Context: an optimization exercise on an open-source flow, tuned for small area, a short achievable clock period and few clock cycles. The choices shown serve that exercise and are no tape-out recipe.
Function was checked by simulation only, so behaviour that the tests miss may differ from the original.
Some runs may be left out. An edit can pass the tests and still lose a function that they never use.

## flow/design.v in outline (module list and top-level ports)
// module fpmult_rtl: 263 lines
// module fpm_booth_tree: 6099 lines
// module fpm_fa: 4 lines
// module fpm_bsel: 3 lines
// module fpm_ha: 4 lines
module fpmult_rtl #(parameter int P=53, parameter int Q=11)(
    input  logic rst_in_N,
    input  logic clk_in,
    input  logic [P+Q-1:0] x_in,
    input  logic [P+Q-1:0] y_in,
    input  logic [1:0] round_in,
    input  logic start_in,
    output logic [P+Q-1:0] p_out,
    output logic [3:0] oor_out,
    output logic done_out
);
  // ...
==> flow/run.sh <==
#!/bin/bash
# synth_recipe.tcl (not shown) runs the flow's synth.tcl, then flattens the netlist and writes it again
# the make line also repeats each setting of config.mk as NAME=value (left out here)
make -C /OpenROAD-flow-scripts/flow DESIGN_CONFIG=/design/flow/config.mk WORK_HOME=/design/flow/orfs CLKGATE_MAP_FILE= SYNTH_SCRIPT=/design/flow/synth_recipe.tcl finish
==> flow/config.mk <==
export PLATFORM = sky130hd
export DESIGN_NAME = fpmult_rtl
export DESIGN_NICKNAME = fpmult_rtl
export VERILOG_FILES = /design/flow/design.v
export SDC_FILE = /design/flow/constraint.sdc
export NUM_CORES = 4
export LEC_CHECK = 0
export CAP_MARGIN = 20
export CORE_MARGIN = 2
export CORE_UTILIZATION = 40
export PLACE_DENSITY = 0.6
export SETUP_SLACK_MARGIN = 3
export SLEW_MARGIN = 20
export SYNTH_HIERARCHICAL = 1
export SYNTH_MINIMUM_KEEP_SIZE = 0
==> flow/constraint.sdc <==
create_clock -name core_clock -period 11.0 [get_ports {clk_in}]
set_input_delay 2.2000 -clock core_clock [delete_from_list [all_inputs] [get_ports {clk_in}]]
set_output_delay 2.2000 -clock core_clock [all_outputs]
set_load 0.01 [all_outputs]
Fig. 1: run 1, clock wires, drivers and flops
The bar under the picture is 100 um long.
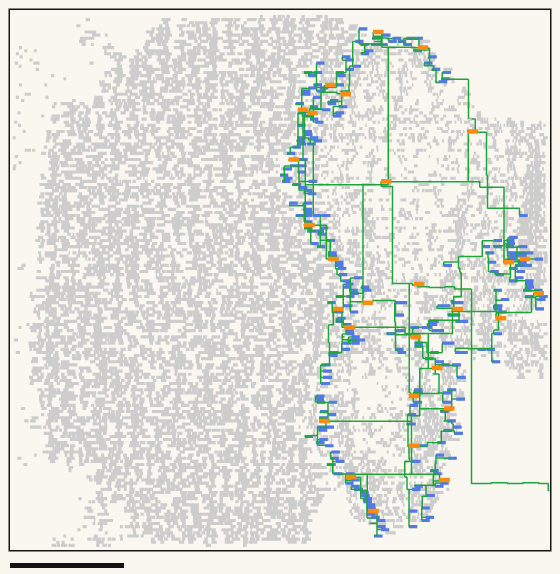
[clock drivers] orange | count: 29
[flip-flops] blue | count: 269
[clock wires] green | length: 4870 um
routed clock nets: 30
source-to-sink clock delay at the later pin of the worst-skew pair: 0.66 ns
Max Clock Skew: 0.0526 ns

Fig. 2: run 1, sequential cells grouped by signal name
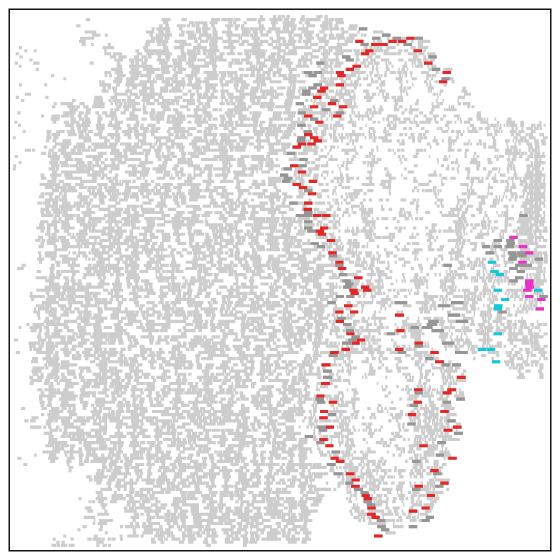
[eo_hi] magenta | placed flops: 11 | where: east
[ein] cyan | placed flops: 12 | where: east
[S] red | placed flops: 106
not coloured: 140
Seq/total area: 5.66%
Final Util: 44.8%
total area of sequential cells: 5510 sq um

Fig. 3: run 1, congestion heat map
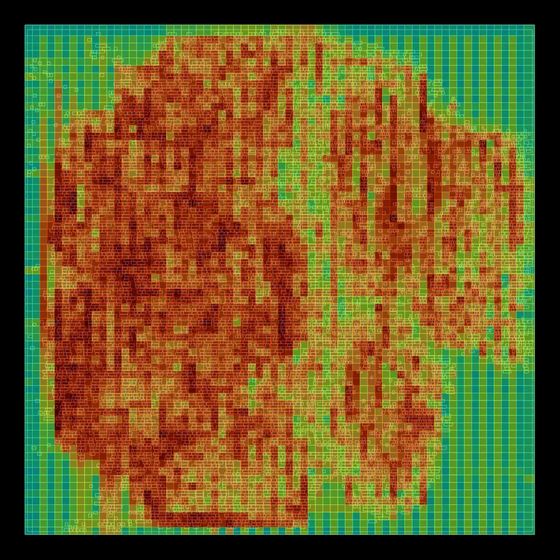
Most Crowded Layer GR: met2
global-route track usage on met1: 46.8%

==> metrics list, run 1 <==
* Post-route DRC violation count: 0
- Nets@finish: 10.4k
- The worst path needs 9.14 ns of the cycle, external delays included.
- Row count: 171
- Of all flip-flops after synthesis, the portion carrying an async set or reset was 1.12%.
* RD Place Congestion: 1.05
- Data on the critical path is required at its endpoint by 8.80 ns.
* Most area-hungry cell type in the Yosys netlist: fa_1
- Initial DRC Count: 9416
- Setup repair after global routing could not meet its margin everywhere.
* Initial antenna violation count: 25
- Summing the areas of all fa, ha and maj instances in the mapped netlist gives 35.2% of the synthesized area.
- In this run the tool buffered the top-level ports with 201 buffer cells.
* Longest Clk Path Bufs: 3
- After legalization and detailed placement, the total HPWL measured 293000 um.
* Area fraction in compound gates after synthesis: 28.3%
* Layout buffer count excluding clock buffers: 620
- TritonCTS built the clock tree.
- Together, buffers and inverters on the worst path number 5.
* Biggest area consumer among cell classes: multi-input combinational cells
- The run finished with no timing, DRC or antenna violations.
- For this run, the slowest stage of the critical path takes 0.54 ns.
* CTS Hold Bufs: 0
* Pre-CTS setup slack: 0.565 ns
* Routed length on met2: 179000 um
- Counting flops with a built-in enable in the synthesized netlist gives 8.
* Tightest Hold Check Type: reg2reg
- Global routing used 36.7% of the available tracks.
- Clk sink count: 269
- The synthesized netlist devotes 16.6% of its cell area to XOR and XNOR gates.
Testbench counts for the RTL of run 1, summed over its fixed seeds: cycles 960.
Fig. 4: run 1, wires at chosen ports, followed through buffers
The bar under the picture is 100 um long.
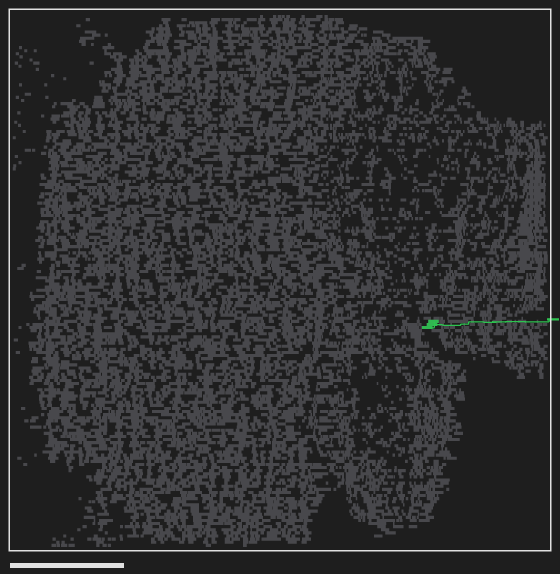

==> run 2: changes to the inputs <==
--- a/flow/design.v
+++ b/flow/design.v
@@ -61,43 +61,13 @@
     logic         denorm, sticky;
     logic [52:0] lo;
     logic        c53;
-    assign {c53, lo} = {1'b0, S[52:0]} + {1'b0, C[52:0]};
-    logic [52:0] ha_s, ha_c;
-    assign ha_s = S[105:53] ^ C[105:53];
-    assign ha_c = {S[104:53] & C[104:53], 1'b0};
-    logic [52:0] gp_g [0:6];
-    logic [52:0] gp_p [0:6];
-    assign gp_g[0] = {ha_s[52:1] & ha_c[52:1], 1'b0};
-    assign gp_p[0] = {ha_s[52:1] ^ ha_c[52:1], 1'b1};
-    genvar lv, bi;
-    generate
-        for (lv = 0; lv < 6; lv++) begin : g_lv
-            for (bi = 0; bi < 53; bi++) begin : g_bi
-                if (bi >= (1 << lv)) begin : g_op
-                    assign gp_g[lv+1][bi] = gp_g[lv][bi] | (gp_p[lv][bi] & gp_g[lv][bi - (1 << lv)]);
-                    assign gp_p[lv+1][bi] = gp_p[lv][bi] & gp_p[lv][bi - (1 << lv)];
-                end else begin : g_pass
-                    assign gp_g[lv+1][bi] = gp_g[lv][bi];
-                    assign gp_p[lv+1][bi] = gp_p[lv][bi];
-                end
-            end
-        end
-    endgenerate
-    logic x0, g0, a0;
-    assign x0 = ha_s[0];
-    assign g0 = x0 & c53;       
-    assign a0 = x0 | c53;       
+    fpm_add_lo u_add_lo (.a(S[52:0]), .b(C[52:0]), .s(lo), .co(c53));
     logic [52:0] U, U1;
-    logic        U1_co;
-    assign U[0]  = x0 ^ c53;
-    assign U1[0] = ~(x0 ^ c53);
-    generate
-        for (bi = 1; bi < 53; bi++) begin : g_sum
-            assign U[bi]  = (ha_s[bi] ^ ha_c[bi]) ^ (gp_g[6][bi-1] | (gp_p[6][bi-1] & g0));
-            assign U1[bi] = (ha_s[bi] ^ ha_c[bi]) ^ (gp_g[6][bi-1] | (gp_p[6][bi-1] & a0));
-        end
-    endgenerate
-    assign U1_co = &U;
+    logic        ones53, ones52;
+    fpm_add_hi u_add_hi (.a(S[105:53]), .b(C[105:53]), .ci(c53), .s(U), .s1(U1),
+                         .ones53(ones53), .ones52(ones52));
+    logic U1_co;
+    assign U1_co = ones53;
     logic [105:0] PV;
     assign PV = {U, lo};
     logic q105;
@@ -200,7 +170,7 @@
             top = 1'b1;
             sig = inc ? U1[51:0] : U[51:0];
         end else begin
-            cy  = inc & lo[52] & U1[52];
+            cy  = inc & lo[52] & ones52;
             top = U[51] | (inc & lo[52] & U1[51]) ;
             sig = inc ? (lo[52] ? {U1[50:0], 1'b0} : {U[50:0], 1'b1}) : {U[50:0], lo[52]};
         end
@@ -261,6 +231,84 @@
     assign oor_out[1] = nan_r;
     assign oor_out[0] = cls_sub & sig_nz_r;
 endmodule
+module fpm_add_lo (
+    input  logic [52:0] a,
+    input  logic [52:0] b,
+    output logic [52:0] s,
+    output logic        co
+);
+    logic [52:0] g [0:6];
+    logic [52:0] p [0:6];
+    assign g[0] = a & b;
+    assign p[0] = a ^ b;
+    genvar lv, i;
+    generate
+        for (lv = 0; lv < 6; lv++) begin : g_lv
+            for (i = 0; i < 53; i++) begin : g_i
+                if (i >= (1 << lv)) begin : g_op
+                    assign g[lv+1][i] = g[lv][i] | (p[lv][i] & g[lv][i - (1 << lv)]);
+                    assign p[lv+1][i] = p[lv][i] & p[lv][i - (1 << lv)];
+                end else begin : g_pass
+                    assign g[lv+1][i] = g[lv][i];
+                    assign p[lv+1][i] = p[lv][i];
+                end
+            end
+        end
+    endgenerate
+    assign s[0] = p[0][0];
+    assign s[52:1] = p[0][52:1] ^ g[6][51:0];
+    assign co = g[6][52];
+endmodule
+module fpm_add_hi (
+    input  logic [52:0] a,
+    input  logic [52:0] b,
+    input  logic        ci,
+    output logic [52:0] s,
+    output logic [52:0] s1,
+    output logic        ones53,   
+    output logic        ones52    
+);
+    logic [52:0] hs, hc;
+    assign hs = a ^ b;
+    assign hc = {a[51:0] & b[51:0], 1'b0};
+    logic [52:0] z1, z2;
+    assign z1[0] = ~hs[0];
+    assign z2[0] = hs[0];
+    assign z1[52:1] = (hs[52:1] ^ hc[52:1]) ^ (hs[51:0] | hc[51:0]);
+    assign z2[1]    = (hs[1] ^ hc[1]) ^ 1'b1;
+    assign z2[52:2] = (hs[52:2] ^ hc[52:2]) ^ (hs[51:1] | hc[51:1]);
+    assign ones53 = ci ? ~|z2 : ~|z1;
+    assign ones52 = ci ? ~|z2[51:0] : ~|z1[51:0];
+    logic [52:0] g [0:6];
+    logic [52:0] p [0:6];
+    assign g[0] = {hs[52:1] & hc[52:1], 1'b0};
+    assign p[0] = {hs[52:1] ^ hc[52:1], 1'b1};
+    genvar lv, i;
+    generate
+        for (lv = 0; lv < 6; lv++) begin : g_lv
+            for (i = 0; i < 53; i++) begin : g_i
+                if (i >= (1 << lv)) begin : g_op
+                    assign g[lv+1][i] = g[lv][i] | (p[lv][i] & g[lv][i - (1 << lv)]);
+                    assign p[lv+1][i] = p[lv][i] & p[lv][i - (1 << lv)];
+                end else begin : g_pass
+                    assign g[lv+1][i] = g[lv][i];
+                    assign p[lv+1][i] = p[lv][i];
+                end
+            end
+        end
+    endgenerate
+    logic g0, a0;
+    assign g0 = hs[0] & ci;
+    assign a0 = hs[0] | ci;
+    assign s[0]  = hs[0] ^ ci;
+    assign s1[0] = ~(hs[0] ^ ci);
+    generate
+        for (i = 1; i < 53; i++) begin : g_sum
+            assign s[i]  = p[0][i] ^ (g[6][i-1] | (p[6][i-1] & g0));
+            assign s1[i] = p[0][i] ^ (g[6][i-1] | (p[6][i-1] & a0));
+        end
+    endgenerate
+endmodule
 module fpm_booth_tree (
     input  logic [52:0] a,
     input  logic [52:0] b,
Fig. 5: run 2, wires at chosen ports, followed through buffers
The bar under the picture is 100 um long.
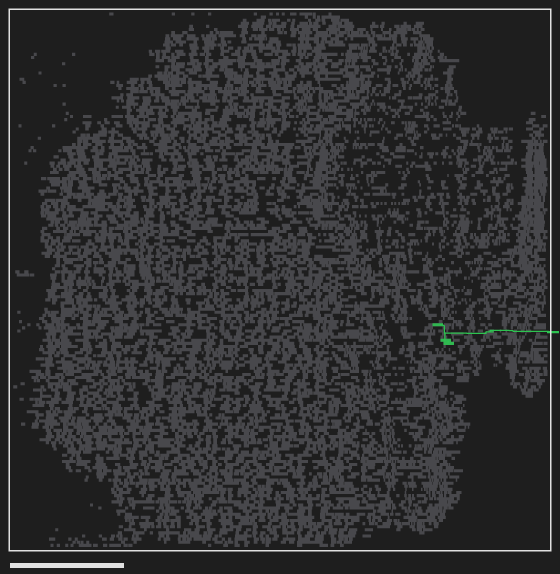
[rst_in_N] green | bits: 1 | direction: input | end cells: 3 | buffers: 1 | wire: 118 um
quantity of I/O buffers inserted on ports: 201
count of boundary I/O pins: 202

Fig. 6: run 2, congestion heat map
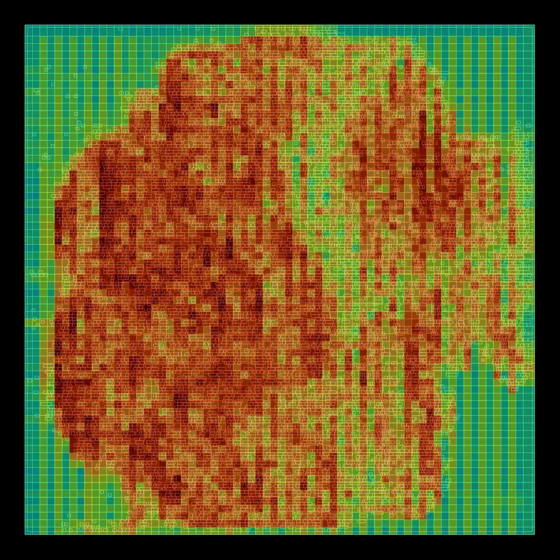
Routed wire per std cell: 36.2 um
met2 usage: 54.8%

Fig. 7: run 2, path with the least slack
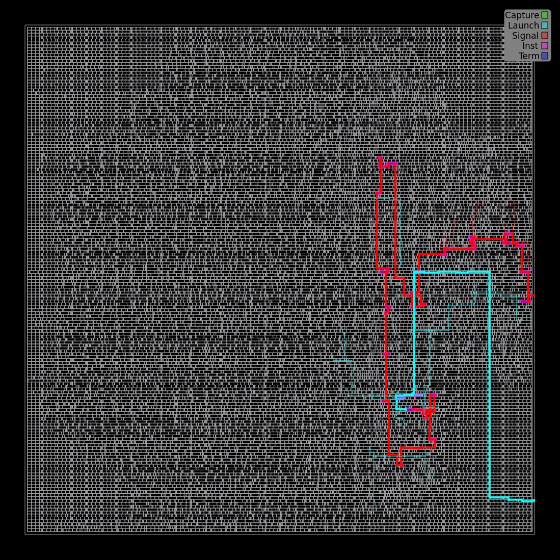
final worst path period need: 9.02 ns
aggregate negative setup slack: 0 ns

Fig. 8: run 2, clock wires, drivers and flops
The bar under the picture is 100 um long.
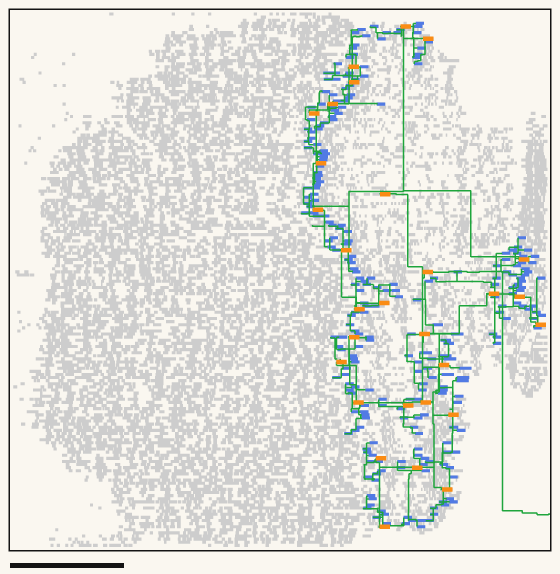
[flip-flops] blue | count: 269
[clock drivers] orange | count: 29
[clock wires] green | length: 4560 um
routed clock nets: 30
Max Clock Skew: 0.0242 ns
source-to-sink clock delay at the later pin of the worst-skew pair: 0.64 ns

==> run 2 against run 1 <==
Against the previous run: still clean; hold slack lost 0.081 ns; maximum frequency rose by 1.3%; die area grew 0.24%; final area is 0.23% higher; sequential cell count unchanged; critical path depth is 2 higher; sequential share of layout area about the same; first-iteration DRC count decreased by 7.9%; via count down 2.4%; largest cell class unchanged.
==> metrics list, run 2 <==
- Based on the critical path, the design can be clocked at up to 111 MHz.
- Pre-CTS setup slack: 0.749 ns (+0.185 ns)
* Layout buffer count excluding clock buffers: 577 (-6.9%)
- Post-Route Hold Slack: 0.581 ns
* Post-route DRC violation count: 0 (unchanged)
- Biggest area consumer among cell classes: multi-input combinational cells
- Tightest Hold Check Type: reg2reg
- Multi-input logic gates represent a cell area share of 83.1%.
- Non-clk invs: 324
- Syn Std Cell Area: 87900 sq um
- Largest net degree at the start of global routing: 81
* Run status: finished clean
- The die is 473 um tall.
- Area of the multi-input gates: 81100 sq um
- Along the worst path, the maximum fanout reaches 6.
- The count of buffering cells on the critical path with inverters included came to 5 (unchanged).
* Worst relative slew slack: 16.9%
- The setup path with the least slack is of type reg2out.
* Initial DRC Count: 8668 (-7.9%)
- The largest buffer count on any clock path came to 3 (unchanged).
- Die ar.: 223000 sq um
- Max-cap violations in this run came to 0.
- Global-route track usage on met1: 45.4% (-1.5 points)
* Sum of net half-perimeters after detailed placement: 286000 um (-2.5%)
- Initial antenna violation count: 18 (-28%)
* Clock root buffer: clkbuf_16
* Total routed wire length on the met1 layer: 159000 um
- The required time at the endpoint of the critical path came to 8.80 ns (about the same).
* CTS Hold Bufs: 0 (unchanged)
- After filler insertion, the fill cell instance count of the layout stands at 20.7k.
* Nets@finish: 10.3k (-0.84%)
- The routability congestion estimate from global placement was 1.02 (-3.0%).
* Final Hold Vio Count: 0
- Of the cells placed in the final design, the portion with a size suffix greater than 1 is 27.0%.
- The total area of sequential cells was 5500 sq um (-0.25%).
- The number of clock sinks came to 269 (unchanged).
- Gr usage total: 35.7% (-1.0 points)
* Final Util: 44.6% (-0.20 points)
* TritonCTS clock tree: yes
* Longest individual stage delay on the worst path: 0.65 ns (+0.11 ns)
* Most Crowded Layer GR: met2
- Routed length on met2: 180000 um (+0.47%)
- The total number of placement rows was 172 (+0.58%).
* Seq/total area: 5.63% (-0.027 points)
- Number of gates resized after cts: 374
- The clock buffers instantiated in the layout total 34.
- Residual overflow from global routing: 0
- Setup repair after global routing could not meet its margin everywhere.
* Slew @ Worst Pin: 1.24 ns
Testbench counts for the RTL of run 2, summed over its fixed seeds: cycles 960.
Fig. 9: run 2, sequential cells grouped by signal name
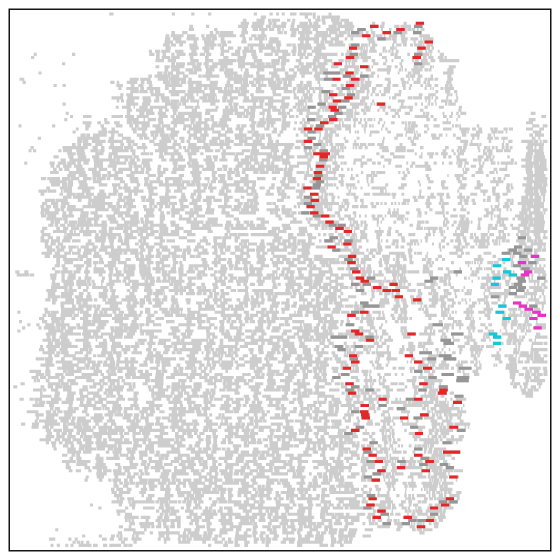

==> run 3: changes to the inputs <==
--- a/flow/config.mk
+++ b/flow/config.mk
@@ -5,11 +5,10 @@
 export SDC_FILE = /design/flow/constraint.sdc
 export NUM_CORES = 4
 export LEC_CHECK = 0
+export ABC_AREA = 1
 export CAP_MARGIN = 20
 export CORE_MARGIN = 2
 export CORE_UTILIZATION = 40
 export PLACE_DENSITY = 0.6
 export SETUP_SLACK_MARGIN = 3
 export SLEW_MARGIN = 20
-export SYNTH_HIERARCHICAL = 1
-export SYNTH_MINIMUM_KEEP_SIZE = 0
Fig. 10: run 3, sequential cells grouped by signal name
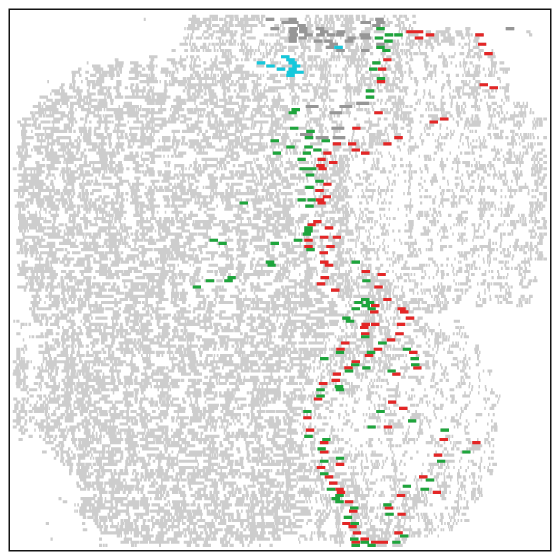
[C] green | placed flops: 105 | where: a column down the middle
[ein] cyan | placed flops: 12 | where: north
[S] red | placed flops: 106
not coloured: 45
Final Util: 43.3%
Seq/total area: 5.80%

Fig. 11: run 3, congestion heat map
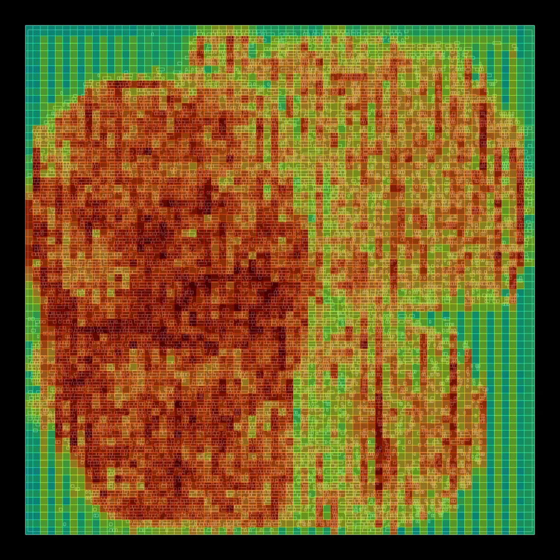
gr usage total: 39.8%
met3 global-route usage: 15.5%
met2 usage: 56.1%
global-route track usage on met1: 51.0%

Fig. 12: run 3, clock wires, drivers and flops
The bar under the picture is 100 um long.
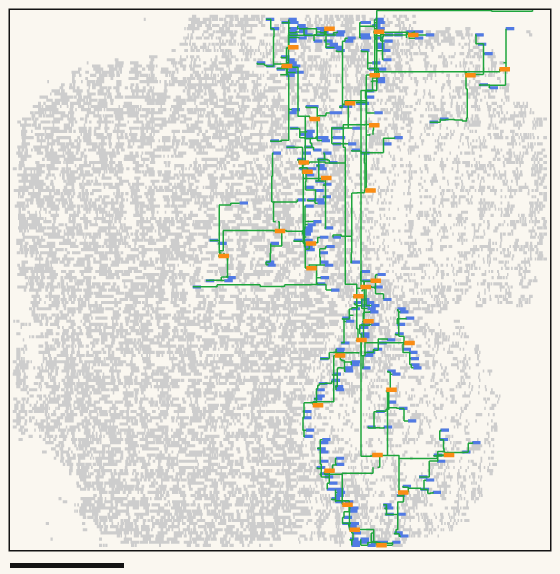
[clock drivers] orange | count: 35
[clock wires] green | length: 5230 um
[flip-flops] blue | count: 268
flops lie: a column down the middle
routed clock nets: 36
source-to-sink clock delay at the later pin of the worst-skew pair: 0.62 ns
Max Clock Skew: 0.0560 ns

Fig. 13: run 3, wires at chosen ports, followed through buffers
The bar under the picture is 100 um long.
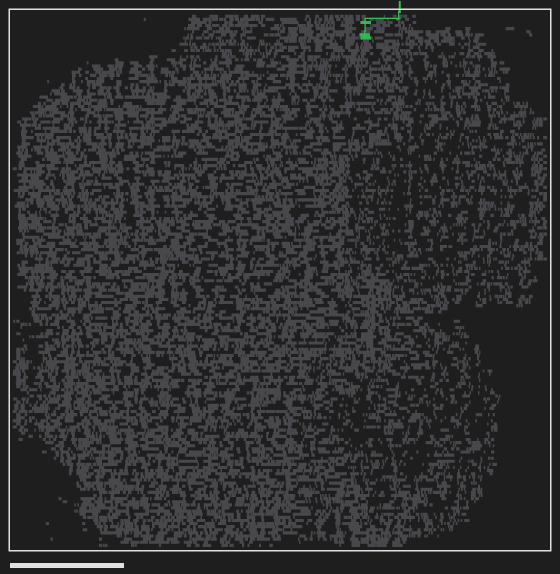
[rst_in_N] green | bits: 1 | direction: input | end cells: 3 | buffers: 1 | wire: 58.8 um

==> run 3 against run 2 <==
Against the previous run: maximum frequency grew 12%; register-to-register slack gained 0.77 ns; final area shrank 3.6%; clock skew grew 0.032 ns; setup slack gained 0.94 ns; synthesized cell count grew 45%; routed wire length grew 11%; hold slack gained 0.12 ns; still clean.
==> metrics list, run 3 <==
* Worst path bufs/invs: 6 (+1)
* Run status: finished clean
- The largest incremental delay on the critical path was 0.89 ns (+0.24 ns).
* FMAX: 124 MHz (+12%)
* Total area of sequential cells: 5460 sq um (-0.66%)
* Residual overflow from global routing: 0 (unchanged)
- RD Place Congestion: 1.03 (+1.4%)
- Setup repair after global routing could not meet its margin everywhere.
- The number of logic inverters in the finished layout is 2107 (+550%).
* CTS Hold Bufs: 0 (unchanged)
- The number of inserted filler cells in the final layout is 22.3k (+7.7%).
- The relative max-transition margin was 15.4% (-1.6 points).
- Count of boundary I/O pins: 202 (unchanged)
- Sum of net half-perimeters after detailed placement: 331000 um (+16%)
* TritonCTS clock tree: yes
- Worst path required time: 11.48 ns (+2.68 ns)
- The number of DRC markers after the initial detailed-route iteration was 12.6k (+46%).
- Count of max-cap constraint violations: 0 (unchanged)
- Die ar.: 223000 sq um (-0.33%)
- Most Crowded Layer GR: met2
- Fraction of area in multi-input gates: 76.1% (-6.9 points)
- Slew @ Worst Pin: 1.26 ns (+0.0211 ns)
- The initial antenna violation count was 21 (+3).
- The biggest fanout along the worst timing path was 52 (+46).
- The met2 wirelength from detailed routing is 182000 um (+1.1%).
- Tightest Hold Check Type: reg2reg
* Clock root buffer: clkbuf_16
- Number of gates resized after cts: 123 (-67%)
- The largest buffer count on any clock path is 3 (unchanged).
- Aggregate negative setup slack: 0 ns (unchanged)
- The biggest slice of the area belongs to multi-input combinational cells.
- The count of buffers from port buffering was 201 (unchanged).
* Post-route DRC violation count: 0 (unchanged)
- The die height came to 472 um (-0.16%).
- The clock buffer instance count of the final layout came to 41 (+21%).
* Nets@finish: 13.3k (+29%)
- Largest net degree at the start of global routing: 128 (+58%)
* Layout buffer count excluding clock buffers: 483 (-16%)
* Final worst path period need: 8.08 ns (-0.944 ns)
- Worst Setup Path Type: in2reg
- The worst slack after detailed placement came to 1.43 ns (+0.681 ns).
* Total routed wire length on the met1 layer: 174000 um (+9.9%)
- Area of the multi-input gates: 71700 sq um (-12%)
- The total number of placement rows is 171 (-0.58%).
Fig. 14: run 3, path with the least slack
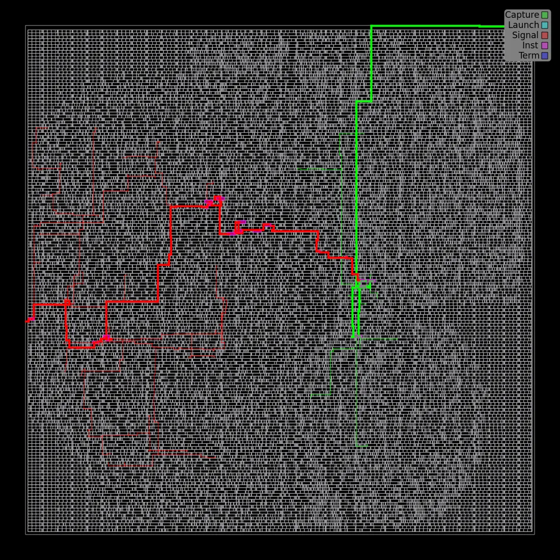

==> run 4: changes to the inputs <==
--- a/flow/design.v
+++ b/flow/design.v
@@ -149,36 +149,24 @@
         sig_nz_r <= |sig;
     end
     assign done_out = (st == ST_FINAL);
-    logic g, s_b, lsb;
-    assign g   = q105 ? lo[52] : lo[51];
-    assign s_b = lo_nz | (q105 & lo[51]) | sticky;
-    assign lsb = q105 ? U[0] : lo[52];
-    logic inc;
-    always_comb begin
-        case (rnd)
-            2'd0: inc = g & (s_b | lsb);
-            2'd1: inc = 1'b0;
-            2'd2: inc = (g | s_b) & sgn;
-            default: inc = (g | s_b) & ~sgn;
-        endcase
-    end
-    logic        cy, top;
-    logic [51:0] sig;
-    always_comb begin
-        if (q105) begin
-            cy  = inc & U1_co;
-            top = 1'b1;
-            sig = inc ? U1[51:0] : U[51:0];
-        end else begin
-            cy  = inc & lo[52] & ones52;
-            top = U[51] | (inc & lo[52] & U1[51]) ;
-            sig = inc ? (lo[52] ? {U1[50:0], 1'b0} : {U[50:0], 1'b1}) : {U[50:0], lo[52]};
-        end
-        if (cy) begin
-            sig = 52'd0;
-            top = 1'b1;
-        end
-    end
+    logic ne_m, up_m;
+    assign ne_m = rnd == 2'd0;
+    assign up_m = ((rnd == 2'd2) & sgn) | ((rnd == 2'd3) & ~sgn);
+    logic st0, st1;
+    assign st0 = lo_nz | sticky;
+    assign st1 = lo_nz | lo[51] | sticky;
+    logic inc0, inc1;
+    assign inc0 = (ne_m & lo[51] & (st0 | lo[52])) | (up_m & (lo[51] | st0));
+    assign inc1 = (ne_m & lo[52] & (st1 | U[0])) | (up_m & (lo[52] | st1));
+    logic cy0, cy1;
+    assign cy0 = inc0 & lo[52] & ones52;
+    assign cy1 = inc1 & U1_co;
+    logic [51:0] sig0, sig1, sig;
+    assign sig0 = cy0 ? 52'd0 : inc0 ? (lo[52] ? {U1[50:0], 1'b0} : {U[50:0], 1'b1}) : {U[50:0], lo[52]};
+    assign sig1 = cy1 ? 52'd0 : inc1 ? U1[51:0] : U[51:0];
+    assign sig  = q105 ? sig1 : sig0;
+    logic top0;
+    assign top0 = cy0 | U[51] | (inc0 & lo[52] & U1[51]);
     logic [11:0] e_hi, e_lo;
     assign e_hi = ein + 12'd1;
     assign e_lo = denorm ? 12'd0 : ein - {5'd0, j};
@@ -200,29 +188,19 @@
         eo_lo  <= e_lo_n[10:0];
     end
     logic use_hi;
-    assign use_hi = cy | (q105 & ~denorm);
-    logic ovf, sub;
-    assign ovf = use_hi ? ovf_hi : ovf_lo;
-    assign sub = use_hi ? sub_hi : (sub_lo | (one_lo & ~top));
+    assign use_hi = q105 ? (~denorm | cy1) : cy0;
     logic to_inf;
     assign to_inf = spec_r | (rnd == 2'd0) | ((rnd == 2'd2) & sgn) | ((rnd == 2'd3) & ~sgn);
-    logic [10:0] eo;
+    logic ovf, sub;
+    assign ovf = use_hi ? ovf_hi : ovf_lo;
+    assign sub = use_hi ? sub_hi : (sub_lo | (one_lo & ~top0));
+    logic [10:0] eo_a, eo_b, eo;
+    assign eo_a = nan_r ? 11'h7ff : ovf_hi ? (to_inf ? 11'h7ff : 11'h7fe) : sub_hi ? 11'd0 : eo_hi;
+    assign eo_b = nan_r ? 11'h7ff : ovf_lo ? (to_inf ? 11'h7ff : 11'h7fe) :
+                  (sub_lo | (one_lo & ~top0)) ? 11'd0 : eo_lo;
+    assign eo = use_hi ? eo_a : eo_b;
     logic [51:0] so;
-    always_comb begin
-        if (nan_r) begin
-            eo = 11'h7ff;
-            so = 52'd1;
-        end else if (ovf) begin
-            eo = to_inf ? 11'h7ff : 11'h7fe;
-            so = to_inf ? 52'd0 : {52{1'b1}};
-        end else if (sub) begin
-            eo = 11'd0;
-            so = sig;
-        end else begin
-            eo = use_hi ? eo_hi : eo_lo;
-            so = sig;
-        end
-    end
+    assign so = nan_r ? 52'd1 : ovf ? {52{~to_inf}} : sig;
     logic cls_sub;
     assign cls_sub = ~nan_r & ~ovf & sub;
     assign p_out = {sgn, eo, so};
@@ -6409,8 +6387,7 @@
     assign c[105] = fc2802;
 endmodule
 module fpm_fa (input logic a, input logic b, input logic c, output logic s, output logic co);
-    assign s = ~(~a ^ b ^ c);
-    assign co = ~((~a & ~b) | (~a & ~c) | (~b & ~c));
+    assign {co, s} = {1'b0, a} + {1'b0, b} + {1'b0, c};
 endmodule
 module fpm_bsel (input logic one, input logic two, input logic neg, input logic b1, input logic b0, output logic pp);
     assign pp = ((one & b1) | (two & b0)) ^ neg;
Fig. 15: run 4, path with the least slack
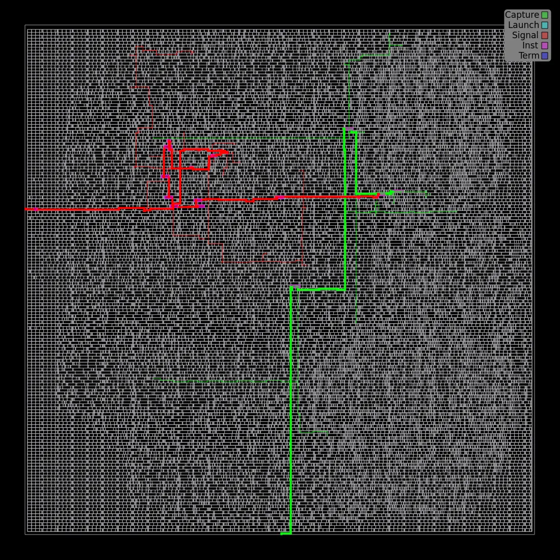
final standard cell count with taps included and fillers excluded: 13.8k
Setup WS post-layout: 2.97 ns
Final Util: 44.0%
final worst path period need: 8.03 ns

Fig. 16: run 4, congestion heat map
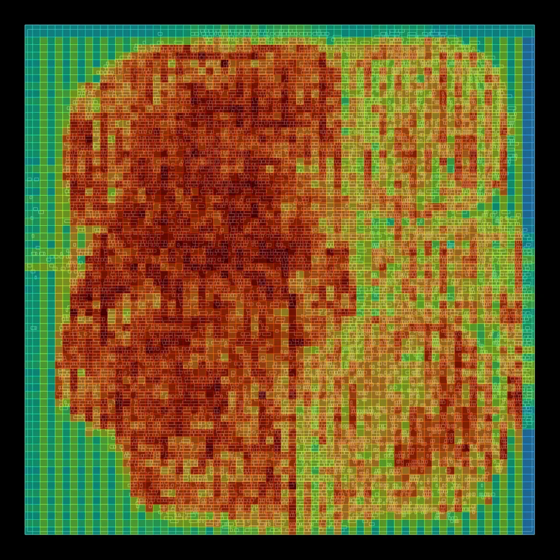
global-route track usage on met1: 50.5%
gr usage total: 40.2%
Routed wire per std cell: 32.6 um
met3 global-route usage: 18.3%
met2 usage: 55.8%

==> run 4 against run 3 <==
Against the previous run: global-route usage rose by 0.47 points; final area is 0.69% lower; critical path type unchanged.
==> metrics list, run 4 <==
- The flow ran to the end and the layout has no timing, DRC or antenna violations.
* Routed length on met2: 177000 um (-2.5%)
* FMAX: 124 MHz (+0.53%)
- The fraction of area in multi-input gates was 77.3% (+1.2 points).
- Number of filler cells placed in the layout: 21.4k (-4.0%)
- Tightest Hold Check Type: reg2reg
* Highest net fanout along the worst path: 17 (-67%)
- Die ar.: 218000 sq um (-2.3%)
- Most Crowded Layer GR: met2
- The relative max-transition margin is 12.1% (-3.3 points).
- Sum of net half-perimeters after detailed placement: 325000 um (-1.7%)
- The setup clock skew after layout was 0.0674 ns (+0.0114 ns).
- The largest incremental delay on the critical path was 0.76 ns (-0.13 ns).
- The number of DRC markers after the initial detailed-route iteration came to 13.0k (+3.0%).
* Quantity of I/O buffers inserted on ports: 201 (unchanged)
- The initial antenna violation count is 25 (+19%).
* Worst path bufs/invs: 2 (-4)
- The total number of nets in the final design was 12.8k (-3.5%).
- The total number of placement rows was 169 (-1.2%).
* TritonCTS clock tree: yes
- The worst slack after detailed placement came to 1.53 ns (+0.103 ns).
- The remaining global-route overflow came to 0 (unchanged).
- The sequential share of cell area is 5.87% (+0.067 points).
* Largest net degree at the start of global routing: 82 (-36%)
* Longest Clk Path Bufs: 3 (unchanged)
* Worst Setup Path Type: in2reg
- CTS Hold Bufs: 0 (unchanged)
- The required time at the endpoint of the critical path came to 11.64 ns (+0.16 ns).
- The clock buffer instance count of the final layout is 48 (+17%).
- Area of the multi-input gates: 72200 sq um (+0.82%)
* Total area of sequential cells: 5490 sq um (+0.46%)
Testbench counts for the RTL of run 4, summed over its fixed seeds: cycles 960.
Fig. 17: run 4, wires at chosen ports, followed through buffers
The bar under the picture is 100 um long.
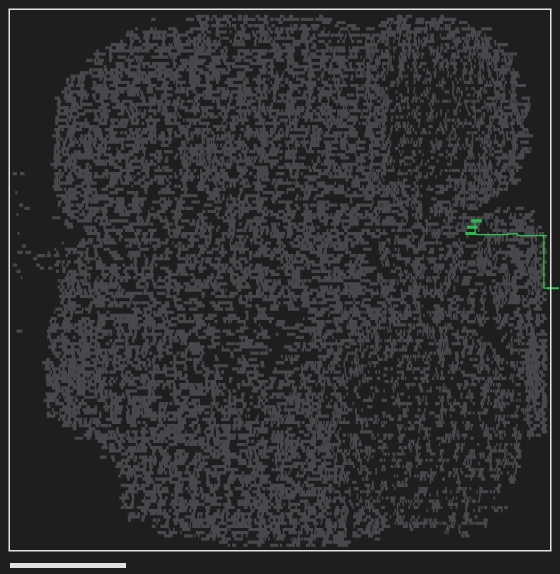
[rst_in_N] green | bits: 1 | direction: input | end cells: 3 | buffers: 1 | wire: 128 um

Fig. 18: run 4, clock wires, drivers and flops
The bar under the picture is 100 um long.
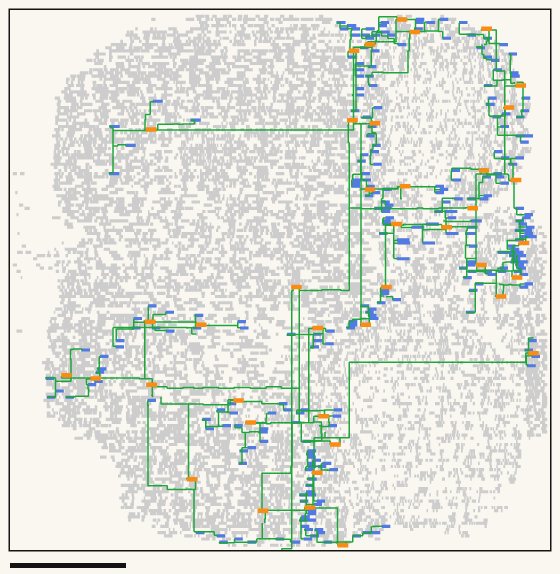
[flip-flops] blue | count: 268
[clock drivers] orange | count: 40
[clock wires] green | length: 6450 um
routed clock nets: 41
source-to-sink clock delay at the later pin of the worst-skew pair: 0.71 ns

Fig. 19: run 4, sequential cells grouped by signal name
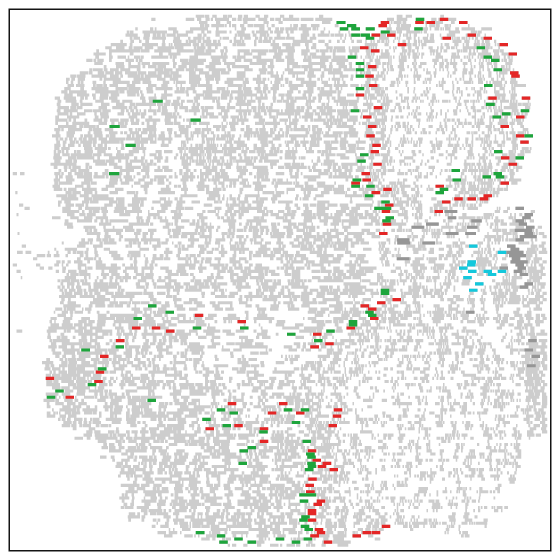

==> run 5: changes to the inputs <==
==> flow/flow/run.sh (new file) <==
#!/bin/bash
# The standard layout (standard.sh, unchanged synthesis and steps), with
# one difference: the buffers that placement puts on every input and output
# port are sky130_fd_sc_hd__buf_4 instead of the cell the resizer picks by
# itself (a delay cell, clkdlybuf4s50_1).
set -euo pipefail
export BUFFER_PORTS_ARGS="-buffer_cell sky130_fd_sc_hd__buf_4"
bash standard.sh > standard_flow.log 2>&1
==> flow/standard.sh (new file) <==
#!/bin/bash
# synth_recipe.tcl (not shown) runs the flow's synth.tcl, then flattens the netlist and writes it again
# the make line also repeats each setting of config.mk as NAME=value (left out here)
make -C /OpenROAD-flow-scripts/flow DESIGN_CONFIG=/design/flow/config.mk WORK_HOME=/design/flow/orfs CLKGATE_MAP_FILE= SYNTH_SCRIPT=/design/flow/synth_recipe.tcl "${@:-finish}"
removed: flow/run.sh
Fig. 20: run 5, sequential cells grouped by signal name
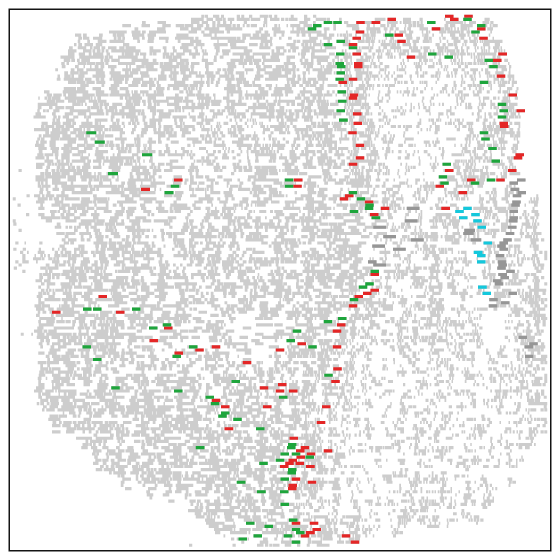
[C] green | placed flops: 105
[ein] cyan | placed flops: 12 | where: east
[S] red | placed flops: 106
not coloured: 45
total area of sequential cells: 5480 sq um
Final Util: 43.1%
Seq/total area: 5.99%

Fig. 21: run 5, path with the least slack
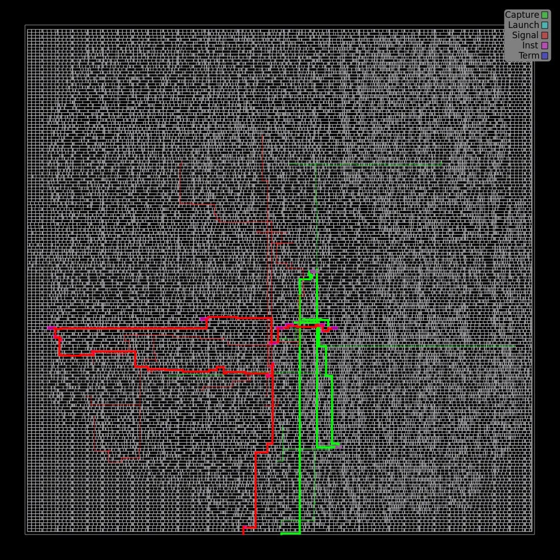
final standard cell count with taps included and fillers excluded: 13.7k
Setup WS post-layout: 2.92 ns
final worst path period need: 8.08 ns

==> run 5 against run 4 <==
Against the previous run: setup slack got worse by 0.045 ns; cell count is 0.84% lower; via count shrank 0.85%; core utilization down 0.98 points; first-iteration DRC count decreased by 1.8%; critical endpoint is now S[59]$_DFF_P_.
==> metrics list, run 5 <==
- Sum of net half-perimeters after detailed placement: 327000 um (+0.49%)
- TritonCTS clock tree: yes
- Worst relative slew slack: 6.35% (-5.8 points)
- Synthesis instantiated 55 different standard cells from the library.
* Fraction of area in multi-input gates: 78.6% (+1.3 points)
- Vias after detailed routing: 87.2k
- Worst path required time: 11.62 ns (-0.02 ns)
- Tightest Hold Check Type: reg2reg
- Area of the multi-input gates: 71800 sq um (-0.56%)
- Nets@finish: 12.7k (-0.94%)
- The worst slack after detailed placement was 1.96 ns (+0.427 ns).
- Run status: finished clean
* Number of filler cells placed in the layout: 21.6k (+0.83%)
- The later-pin clock latency in the skew report came to 0.70 ns (about the same).
- Most Crowded Layer GR: met2
* Synthesis-to-layout area growth: 6.86%
- Routed length on met2: 178000 um (+0.66%)
- The count of buffering cells on the critical path with inverters included came to 3 (+1).
* Layout multi-input combinational cell count: 8652
- The number of DRC markers after the initial detailed-route iteration is 12.8k (-1.8%).
* Worst Setup Path Type: in2reg
* Quantity of I/O buffers inserted on ports: 201 (unchanged)
- In this run the register-to-register setup slack is 3.36 ns.
* Reg clk slew, reported paths: 0.06 ns
- The number of clock buffers added by TritonCTS is 40.
- Row count: 169 (unchanged)
- FMAX: 124 MHz (-0.55%)
- The largest net degree at the start of global routing was 83 (+1.2%).
* 1st-pass router iterations: 10
* Die ar.: 218000 sq um (unchanged)
- Initial antenna violation count: 24 (-4.0%)
- Longest individual stage delay on the worst path: 1.11 ns (+0.35 ns)
* CTS Hold Bufs: 0 (unchanged)
- Clock buffer count: 49 (+2.1%)
Fig. 22: run 5, clock wires, drivers and flops
The bar under the picture is 100 um long.
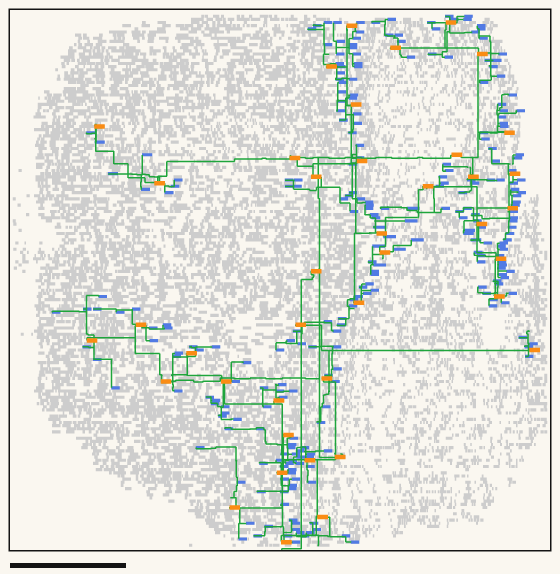
[clock drivers] orange | count: 40
[flip-flops] blue | count: 268
[clock wires] green | length: 6240 um
routed clock nets: 41
Max Clock Skew: 0.0481 ns

Fig. 23: run 5, congestion heat map
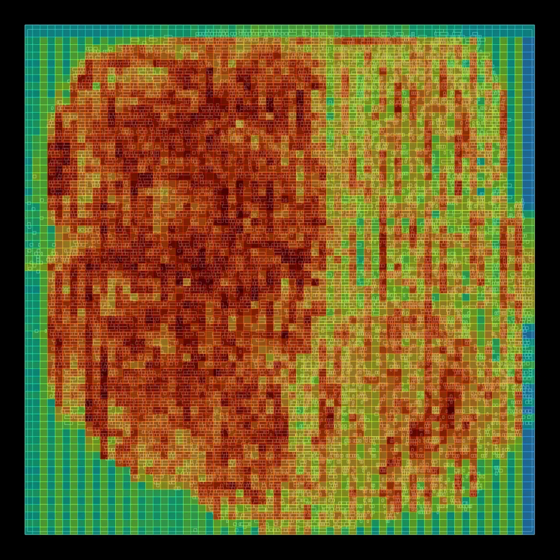
met3 global-route usage: 18.0%
global-route track usage on met1: 50.6%
met2 usage: 56.5%
Routed wire per std cell: 32.8 um
gr usage total: 40.4%

Fig. 24: run 5, wires at chosen ports, followed through buffers
The bar under the picture is 100 um long.
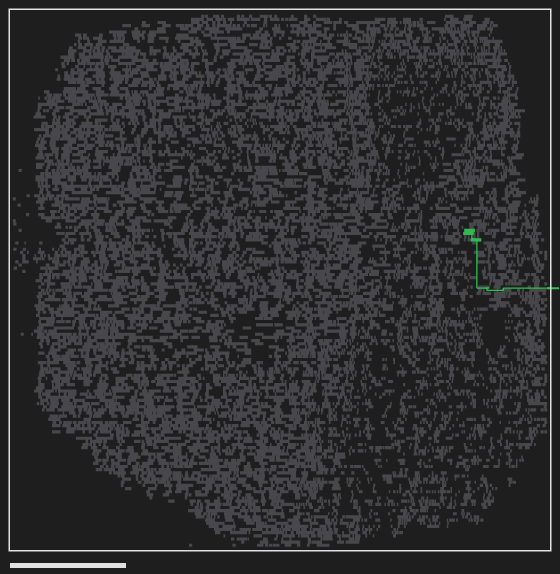

==> run 6: changes to the inputs <==
--- a/flow/design.v
+++ b/flow/design.v
@@ -223,9 +223,9 @@
     generate
         for (lv = 0; lv < 6; lv++) begin : g_lv
             for (i = 0; i < 53; i++) begin : g_i
-                if (i >= (1 << lv)) begin : g_op
-                    assign g[lv+1][i] = g[lv][i] | (p[lv][i] & g[lv][i - (1 << lv)]);
-                    assign p[lv+1][i] = p[lv][i] & p[lv][i - (1 << lv)];
+                if ((i >> lv) & 1) begin : g_op
+                    assign g[lv+1][i] = g[lv][i] | (p[lv][i] & g[lv][((i >> lv) << lv) - 1]);
+                    assign p[lv+1][i] = p[lv][i] & p[lv][((i >> lv) << lv) - 1];
                 end else begin : g_pass
                     assign g[lv+1][i] = g[lv][i];
                     assign p[lv+1][i] = p[lv][i];
@@ -265,9 +265,9 @@
     generate
         for (lv = 0; lv < 6; lv++) begin : g_lv
             for (i = 0; i < 53; i++) begin : g_i
-                if (i >= (1 << lv)) begin : g_op
-                    assign g[lv+1][i] = g[lv][i] | (p[lv][i] & g[lv][i - (1 << lv)]);
-                    assign p[lv+1][i] = p[lv][i] & p[lv][i - (1 << lv)];
+                if ((i >> lv) & 1) begin : g_op
+                    assign g[lv+1][i] = g[lv][i] | (p[lv][i] & g[lv][((i >> lv) << lv) - 1]);
+                    assign p[lv+1][i] = p[lv][i] & p[lv][((i >> lv) << lv) - 1];
                 end else begin : g_pass
                     assign g[lv+1][i] = g[lv][i];
                     assign p[lv+1][i] = p[lv][i];
--- a/flow/config.mk
+++ b/flow/config.mk
@@ -10,5 +10,5 @@
 export CORE_MARGIN = 2
 export CORE_UTILIZATION = 40
 export PLACE_DENSITY = 0.6
-export SETUP_SLACK_MARGIN = 3
+export SETUP_SLACK_MARGIN = 4
 export SLEW_MARGIN = 20
Fig. 25: run 6, wires at chosen ports, followed through buffers
The bar under the picture is 100 um long.
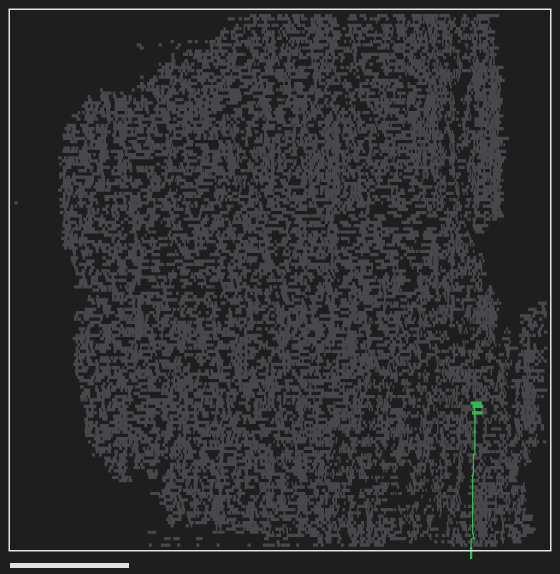
[rst_in_N] green | bits: 1 | direction: input | end cells: 3 | buffers: 1 | wire: 138 um

Fig. 26: run 6, path with the least slack
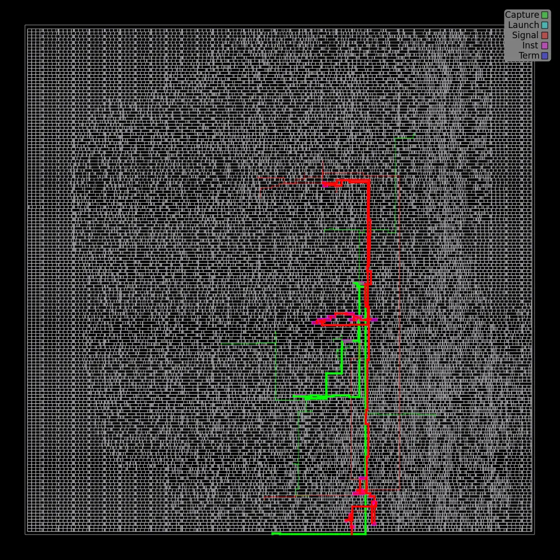
Setup WS post-layout: 3.87 ns
Final Util: 45.9%

==> run 6 against run 5 <==
Against the previous run: non-clock buffer count up 231; via count decreased by 4.4%; largest cell class unchanged; synthesized area down 4.9%; core utilization up 2.9 points; clock-buffer cell count shrank 9; global-route usage is 1.3 points lower; still clean on timing, DRC and antenna; routed wire length decreased by 6.7%; critical endpoint is now S[63]$_DFF_P_; highest routed layer unchanged.
==> metrics list, run 6 <==
- The wire length per cell after detailed routing came to 33.0 um (+0.46%).
- Final worst path period need: 7.13 ns (-0.946 ns)
- The overall routing resource usage came to 39.1% (-1.3 points).
- The total number of placement rows was 165 (-2.4%).
* Reg clk slew, reported paths: 0.07 ns (about the same)
- Area of the multi-input gates: 71200 sq um (-0.94%)
- Synthesis-to-layout area growth: 14.1%
- The critical path is of the in2reg type.
- The HPWL after detailed placement is 283000 um (-13%).
* Placed Cells incl. Taps: 12.4k
* Layout multi-input combinational cell count: 7958 (-8.0%)
- Final standard cell count with taps included and fillers excluded: 12.8k (-7.1%)
* Initial DRC Count: 13.8k (+7.9%)
- The worst reg-to-reg setup slack is 4.31 ns (+0.95 ns).
* Slowest-stage cell, CP: fa_1
- The worst setup path is launched from a primary input.
- Across all hold checks on the routed design, the worst slack comes to 0.567 ns.
- The met2 wirelength from detailed routing was 160000 um (-10%).
- Worst path bufs/invs: 6 (+3)
- Vias after detailed routing: 83.3k (-4.4%)
- Met2 usage: 52.7% (-3.8 points)
- Area fraction of clock buffers and clock inverters: 1.39%
- Nets@finish: 11.9k (-6.5%)
* Pre-CTS setup slack: 2.31 ns (+0.348 ns)
- Fraction of area in multi-input gates: 76.7% (-1.9 points)
- The number of CTS-inserted buffers was 35 (-13%).
- The largest net degree at the start of global routing came to 138 (+66%).
- TritonCTS built the clock tree.
- The flow ran to the end and the layout has no timing, DRC or antenna violations.
- The later-pin clock latency in the skew report is 0.64 ns (-0.06 ns).
* Yosys cell types: 63 (+15%)
- The fraction of met3 tracks used by global routing came to 20.5% (+2.5 points).
- The area of the die was 207000 sq um (-4.9%).
- Worst relative slew slack: 12.6% (+6.3 points)
- The count of buffers from port buffering was 201 (unchanged).
- Post-synthesis simple-gate area fraction: 14.4%
- The global routing stage identified its most utilized layer as met2.
- Initial antenna violation count: 21 (-13%)
- Tightest Hold Check Type: reg2reg
* CTS Hold Bufs: 0 (unchanged)
- Using the TritonRoute via totals, the vias-per-cell ratio works out to 6.53.
* Final setup violation count: 0
- Number of filler cells placed in the layout: 19.5k (-9.8%)
- Clock buffer count: 40 (-18%)
- Longest individual stage delay on the worst path: 0.57 ns (-0.54 ns)
- The total area of sequential cells was 5560 sq um (+1.5%).
Testbench counts for the RTL of run 6, summed over its fixed seeds: cycles 960.
Fig. 27: run 6, sequential cells grouped by signal name
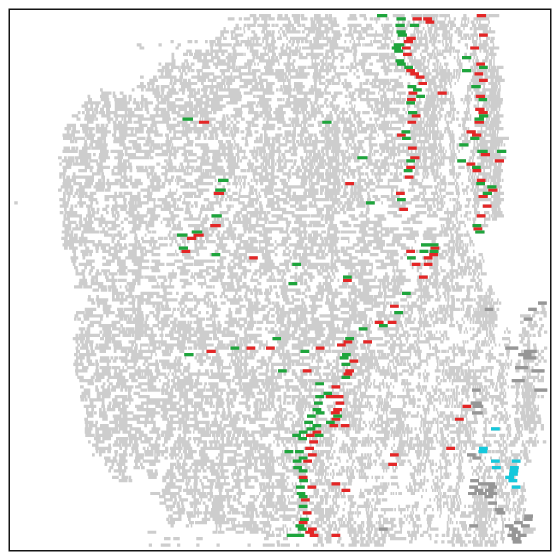
[C] green | placed flops: 105
[ein] cyan | placed flops: 12 | where: south-east
[S] red | placed flops: 106
not coloured: 45
Seq/total area: 5.99%

Fig. 28: run 6, clock wires, drivers and flops
The bar under the picture is 100 um long.
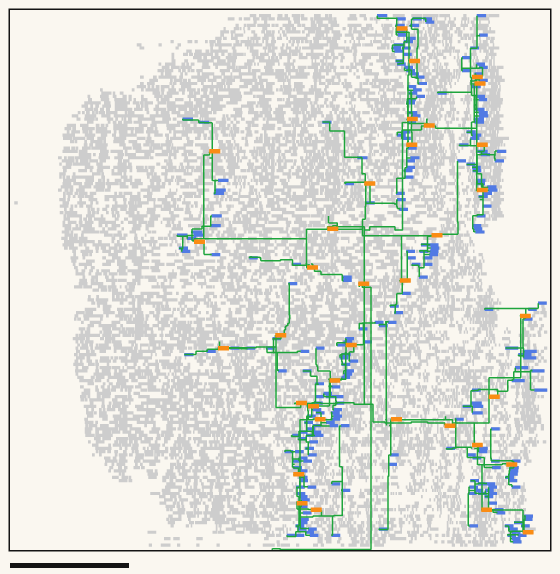
[clock wires] green | length: 5500 um
[flip-flops] blue | count: 268
[clock drivers] orange | count: 35
routed clock nets: 36
Max Clock Skew: 0.0609 ns

Fig. 29: run 6, congestion heat map
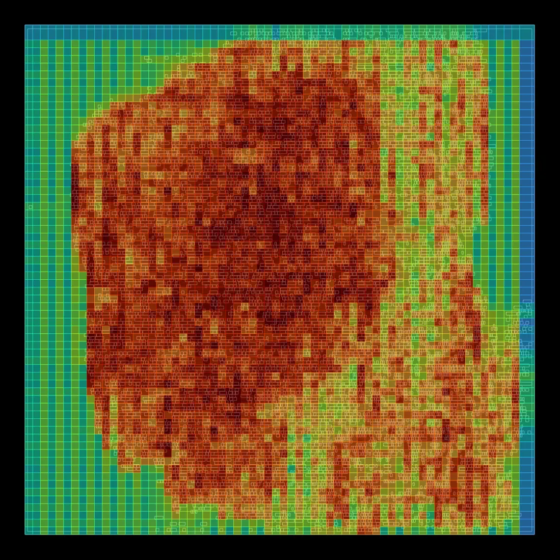

==> run 7: changes to the inputs <==
--- a/flow/config.mk
+++ b/flow/config.mk
@@ -12,3 +12,4 @@
 export PLACE_DENSITY = 0.6
 export SETUP_SLACK_MARGIN = 4
 export SLEW_MARGIN = 20
+export TNS_END_PERCENT = 20
Fig. 30: run 7, congestion heat map
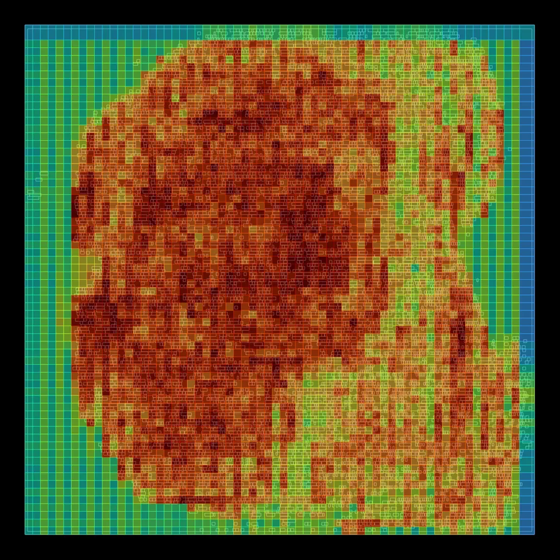
global-route track usage on met1: 47.9%
Routed wire per std cell: 33.0 um
met2 usage: 53.9%

Fig. 31: run 7, sequential cells grouped by signal name
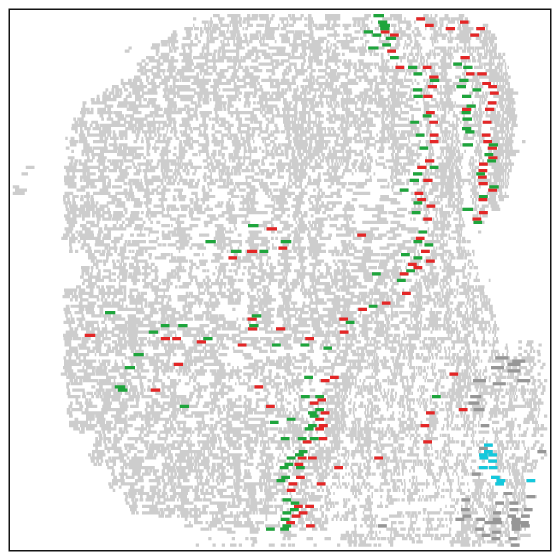
[C] green | placed flops: 105
[S] red | placed flops: 106
[ein] cyan | placed flops: 12 | where: south-east
not coloured: 45
Final Util: 45.8%
Seq/total area: 6.04%

==> run 7 against run 6 <==
Against the previous run: still clean on timing, DRC and antenna; critical path depth decreased by 8; final area fell by 0.34%; via count fell by 1.4%; first-iteration DRC count is 7.9% lower; critical path type unchanged; highest routed layer unchanged.
==> metrics list, run 7 <==
- The number of distinct standard cells referenced by the synthesized netlist is 63 (unchanged).
* Run status: finished clean
* Tightest Hold Check Type: reg2reg
- Fraction of area in multi-input gates: 77.0% (+0.34 points)
* Row count: 165 (unchanged)
* Post-synthesis simple-gate area fraction: 14.4% (unchanged)
- Slowest-stage cell, CP: xor2_1
* Routed length on met2: 164000 um (+2.5%)
- Vias after detailed routing: 82.1k (-1.4%)
* Worst relative slew slack: 19.5% (+6.8 points)
- The clock network contribution to total cell area came to 1.49% (+0.099 points).
* Max Clock Skew: 0.0869 ns (+0.0260 ns)
- The cts-stage hold buffer count was 0 (unchanged).
* TritonCTS clock tree: yes
- Avg Vias per Cell: 6.46 (-1.1%)
* Number of filler cells placed in the layout: 19.6k (+0.31%)
- The number of DRC markers after the initial detailed-route iteration came to 12.7k (-7.9%).
* Nets@finish: 11.8k (-0.27%)
* Worst path bufs/invs: 4 (-2)
- Placed Cells incl. Taps: 12.4k (-0.065%)
- CP Launch Type: primary input
* Sum of net half-perimeters after detailed placement: 286000 um (+1.2%)
* Clock buffer count: 49 (+23%)
- The clock-pin slew reported for the worst setup and hold paths after clock tree synthesis came to 0.07 ns (about the same).
- Reg2Reg Setup Slack: 4.56 ns (+0.25 ns)
* Final setup violation count: 0 (unchanged)
- The multi-input logic cell count was 7955 (-0.038%).
- Total area of sequential cells: 5580 sq um (+0.41%)
* Gr usage total: 39.1% (-0.041 points)
- The area of the die was 207000 sq um (unchanged).
- Most Crowded Layer GR: met2
* Total CTS buffers: 38 (+8.6%)
- Source-to-sink clock delay at the later pin of the worst-skew pair: 0.68 ns (+0.04 ns)
- Synthesis-to-layout area growth: 13.7%
- Largest net degree at the start of global routing: 94 (-32%)
* Worst Setup Path Type: in2reg
Fig. 32: run 7, wires at chosen ports, followed through buffers
The bar under the picture is 100 um long.
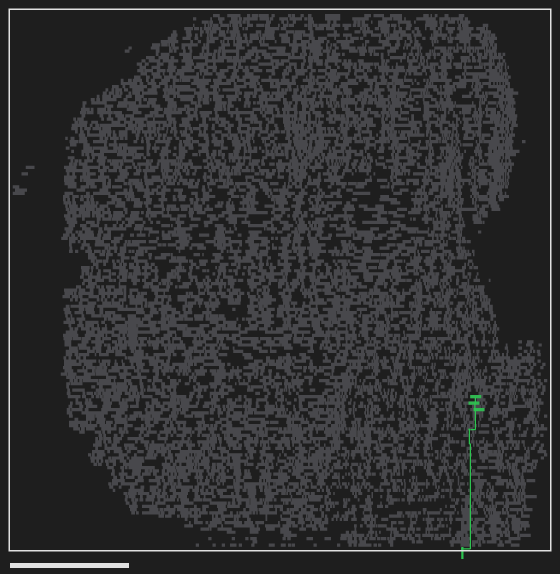
[rst_in_N] green | bits: 1 | direction: input | end cells: 3 | buffers: 1 | wire: 145 um

Fig. 33: run 7, path with the least slack
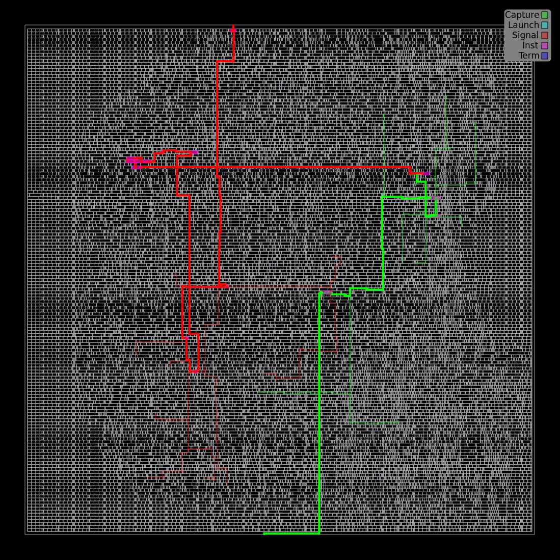
Setup WS post-layout: 3.84 ns
final worst path period need: 7.16 ns

Fig. 34: run 7, clock wires, drivers and flops
The bar under the picture is 100 um long.
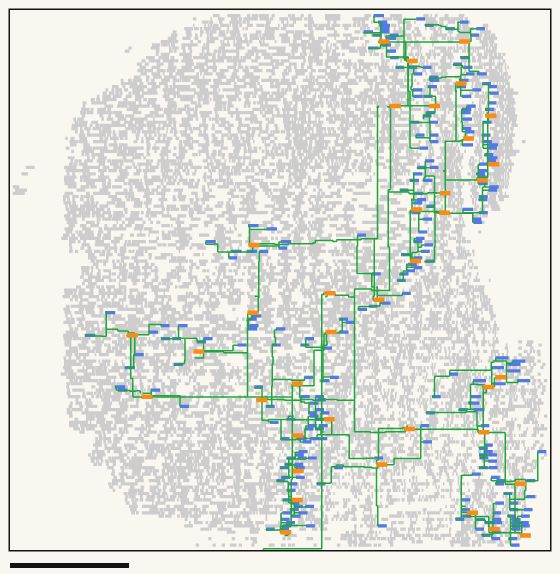

==> run 8: changes to the inputs <==
--- a/flow/config.mk
+++ b/flow/config.mk
@@ -8,8 +8,7 @@
 export ABC_AREA = 1
 export CAP_MARGIN = 20
 export CORE_MARGIN = 2
-export CORE_UTILIZATION = 40
-export PLACE_DENSITY = 0.6
+export CORE_UTILIZATION = 55
+export PLACE_DENSITY = 0.7
 export SETUP_SLACK_MARGIN = 4
 export SLEW_MARGIN = 20
-export TNS_END_PERCENT = 20
Fig. 35: run 8, clock wires, drivers and flops
The bar under the picture is 100 um long.
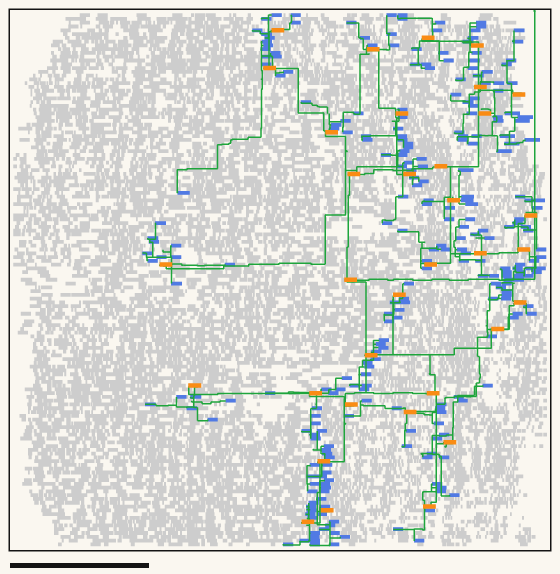
[clock drivers] orange | count: 34
[clock wires] green | length: 5190 um
[flip-flops] blue | count: 268
routed clock nets: 35
source-to-sink clock delay at the later pin of the worst-skew pair: 0.65 ns

Fig. 36: run 8, congestion heat map
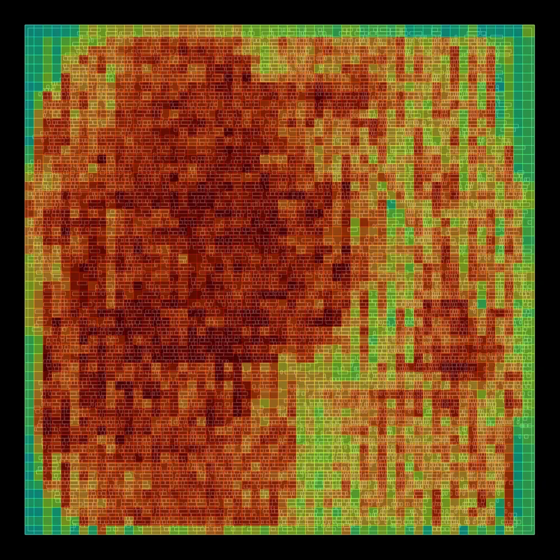
met2 usage: 67.8%
Routed wire per std cell: 33.2 um
Final Util: 62.2%
gr usage total: 50.4%

==> run 8 against run 7 <==
Against the previous run: setup slack gained 0.014 ns; synthesized cell count is the same; routed wire length shrank 4.9%; sequential share of layout area is essentially flat; die area shrank 27%; hold slack lost 0.027 ns; clock-buffer cell count shrank 12.
==> metrics list, run 8 <==
- The clock-pin slew reported for the worst setup and hold paths after clock tree synthesis is 0.07 ns (about the same).
- The multi-input logic cell count came to 7961 (+0.075%).
- The cts-stage hold buffer count came to 0 (unchanged).
- The clock buffer instance count of the final layout is 37 (-24%).
- Tightest Hold Check Type: reg2reg
- The count of buffering cells on the critical path with inverters included came to 7 (+3).
* Total area of sequential cells: 5490 sq um (-1.6%)
- Slowest-stage cell, CP: fa_1
- The fraction of area in multi-input gates is 77.5% (+0.47 points).
* Run status: finished clean
* Yosys cell types: 63 (unchanged)
- The total number of nets in the final design is 11.9k (+0.28%).
* Max Clock Skew: 0.0810 ns (-0.00596 ns)
- Sum of net half-perimeters after detailed placement: 265000 um (-7.2%)
* Seq/total area: 6.00% (-0.039 points)
* Die ar.: 151000 sq um (-27%)
* Total CTS buffers: 34 (-11%)
* Post-synthesis simple-gate area fraction: 14.4% (unchanged)
- Worst Setup Path Type: in2reg
* Global-route track usage on met1: 60.7% (+13 points)
* Row count: 141 (-15%)
- Routed length on met2: 151000 um (-8.0%)
- The number of DRC markers after the initial detailed-route iteration was 14.6k (+15%).
* Area fraction of clock buffers and clock inverters: 1.28% (-0.20 points)
Fig. 37: run 8, path with the least slack
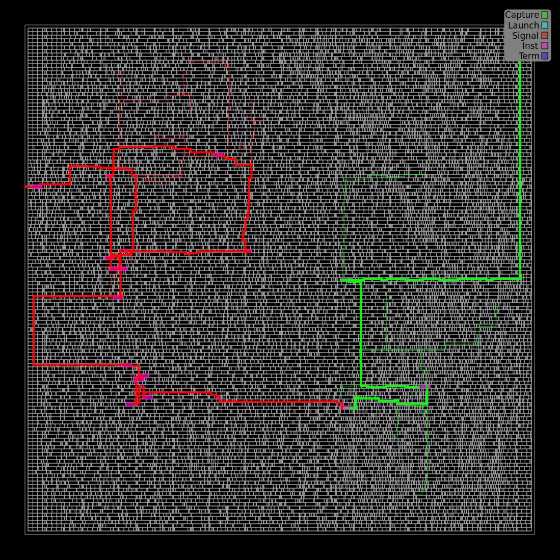
final worst path period need: 7.14 ns
final standard cell count with taps included and fillers excluded: 12.0k
Setup WS post-layout: 3.86 ns

Fig. 38: run 8, wires at chosen ports, followed through buffers
The bar under the picture is 100 um long.
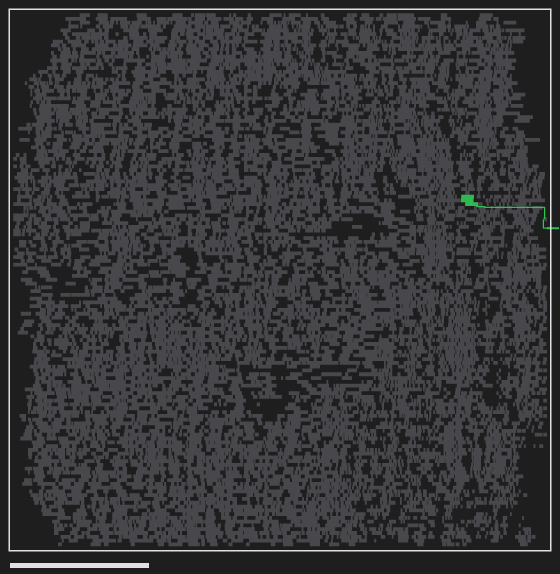
[rst_in_N] green | bits: 1 | direction: input | end cells: 3 | buffers: 1 | wire: 77.1 um

Fig. 39: run 8, sequential cells grouped by signal name
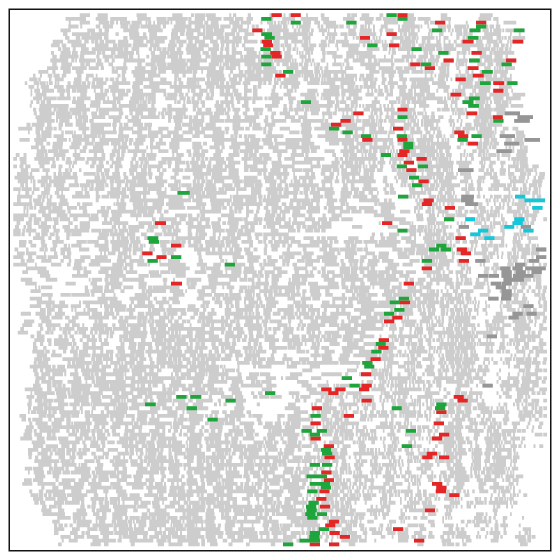

==> run 9: changes to the inputs <==
--- a/flow/config.mk
+++ b/flow/config.mk
@@ -10,5 +10,5 @@
 export CORE_MARGIN = 2
 export CORE_UTILIZATION = 55
 export PLACE_DENSITY = 0.7
-export SETUP_SLACK_MARGIN = 4
+export SETUP_SLACK_MARGIN = 4.2
 export SLEW_MARGIN = 20
Fig. 40: run 9, sequential cells grouped by signal name
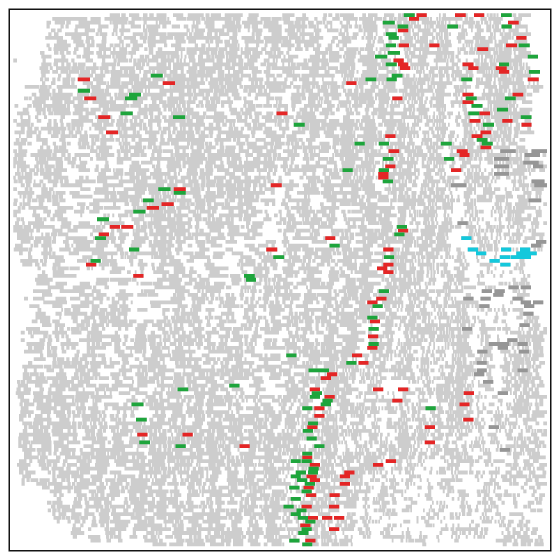
[ein] cyan | placed flops: 12 | where: east
[S] red | placed flops: 106 | where: all over the die
[C] green | placed flops: 105 | where: all over the die
not coloured: 45
Final Util: 63.6%

Fig. 41: run 9, path with the least slack
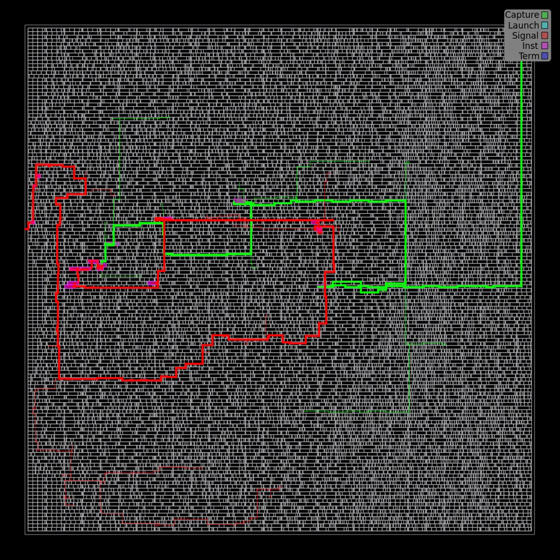
final worst path period need: 6.98 ns
final standard cell count with taps included and fillers excluded: 12.0k
Setup WS post-layout: 4.02 ns

Fig. 42: run 9, congestion heat map
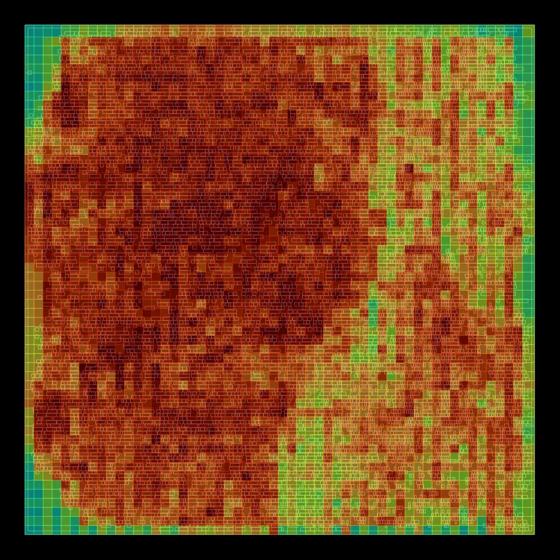
met2 usage: 70.5%
gr usage total: 53.8%
met3 global-route usage: 33.4%
global-route track usage on met1: 63.2%
Routed wire per std cell: 35.2 um

Fig. 43: run 9, clock wires, drivers and flops
The bar under the picture is 100 um long.
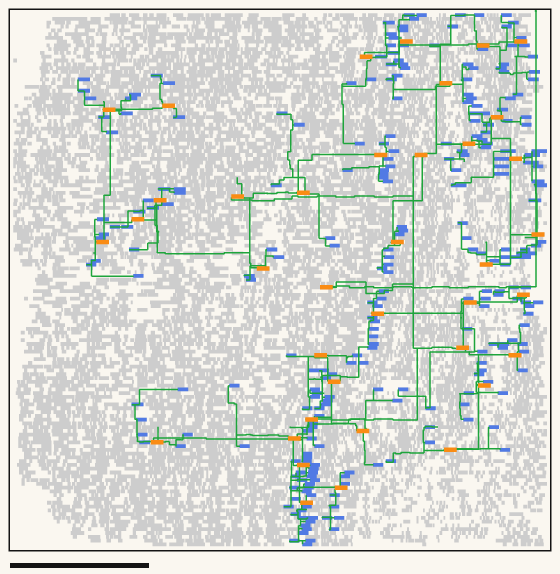
[clock wires] green | length: 5840 um
[flip-flops] blue | count: 268
[clock drivers] orange | count: 38
routed clock nets: 39
source-to-sink clock delay at the later pin of the worst-skew pair: 0.70 ns
Max Clock Skew: 0.0842 ns

==> run 9 against run 8 <==
Against the previous run: final area increased by 2.3%; hold slack improved by 0.052 ns; critical endpoint is now S[52]$_DFF_P_; clock skew is 0.0032 ns higher; still clean on timing, DRC and antenna; largest cell class unchanged; global-route usage rose by 3.5 points; critical path type unchanged.
==> metrics list, run 9 <==
- CTS built an H-tree with a depth of 2.
* Placed Cells incl. Taps: 11.6k
* Initial DRC Count: 16.3k (+12%)
* Area fraction of clock buffers and clock inverters: 1.45% (+0.17 points)
- The total area of sequential cells was 5610 sq um (+2.1%).
* Slowest-stage cell, CP: fa_2
- Sum of net half-perimeters after detailed placement: 272000 um (+2.7%)
- Yosys cell types: 63 (unchanged)
- In this run the clock root is driven by a clkbuf_16.
* Post-Synthesis Cells: 10.2k
* Worst Hold Depth: 2
- Ranking of synthesized cells by area: fa_1, xor2_1, o22ai_1
- Counting the fill cells in the layout gives 12.5k.
- Die width: 389 um
* Tightest Hold Check Type: reg2reg
* Placeable Area: 147000 sq um
* Post-synthesis simple-gate area fraction: 14.4% (unchanged)
* Longest individual stage delay on the worst path: 0.62 ns
- Total CTS buffers: 38 (+12%)
- The global routing stage identified its most utilized layer as met2.
- Reg clk slew, reported paths: 0.06 ns (about the same)
- The cts-stage hold buffer count came to 0 (unchanged).
- The total number of placement rows was 141 (unchanged).
* Worst Setup Path Type: in2reg
* Worst path bufs/invs: 3 (-4)
- Seq/total area: 5.99% (-0.0099 points)
* Area fraction in compound gates after synthesis: 14.8%
* Fraction of area in multi-input gates: 77.1% (-0.33 points)
* Count of boundary I/O pins: 202
- Register bit total from synthesis: 268
* Avg Vias per Cell: 7.17
- The most numerous cell type found on the critical path is fa_2.
- Clock buffer count: 51 (+38%)
- The area of the die came to 151000 sq um (unchanged).
- Run status: finished clean
- The total number of nets in the final design came to 11.9k (+0.23%).
* Layout buffer count excluding clock buffers: 696
Fig. 44: run 9, wires at chosen ports, followed through buffers
The bar under the picture is 100 um long.
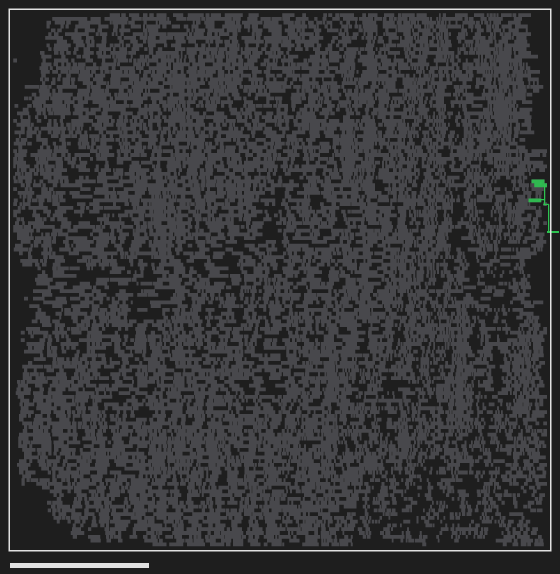

==> run 10: changes to the inputs <==
--- a/flow/config.mk
+++ b/flow/config.mk
@@ -6,9 +6,9 @@
 export NUM_CORES = 4
 export LEC_CHECK = 0
 export ABC_AREA = 1
-export CAP_MARGIN = 20
+export CAP_MARGIN = 10
 export CORE_MARGIN = 2
 export CORE_UTILIZATION = 55
 export PLACE_DENSITY = 0.7
-export SETUP_SLACK_MARGIN = 4.2
-export SLEW_MARGIN = 20
+export SETUP_SLACK_MARGIN = 4
+export SLEW_MARGIN = 10
Fig. 45: run 10, wires at chosen ports, followed through buffers
The bar under the picture is 100 um long.
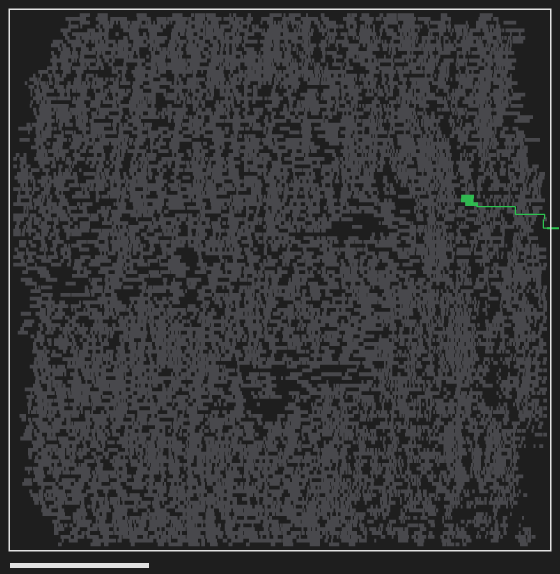
[rst_in_N] green | bits: 1 | direction: input | end cells: 3 | buffers: 1 | wire: 77.2 um

Fig. 46: run 10, sequential cells grouped by signal name
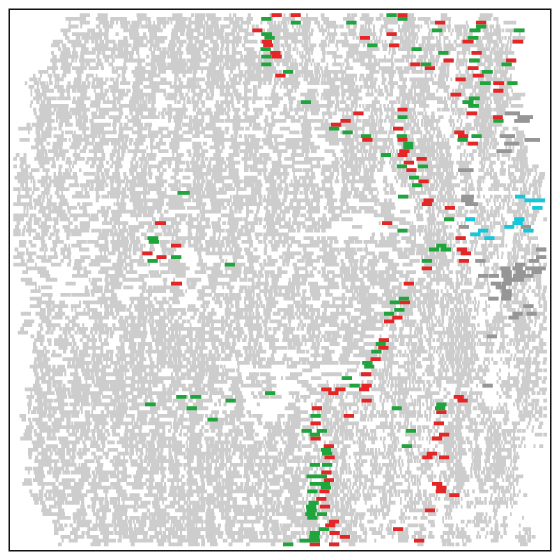
[S] red | placed flops: 106
[C] green | placed flops: 105
[ein] cyan | placed flops: 12 | where: east
not coloured: 45
Final Util: 62.1%

Fig. 47: run 10, clock wires, drivers and flops
The bar under the picture is 100 um long.
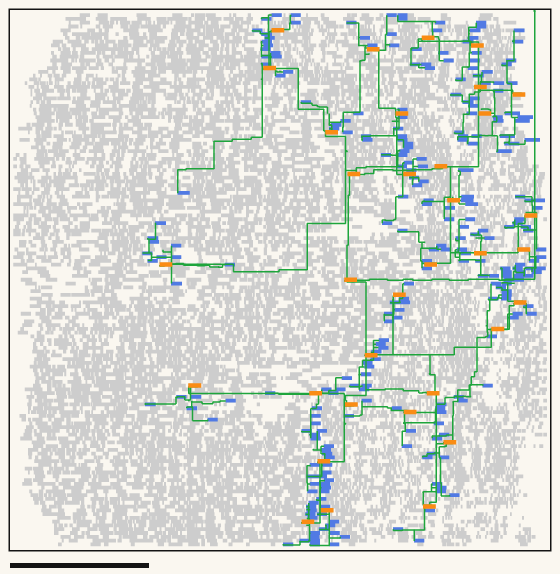
[clock wires] green | length: 5200 um
[flip-flops] blue | count: 268
[clock drivers] orange | count: 34
routed clock nets: 35
source-to-sink clock delay at the later pin of the worst-skew pair: 0.66 ns

Fig. 48: run 10, congestion heat map
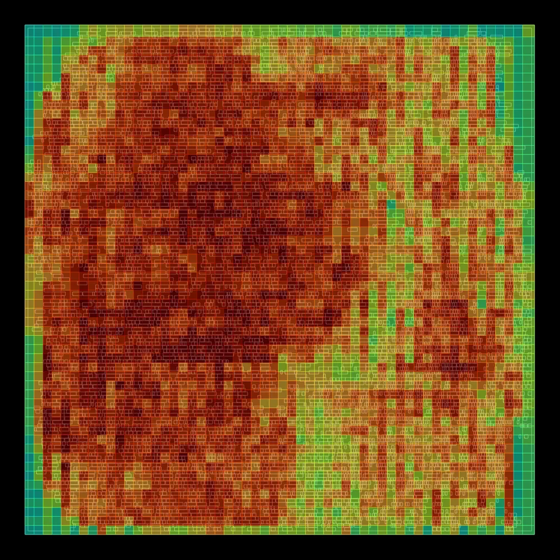
Routed wire per std cell: 33.2 um
met3 global-route usage: 29.5%
global-route track usage on met1: 60.7%
gr usage total: 50.4%

==> run 10 against run 9 <==
Against the previous run: the layout now fails its checks (capacitance limit, slew limit); critical path depth is the same; core utilization fell by 1.5 points; first-iteration DRC count is 10% lower; sequential share of layout area is essentially flat; cell count down 0.27%; final area shrank 2.3%; largest cell class unchanged.
==> metrics list, run 10 <==
- Run status: finished with violations
- A clean result was blocked by capacitance limit, slew limit.
- Number of gates resized after cts: 456
- Most Crowded Layer GR: met2
- Final worst path period need: 7.15 ns (+0.171 ns)
* Count of max-cap constraint violations: 1
- The area inside the core boundary is 147000 sq um (unchanged).
- The via density per instance was 7.04 (-1.9%).
* Met2 usage: 67.8% (-2.8 points)
* Tightest Hold Check Type: reg2reg
- The die span in x was 389 um (unchanged).
- Area of the multi-input gates: 71000 sq um
- Area fraction of clock buffers and clock inverters: 1.28% (-0.16 points)
* Placed Cells incl. Taps: 11.6k (-0.0086%)
* CTS Hold Bufs: 0 (unchanged)
- Longest individual stage delay on the worst path: 0.53 ns (-0.09 ns)
- Clock root buffer: clkbuf_16
- The total number of placement rows was 141 (unchanged).
- Worst Hold Depth: 2 (unchanged)
- Total CTS buffers: 34 (-11%)
* Layout buffer count excluding clock buffers: 673 (-3.3%)
- Number of filler cells placed in the layout: 12.7k (+1.9%)
* Fraction of the mapped netlist area in adder cells: 38.4%
* Initial DRC Count: 14.6k (-10%)
- Worst path bufs/invs: 4 (+1)
- The largest individual stage delay along the critical path comes from the cell fa_1.
- The number of distinct standard cells referenced by the synthesized netlist came to 63 (unchanged).
* Final standard cell count with taps included and fillers excluded: 12.0k (-0.27%)
- Max Clock Skew: 0.0839 ns (-0.000285 ns)
* Nets@finish: 11.9k (-0.26%)
- CTS H-tree depth: 2 (unchanged)
- The clock buffer instance count of the final layout is 37 (-27%).
- Register bit total from synthesis: 268 (unchanged)
- The post-route worst setup slack was 3.85 ns (-0.171 ns).
- Fraction of area in multi-input gates: 77.5% (+0.38 points)
- Sorting the synthesized cells by area gives the leading types as fa_1, xor2_1, o22ai_1.
- Post-synthesis simple-gate area fraction: 14.4% (unchanged)
- Total area of sequential cells: 5490 sq um (-2.1%)
- Worst Setup Path Type: in2reg
- Count of boundary I/O pins: 202 (unchanged)
- Area fraction in compound gates after synthesis: 14.8% (unchanged)
- The area of the die is 151000 sq um (unchanged).
* Number of pins exceeding their max-slew limit in the final report: 13
Fig. 49: run 10, path with the least slack
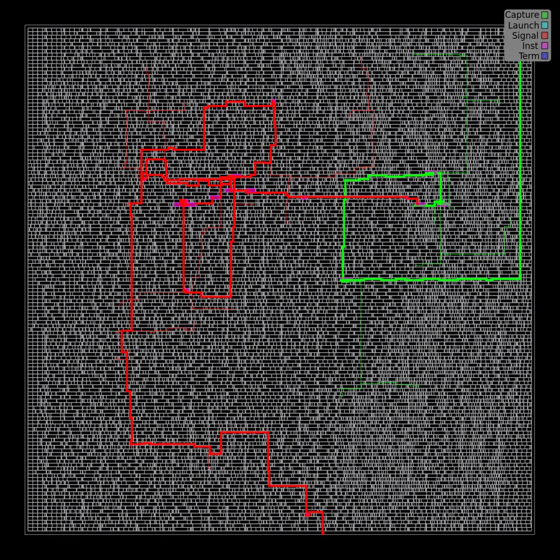

==> run 11: too many edits to list; what changed since run 10 <==
flow/design.v: 6398 -> 6398 lines; modules unchanged: 6
  fpm_booth_tree: edited, 6099 -> 6099 lines
--- a/flow/config.mk
+++ b/flow/config.mk
@@ -7,8 +7,8 @@
 export LEC_CHECK = 0
 export ABC_AREA = 1
-export CAP_MARGIN = 10
+export CAP_MARGIN = 20
 export CORE_MARGIN = 2
 export CORE_UTILIZATION = 55
 export PLACE_DENSITY = 0.7
 export SETUP_SLACK_MARGIN = 4
-export SLEW_MARGIN = 10
+export SLEW_MARGIN = 20
Fig. 50: run 11, path with the least slack
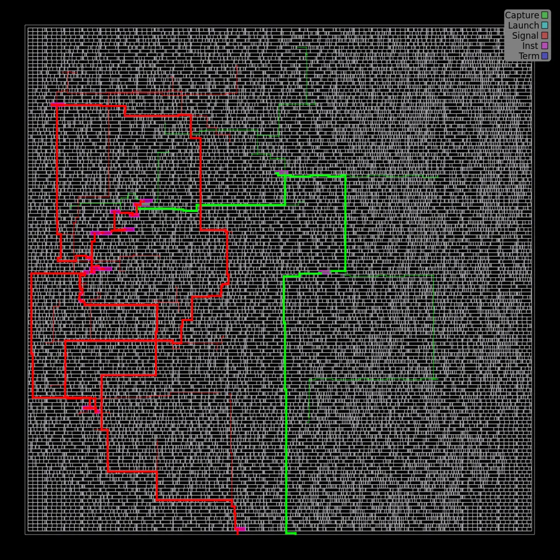
final worst path period need: 7.11 ns
final standard cell count with taps included and fillers excluded: 11.9k

Fig. 51: run 11, clock wires, drivers and flops
The bar under the picture is 100 um long.
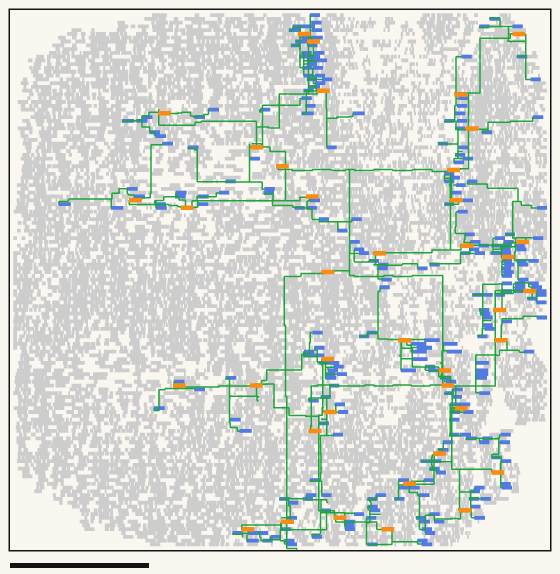
[flip-flops] blue | count: 268
[clock wires] green | length: 5560 um
[clock drivers] orange | count: 39
routed clock nets: 40
Max Clock Skew: 0.0643 ns

Fig. 52: run 11, sequential cells grouped by signal name
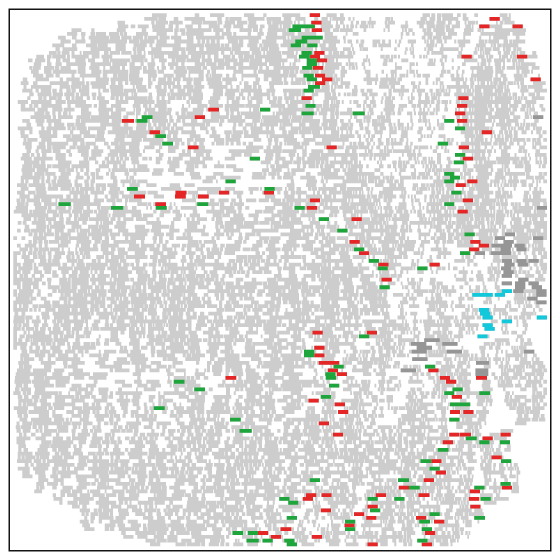
[C] green | placed flops: 105
[ein] cyan | placed flops: 12 | where: east
[S] red | placed flops: 106
not coloured: 45
Final Util: 62.3%
Seq/total area: 6.04%
total area of sequential cells: 5550 sq um

Fig. 53: run 11, wires at chosen ports, followed through buffers
The bar under the picture is 100 um long.
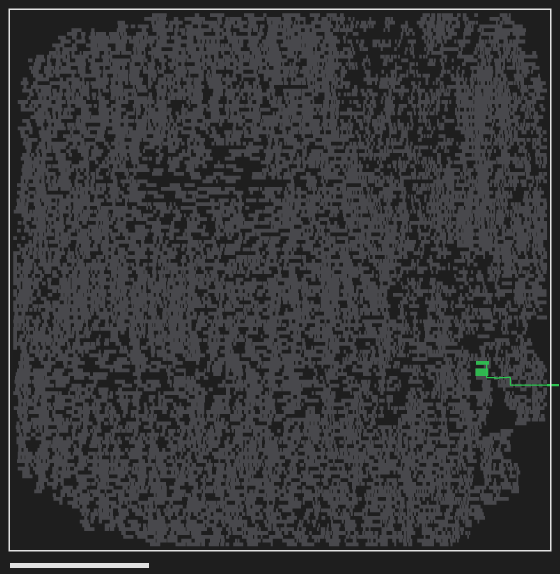
[rst_in_N] green | bits: 1 | direction: input | end cells: 3 | buffers: 1 | wire: 64.0 um

==> run 11 against run 10 <==
Against the previous run: the run now finishes clean; core utilization up 0.16 points; sequential share of layout area about the same; via count up 0.75%; clock skew down 0.020 ns; first-iteration DRC count up 7.2%; non-clock buffer count down 56; critical path type unchanged.
==> metrics list, run 11 <==
- Clock buffer count: 48 (+30%)
* Slowest-stage cell, CP: fa_1
* Number of pins exceeding their max-slew limit in the final report: 0 (-13)
- The clock network contribution to total cell area was 1.47% (+0.19 points).
- Total CTS buffers: 39 (+15%)
- Row count: 141 (unchanged)
- The number of H-tree branching levels is 2 (unchanged).
* Met3 global-route usage: 31.0% (+1.5 points)
- The number of distinct standard cells referenced by the synthesized netlist is 63 (unchanged).
- Avg Vias per Cell: 7.13 (+1.3%)
- Area of the multi-input gates: 71800 sq um (+1.2%)
- The largest incremental delay on the critical path is 0.54 ns (about the same).
- The met2 track demand over resource in global routing came to 68.1% (+0.35 points).
* Global-route track usage on met1: 60.2% (-0.46 points)
- Number of filler cells placed in the layout: 12.6k (-0.59%)
* Die ar.: 151000 sq um (about the same)
* Most Crowded Layer GR: met2
- Count of boundary I/O pins: 202 (unchanged)
* Number of flops mapped to enable cells by yosys: 8
- Worst Hold Depth: 2 (unchanged)
- Placeable Area: 147000 sq um (unchanged)
- The number of maximum-capacitance violations came to 0 (-1).
- Clock root buffer: clkbuf_16
- The tree built by TritonCTS fans out to 268 sinks.
* Fraction of the mapped netlist area in adder cells: 38.5% (about the same)
- The total of cells resized after clock tree synthesis is 533 (+17%).
- The later-pin clock latency in the skew report came to 0.66 ns (about the same).
* Die width: 389 um (about the same)
* Post-Route Hold Slack: 0.618 ns
- Tightest Hold Check Type: reg2reg
* Gr usage total: 51.0% (+0.69 points)
* Initial antenna violation count: 21
- The area fraction in compound gates after synthesis is 14.6% (-0.21 points).
- Routed wire per std cell: 33.9 um (+2.1%)
- The total placed cells including tap cells was 11.6k (-0.27%).
- Worst Setup Path Type: in2reg
- The critical path goes through buf_12 -> nand2_2 -> inv_1 -> nor2_4 -> clkinv_4 -> buf_12 -> buf_16 -> o22ai_1 -> xor2_1 -> fa_2 -> fa_2 -> fa_1 -> fa_1 -> fa_2 -> fa_1 -> fa_1 -> or2_2 -> nand2_1.
- The number of ordinary and repair buffers in the finished layout came to 617 (-8.3%).
- Initial DRC Count: 15.7k (+7.2%)
* Fraction of area in multi-input gates: 78.2% (+0.71 points)
- Top-count cell post-synth: xor2_1
* Nets@finish: 11.8k (-0.47%)
- The run finished with no timing, DRC or antenna violations.
- Share of final layout cell area taken by non-clock buffers: 6.63%
- Register bit total from synthesis: 268 (unchanged)
* Tap cell count: 1930
Testbench counts for the RTL of run 11, summed over its fixed seeds: cycles 960.

-- what the ideal ports hide --
In the flow no input, the clock included, has a driving cell. The finished layouts below were timed again as built, in two steps. Step 1: set_driving_cell puts a clkbuf_16 on clk_in and a buf_2 on each other input, an assumption about the parent block. Step 2 adds t to the input delays and takes it off the output delays; t is the mean of the earliest and latest rising clock arrival at the registers after step 1. Input paths then give back, and output paths get back, about the clock's delay inside the block. Three values: ideal ports, drivers, drivers and shift; two values: the first two.
run	t (ns)	setup WS [ns]	worst hold slack (ns)	latest minus earliest clock arrival (ns)	cell pins on the clock port's net
run 1	0.704	1.860 / 1.793 / 2.262	0.662 / 0.662 / 0.662	0.052 / 0.052	1
run 2	0.704	1.980 / 1.906 / 2.301	0.581 / 0.581 / 0.581	0.024 / 0.024	1
run 3	0.682	2.923 / 2.987 / 2.305	0.700 / 0.700 / 0.700	0.057 / 0.056	1
run 4	0.740	2.966 / 2.977 / 2.237	0.461 / 0.461 / 0.461	0.068 / 0.068	1
run 5	0.749	2.921 / 2.832 / 2.083	0.449 / 0.449 / 0.449	0.048 / 0.048	1
run 6	0.691	3.868 / 3.838 / 3.147	0.567 / 0.567 / 0.567	0.061 / 0.060	1
run 7	0.713	3.842 / 3.852 / 3.139	0.571 / 0.571 / 0.571	0.087 / 0.087	1
run 8	0.685	3.856 / 3.886 / 3.201	0.544 / 0.544 / 0.544	0.083 / 0.083	1
run 9	0.735	4.017 / 4.011 / 3.336	0.597 / 0.597 / 0.597	0.084 / 0.084	1
run 10	0.692	3.846 / 3.879 / 3.187	0.542 / 0.542 / 0.542	0.086 / 0.086	1
run 11	0.701	3.886 / 3.843 / 3.189	0.618 / 0.618 / 0.618	0.065 / 0.065	1
For run 5, which loses most, drivers alone change the setup slack by -0.089 ns; drivers and shift together by -0.838 ns.
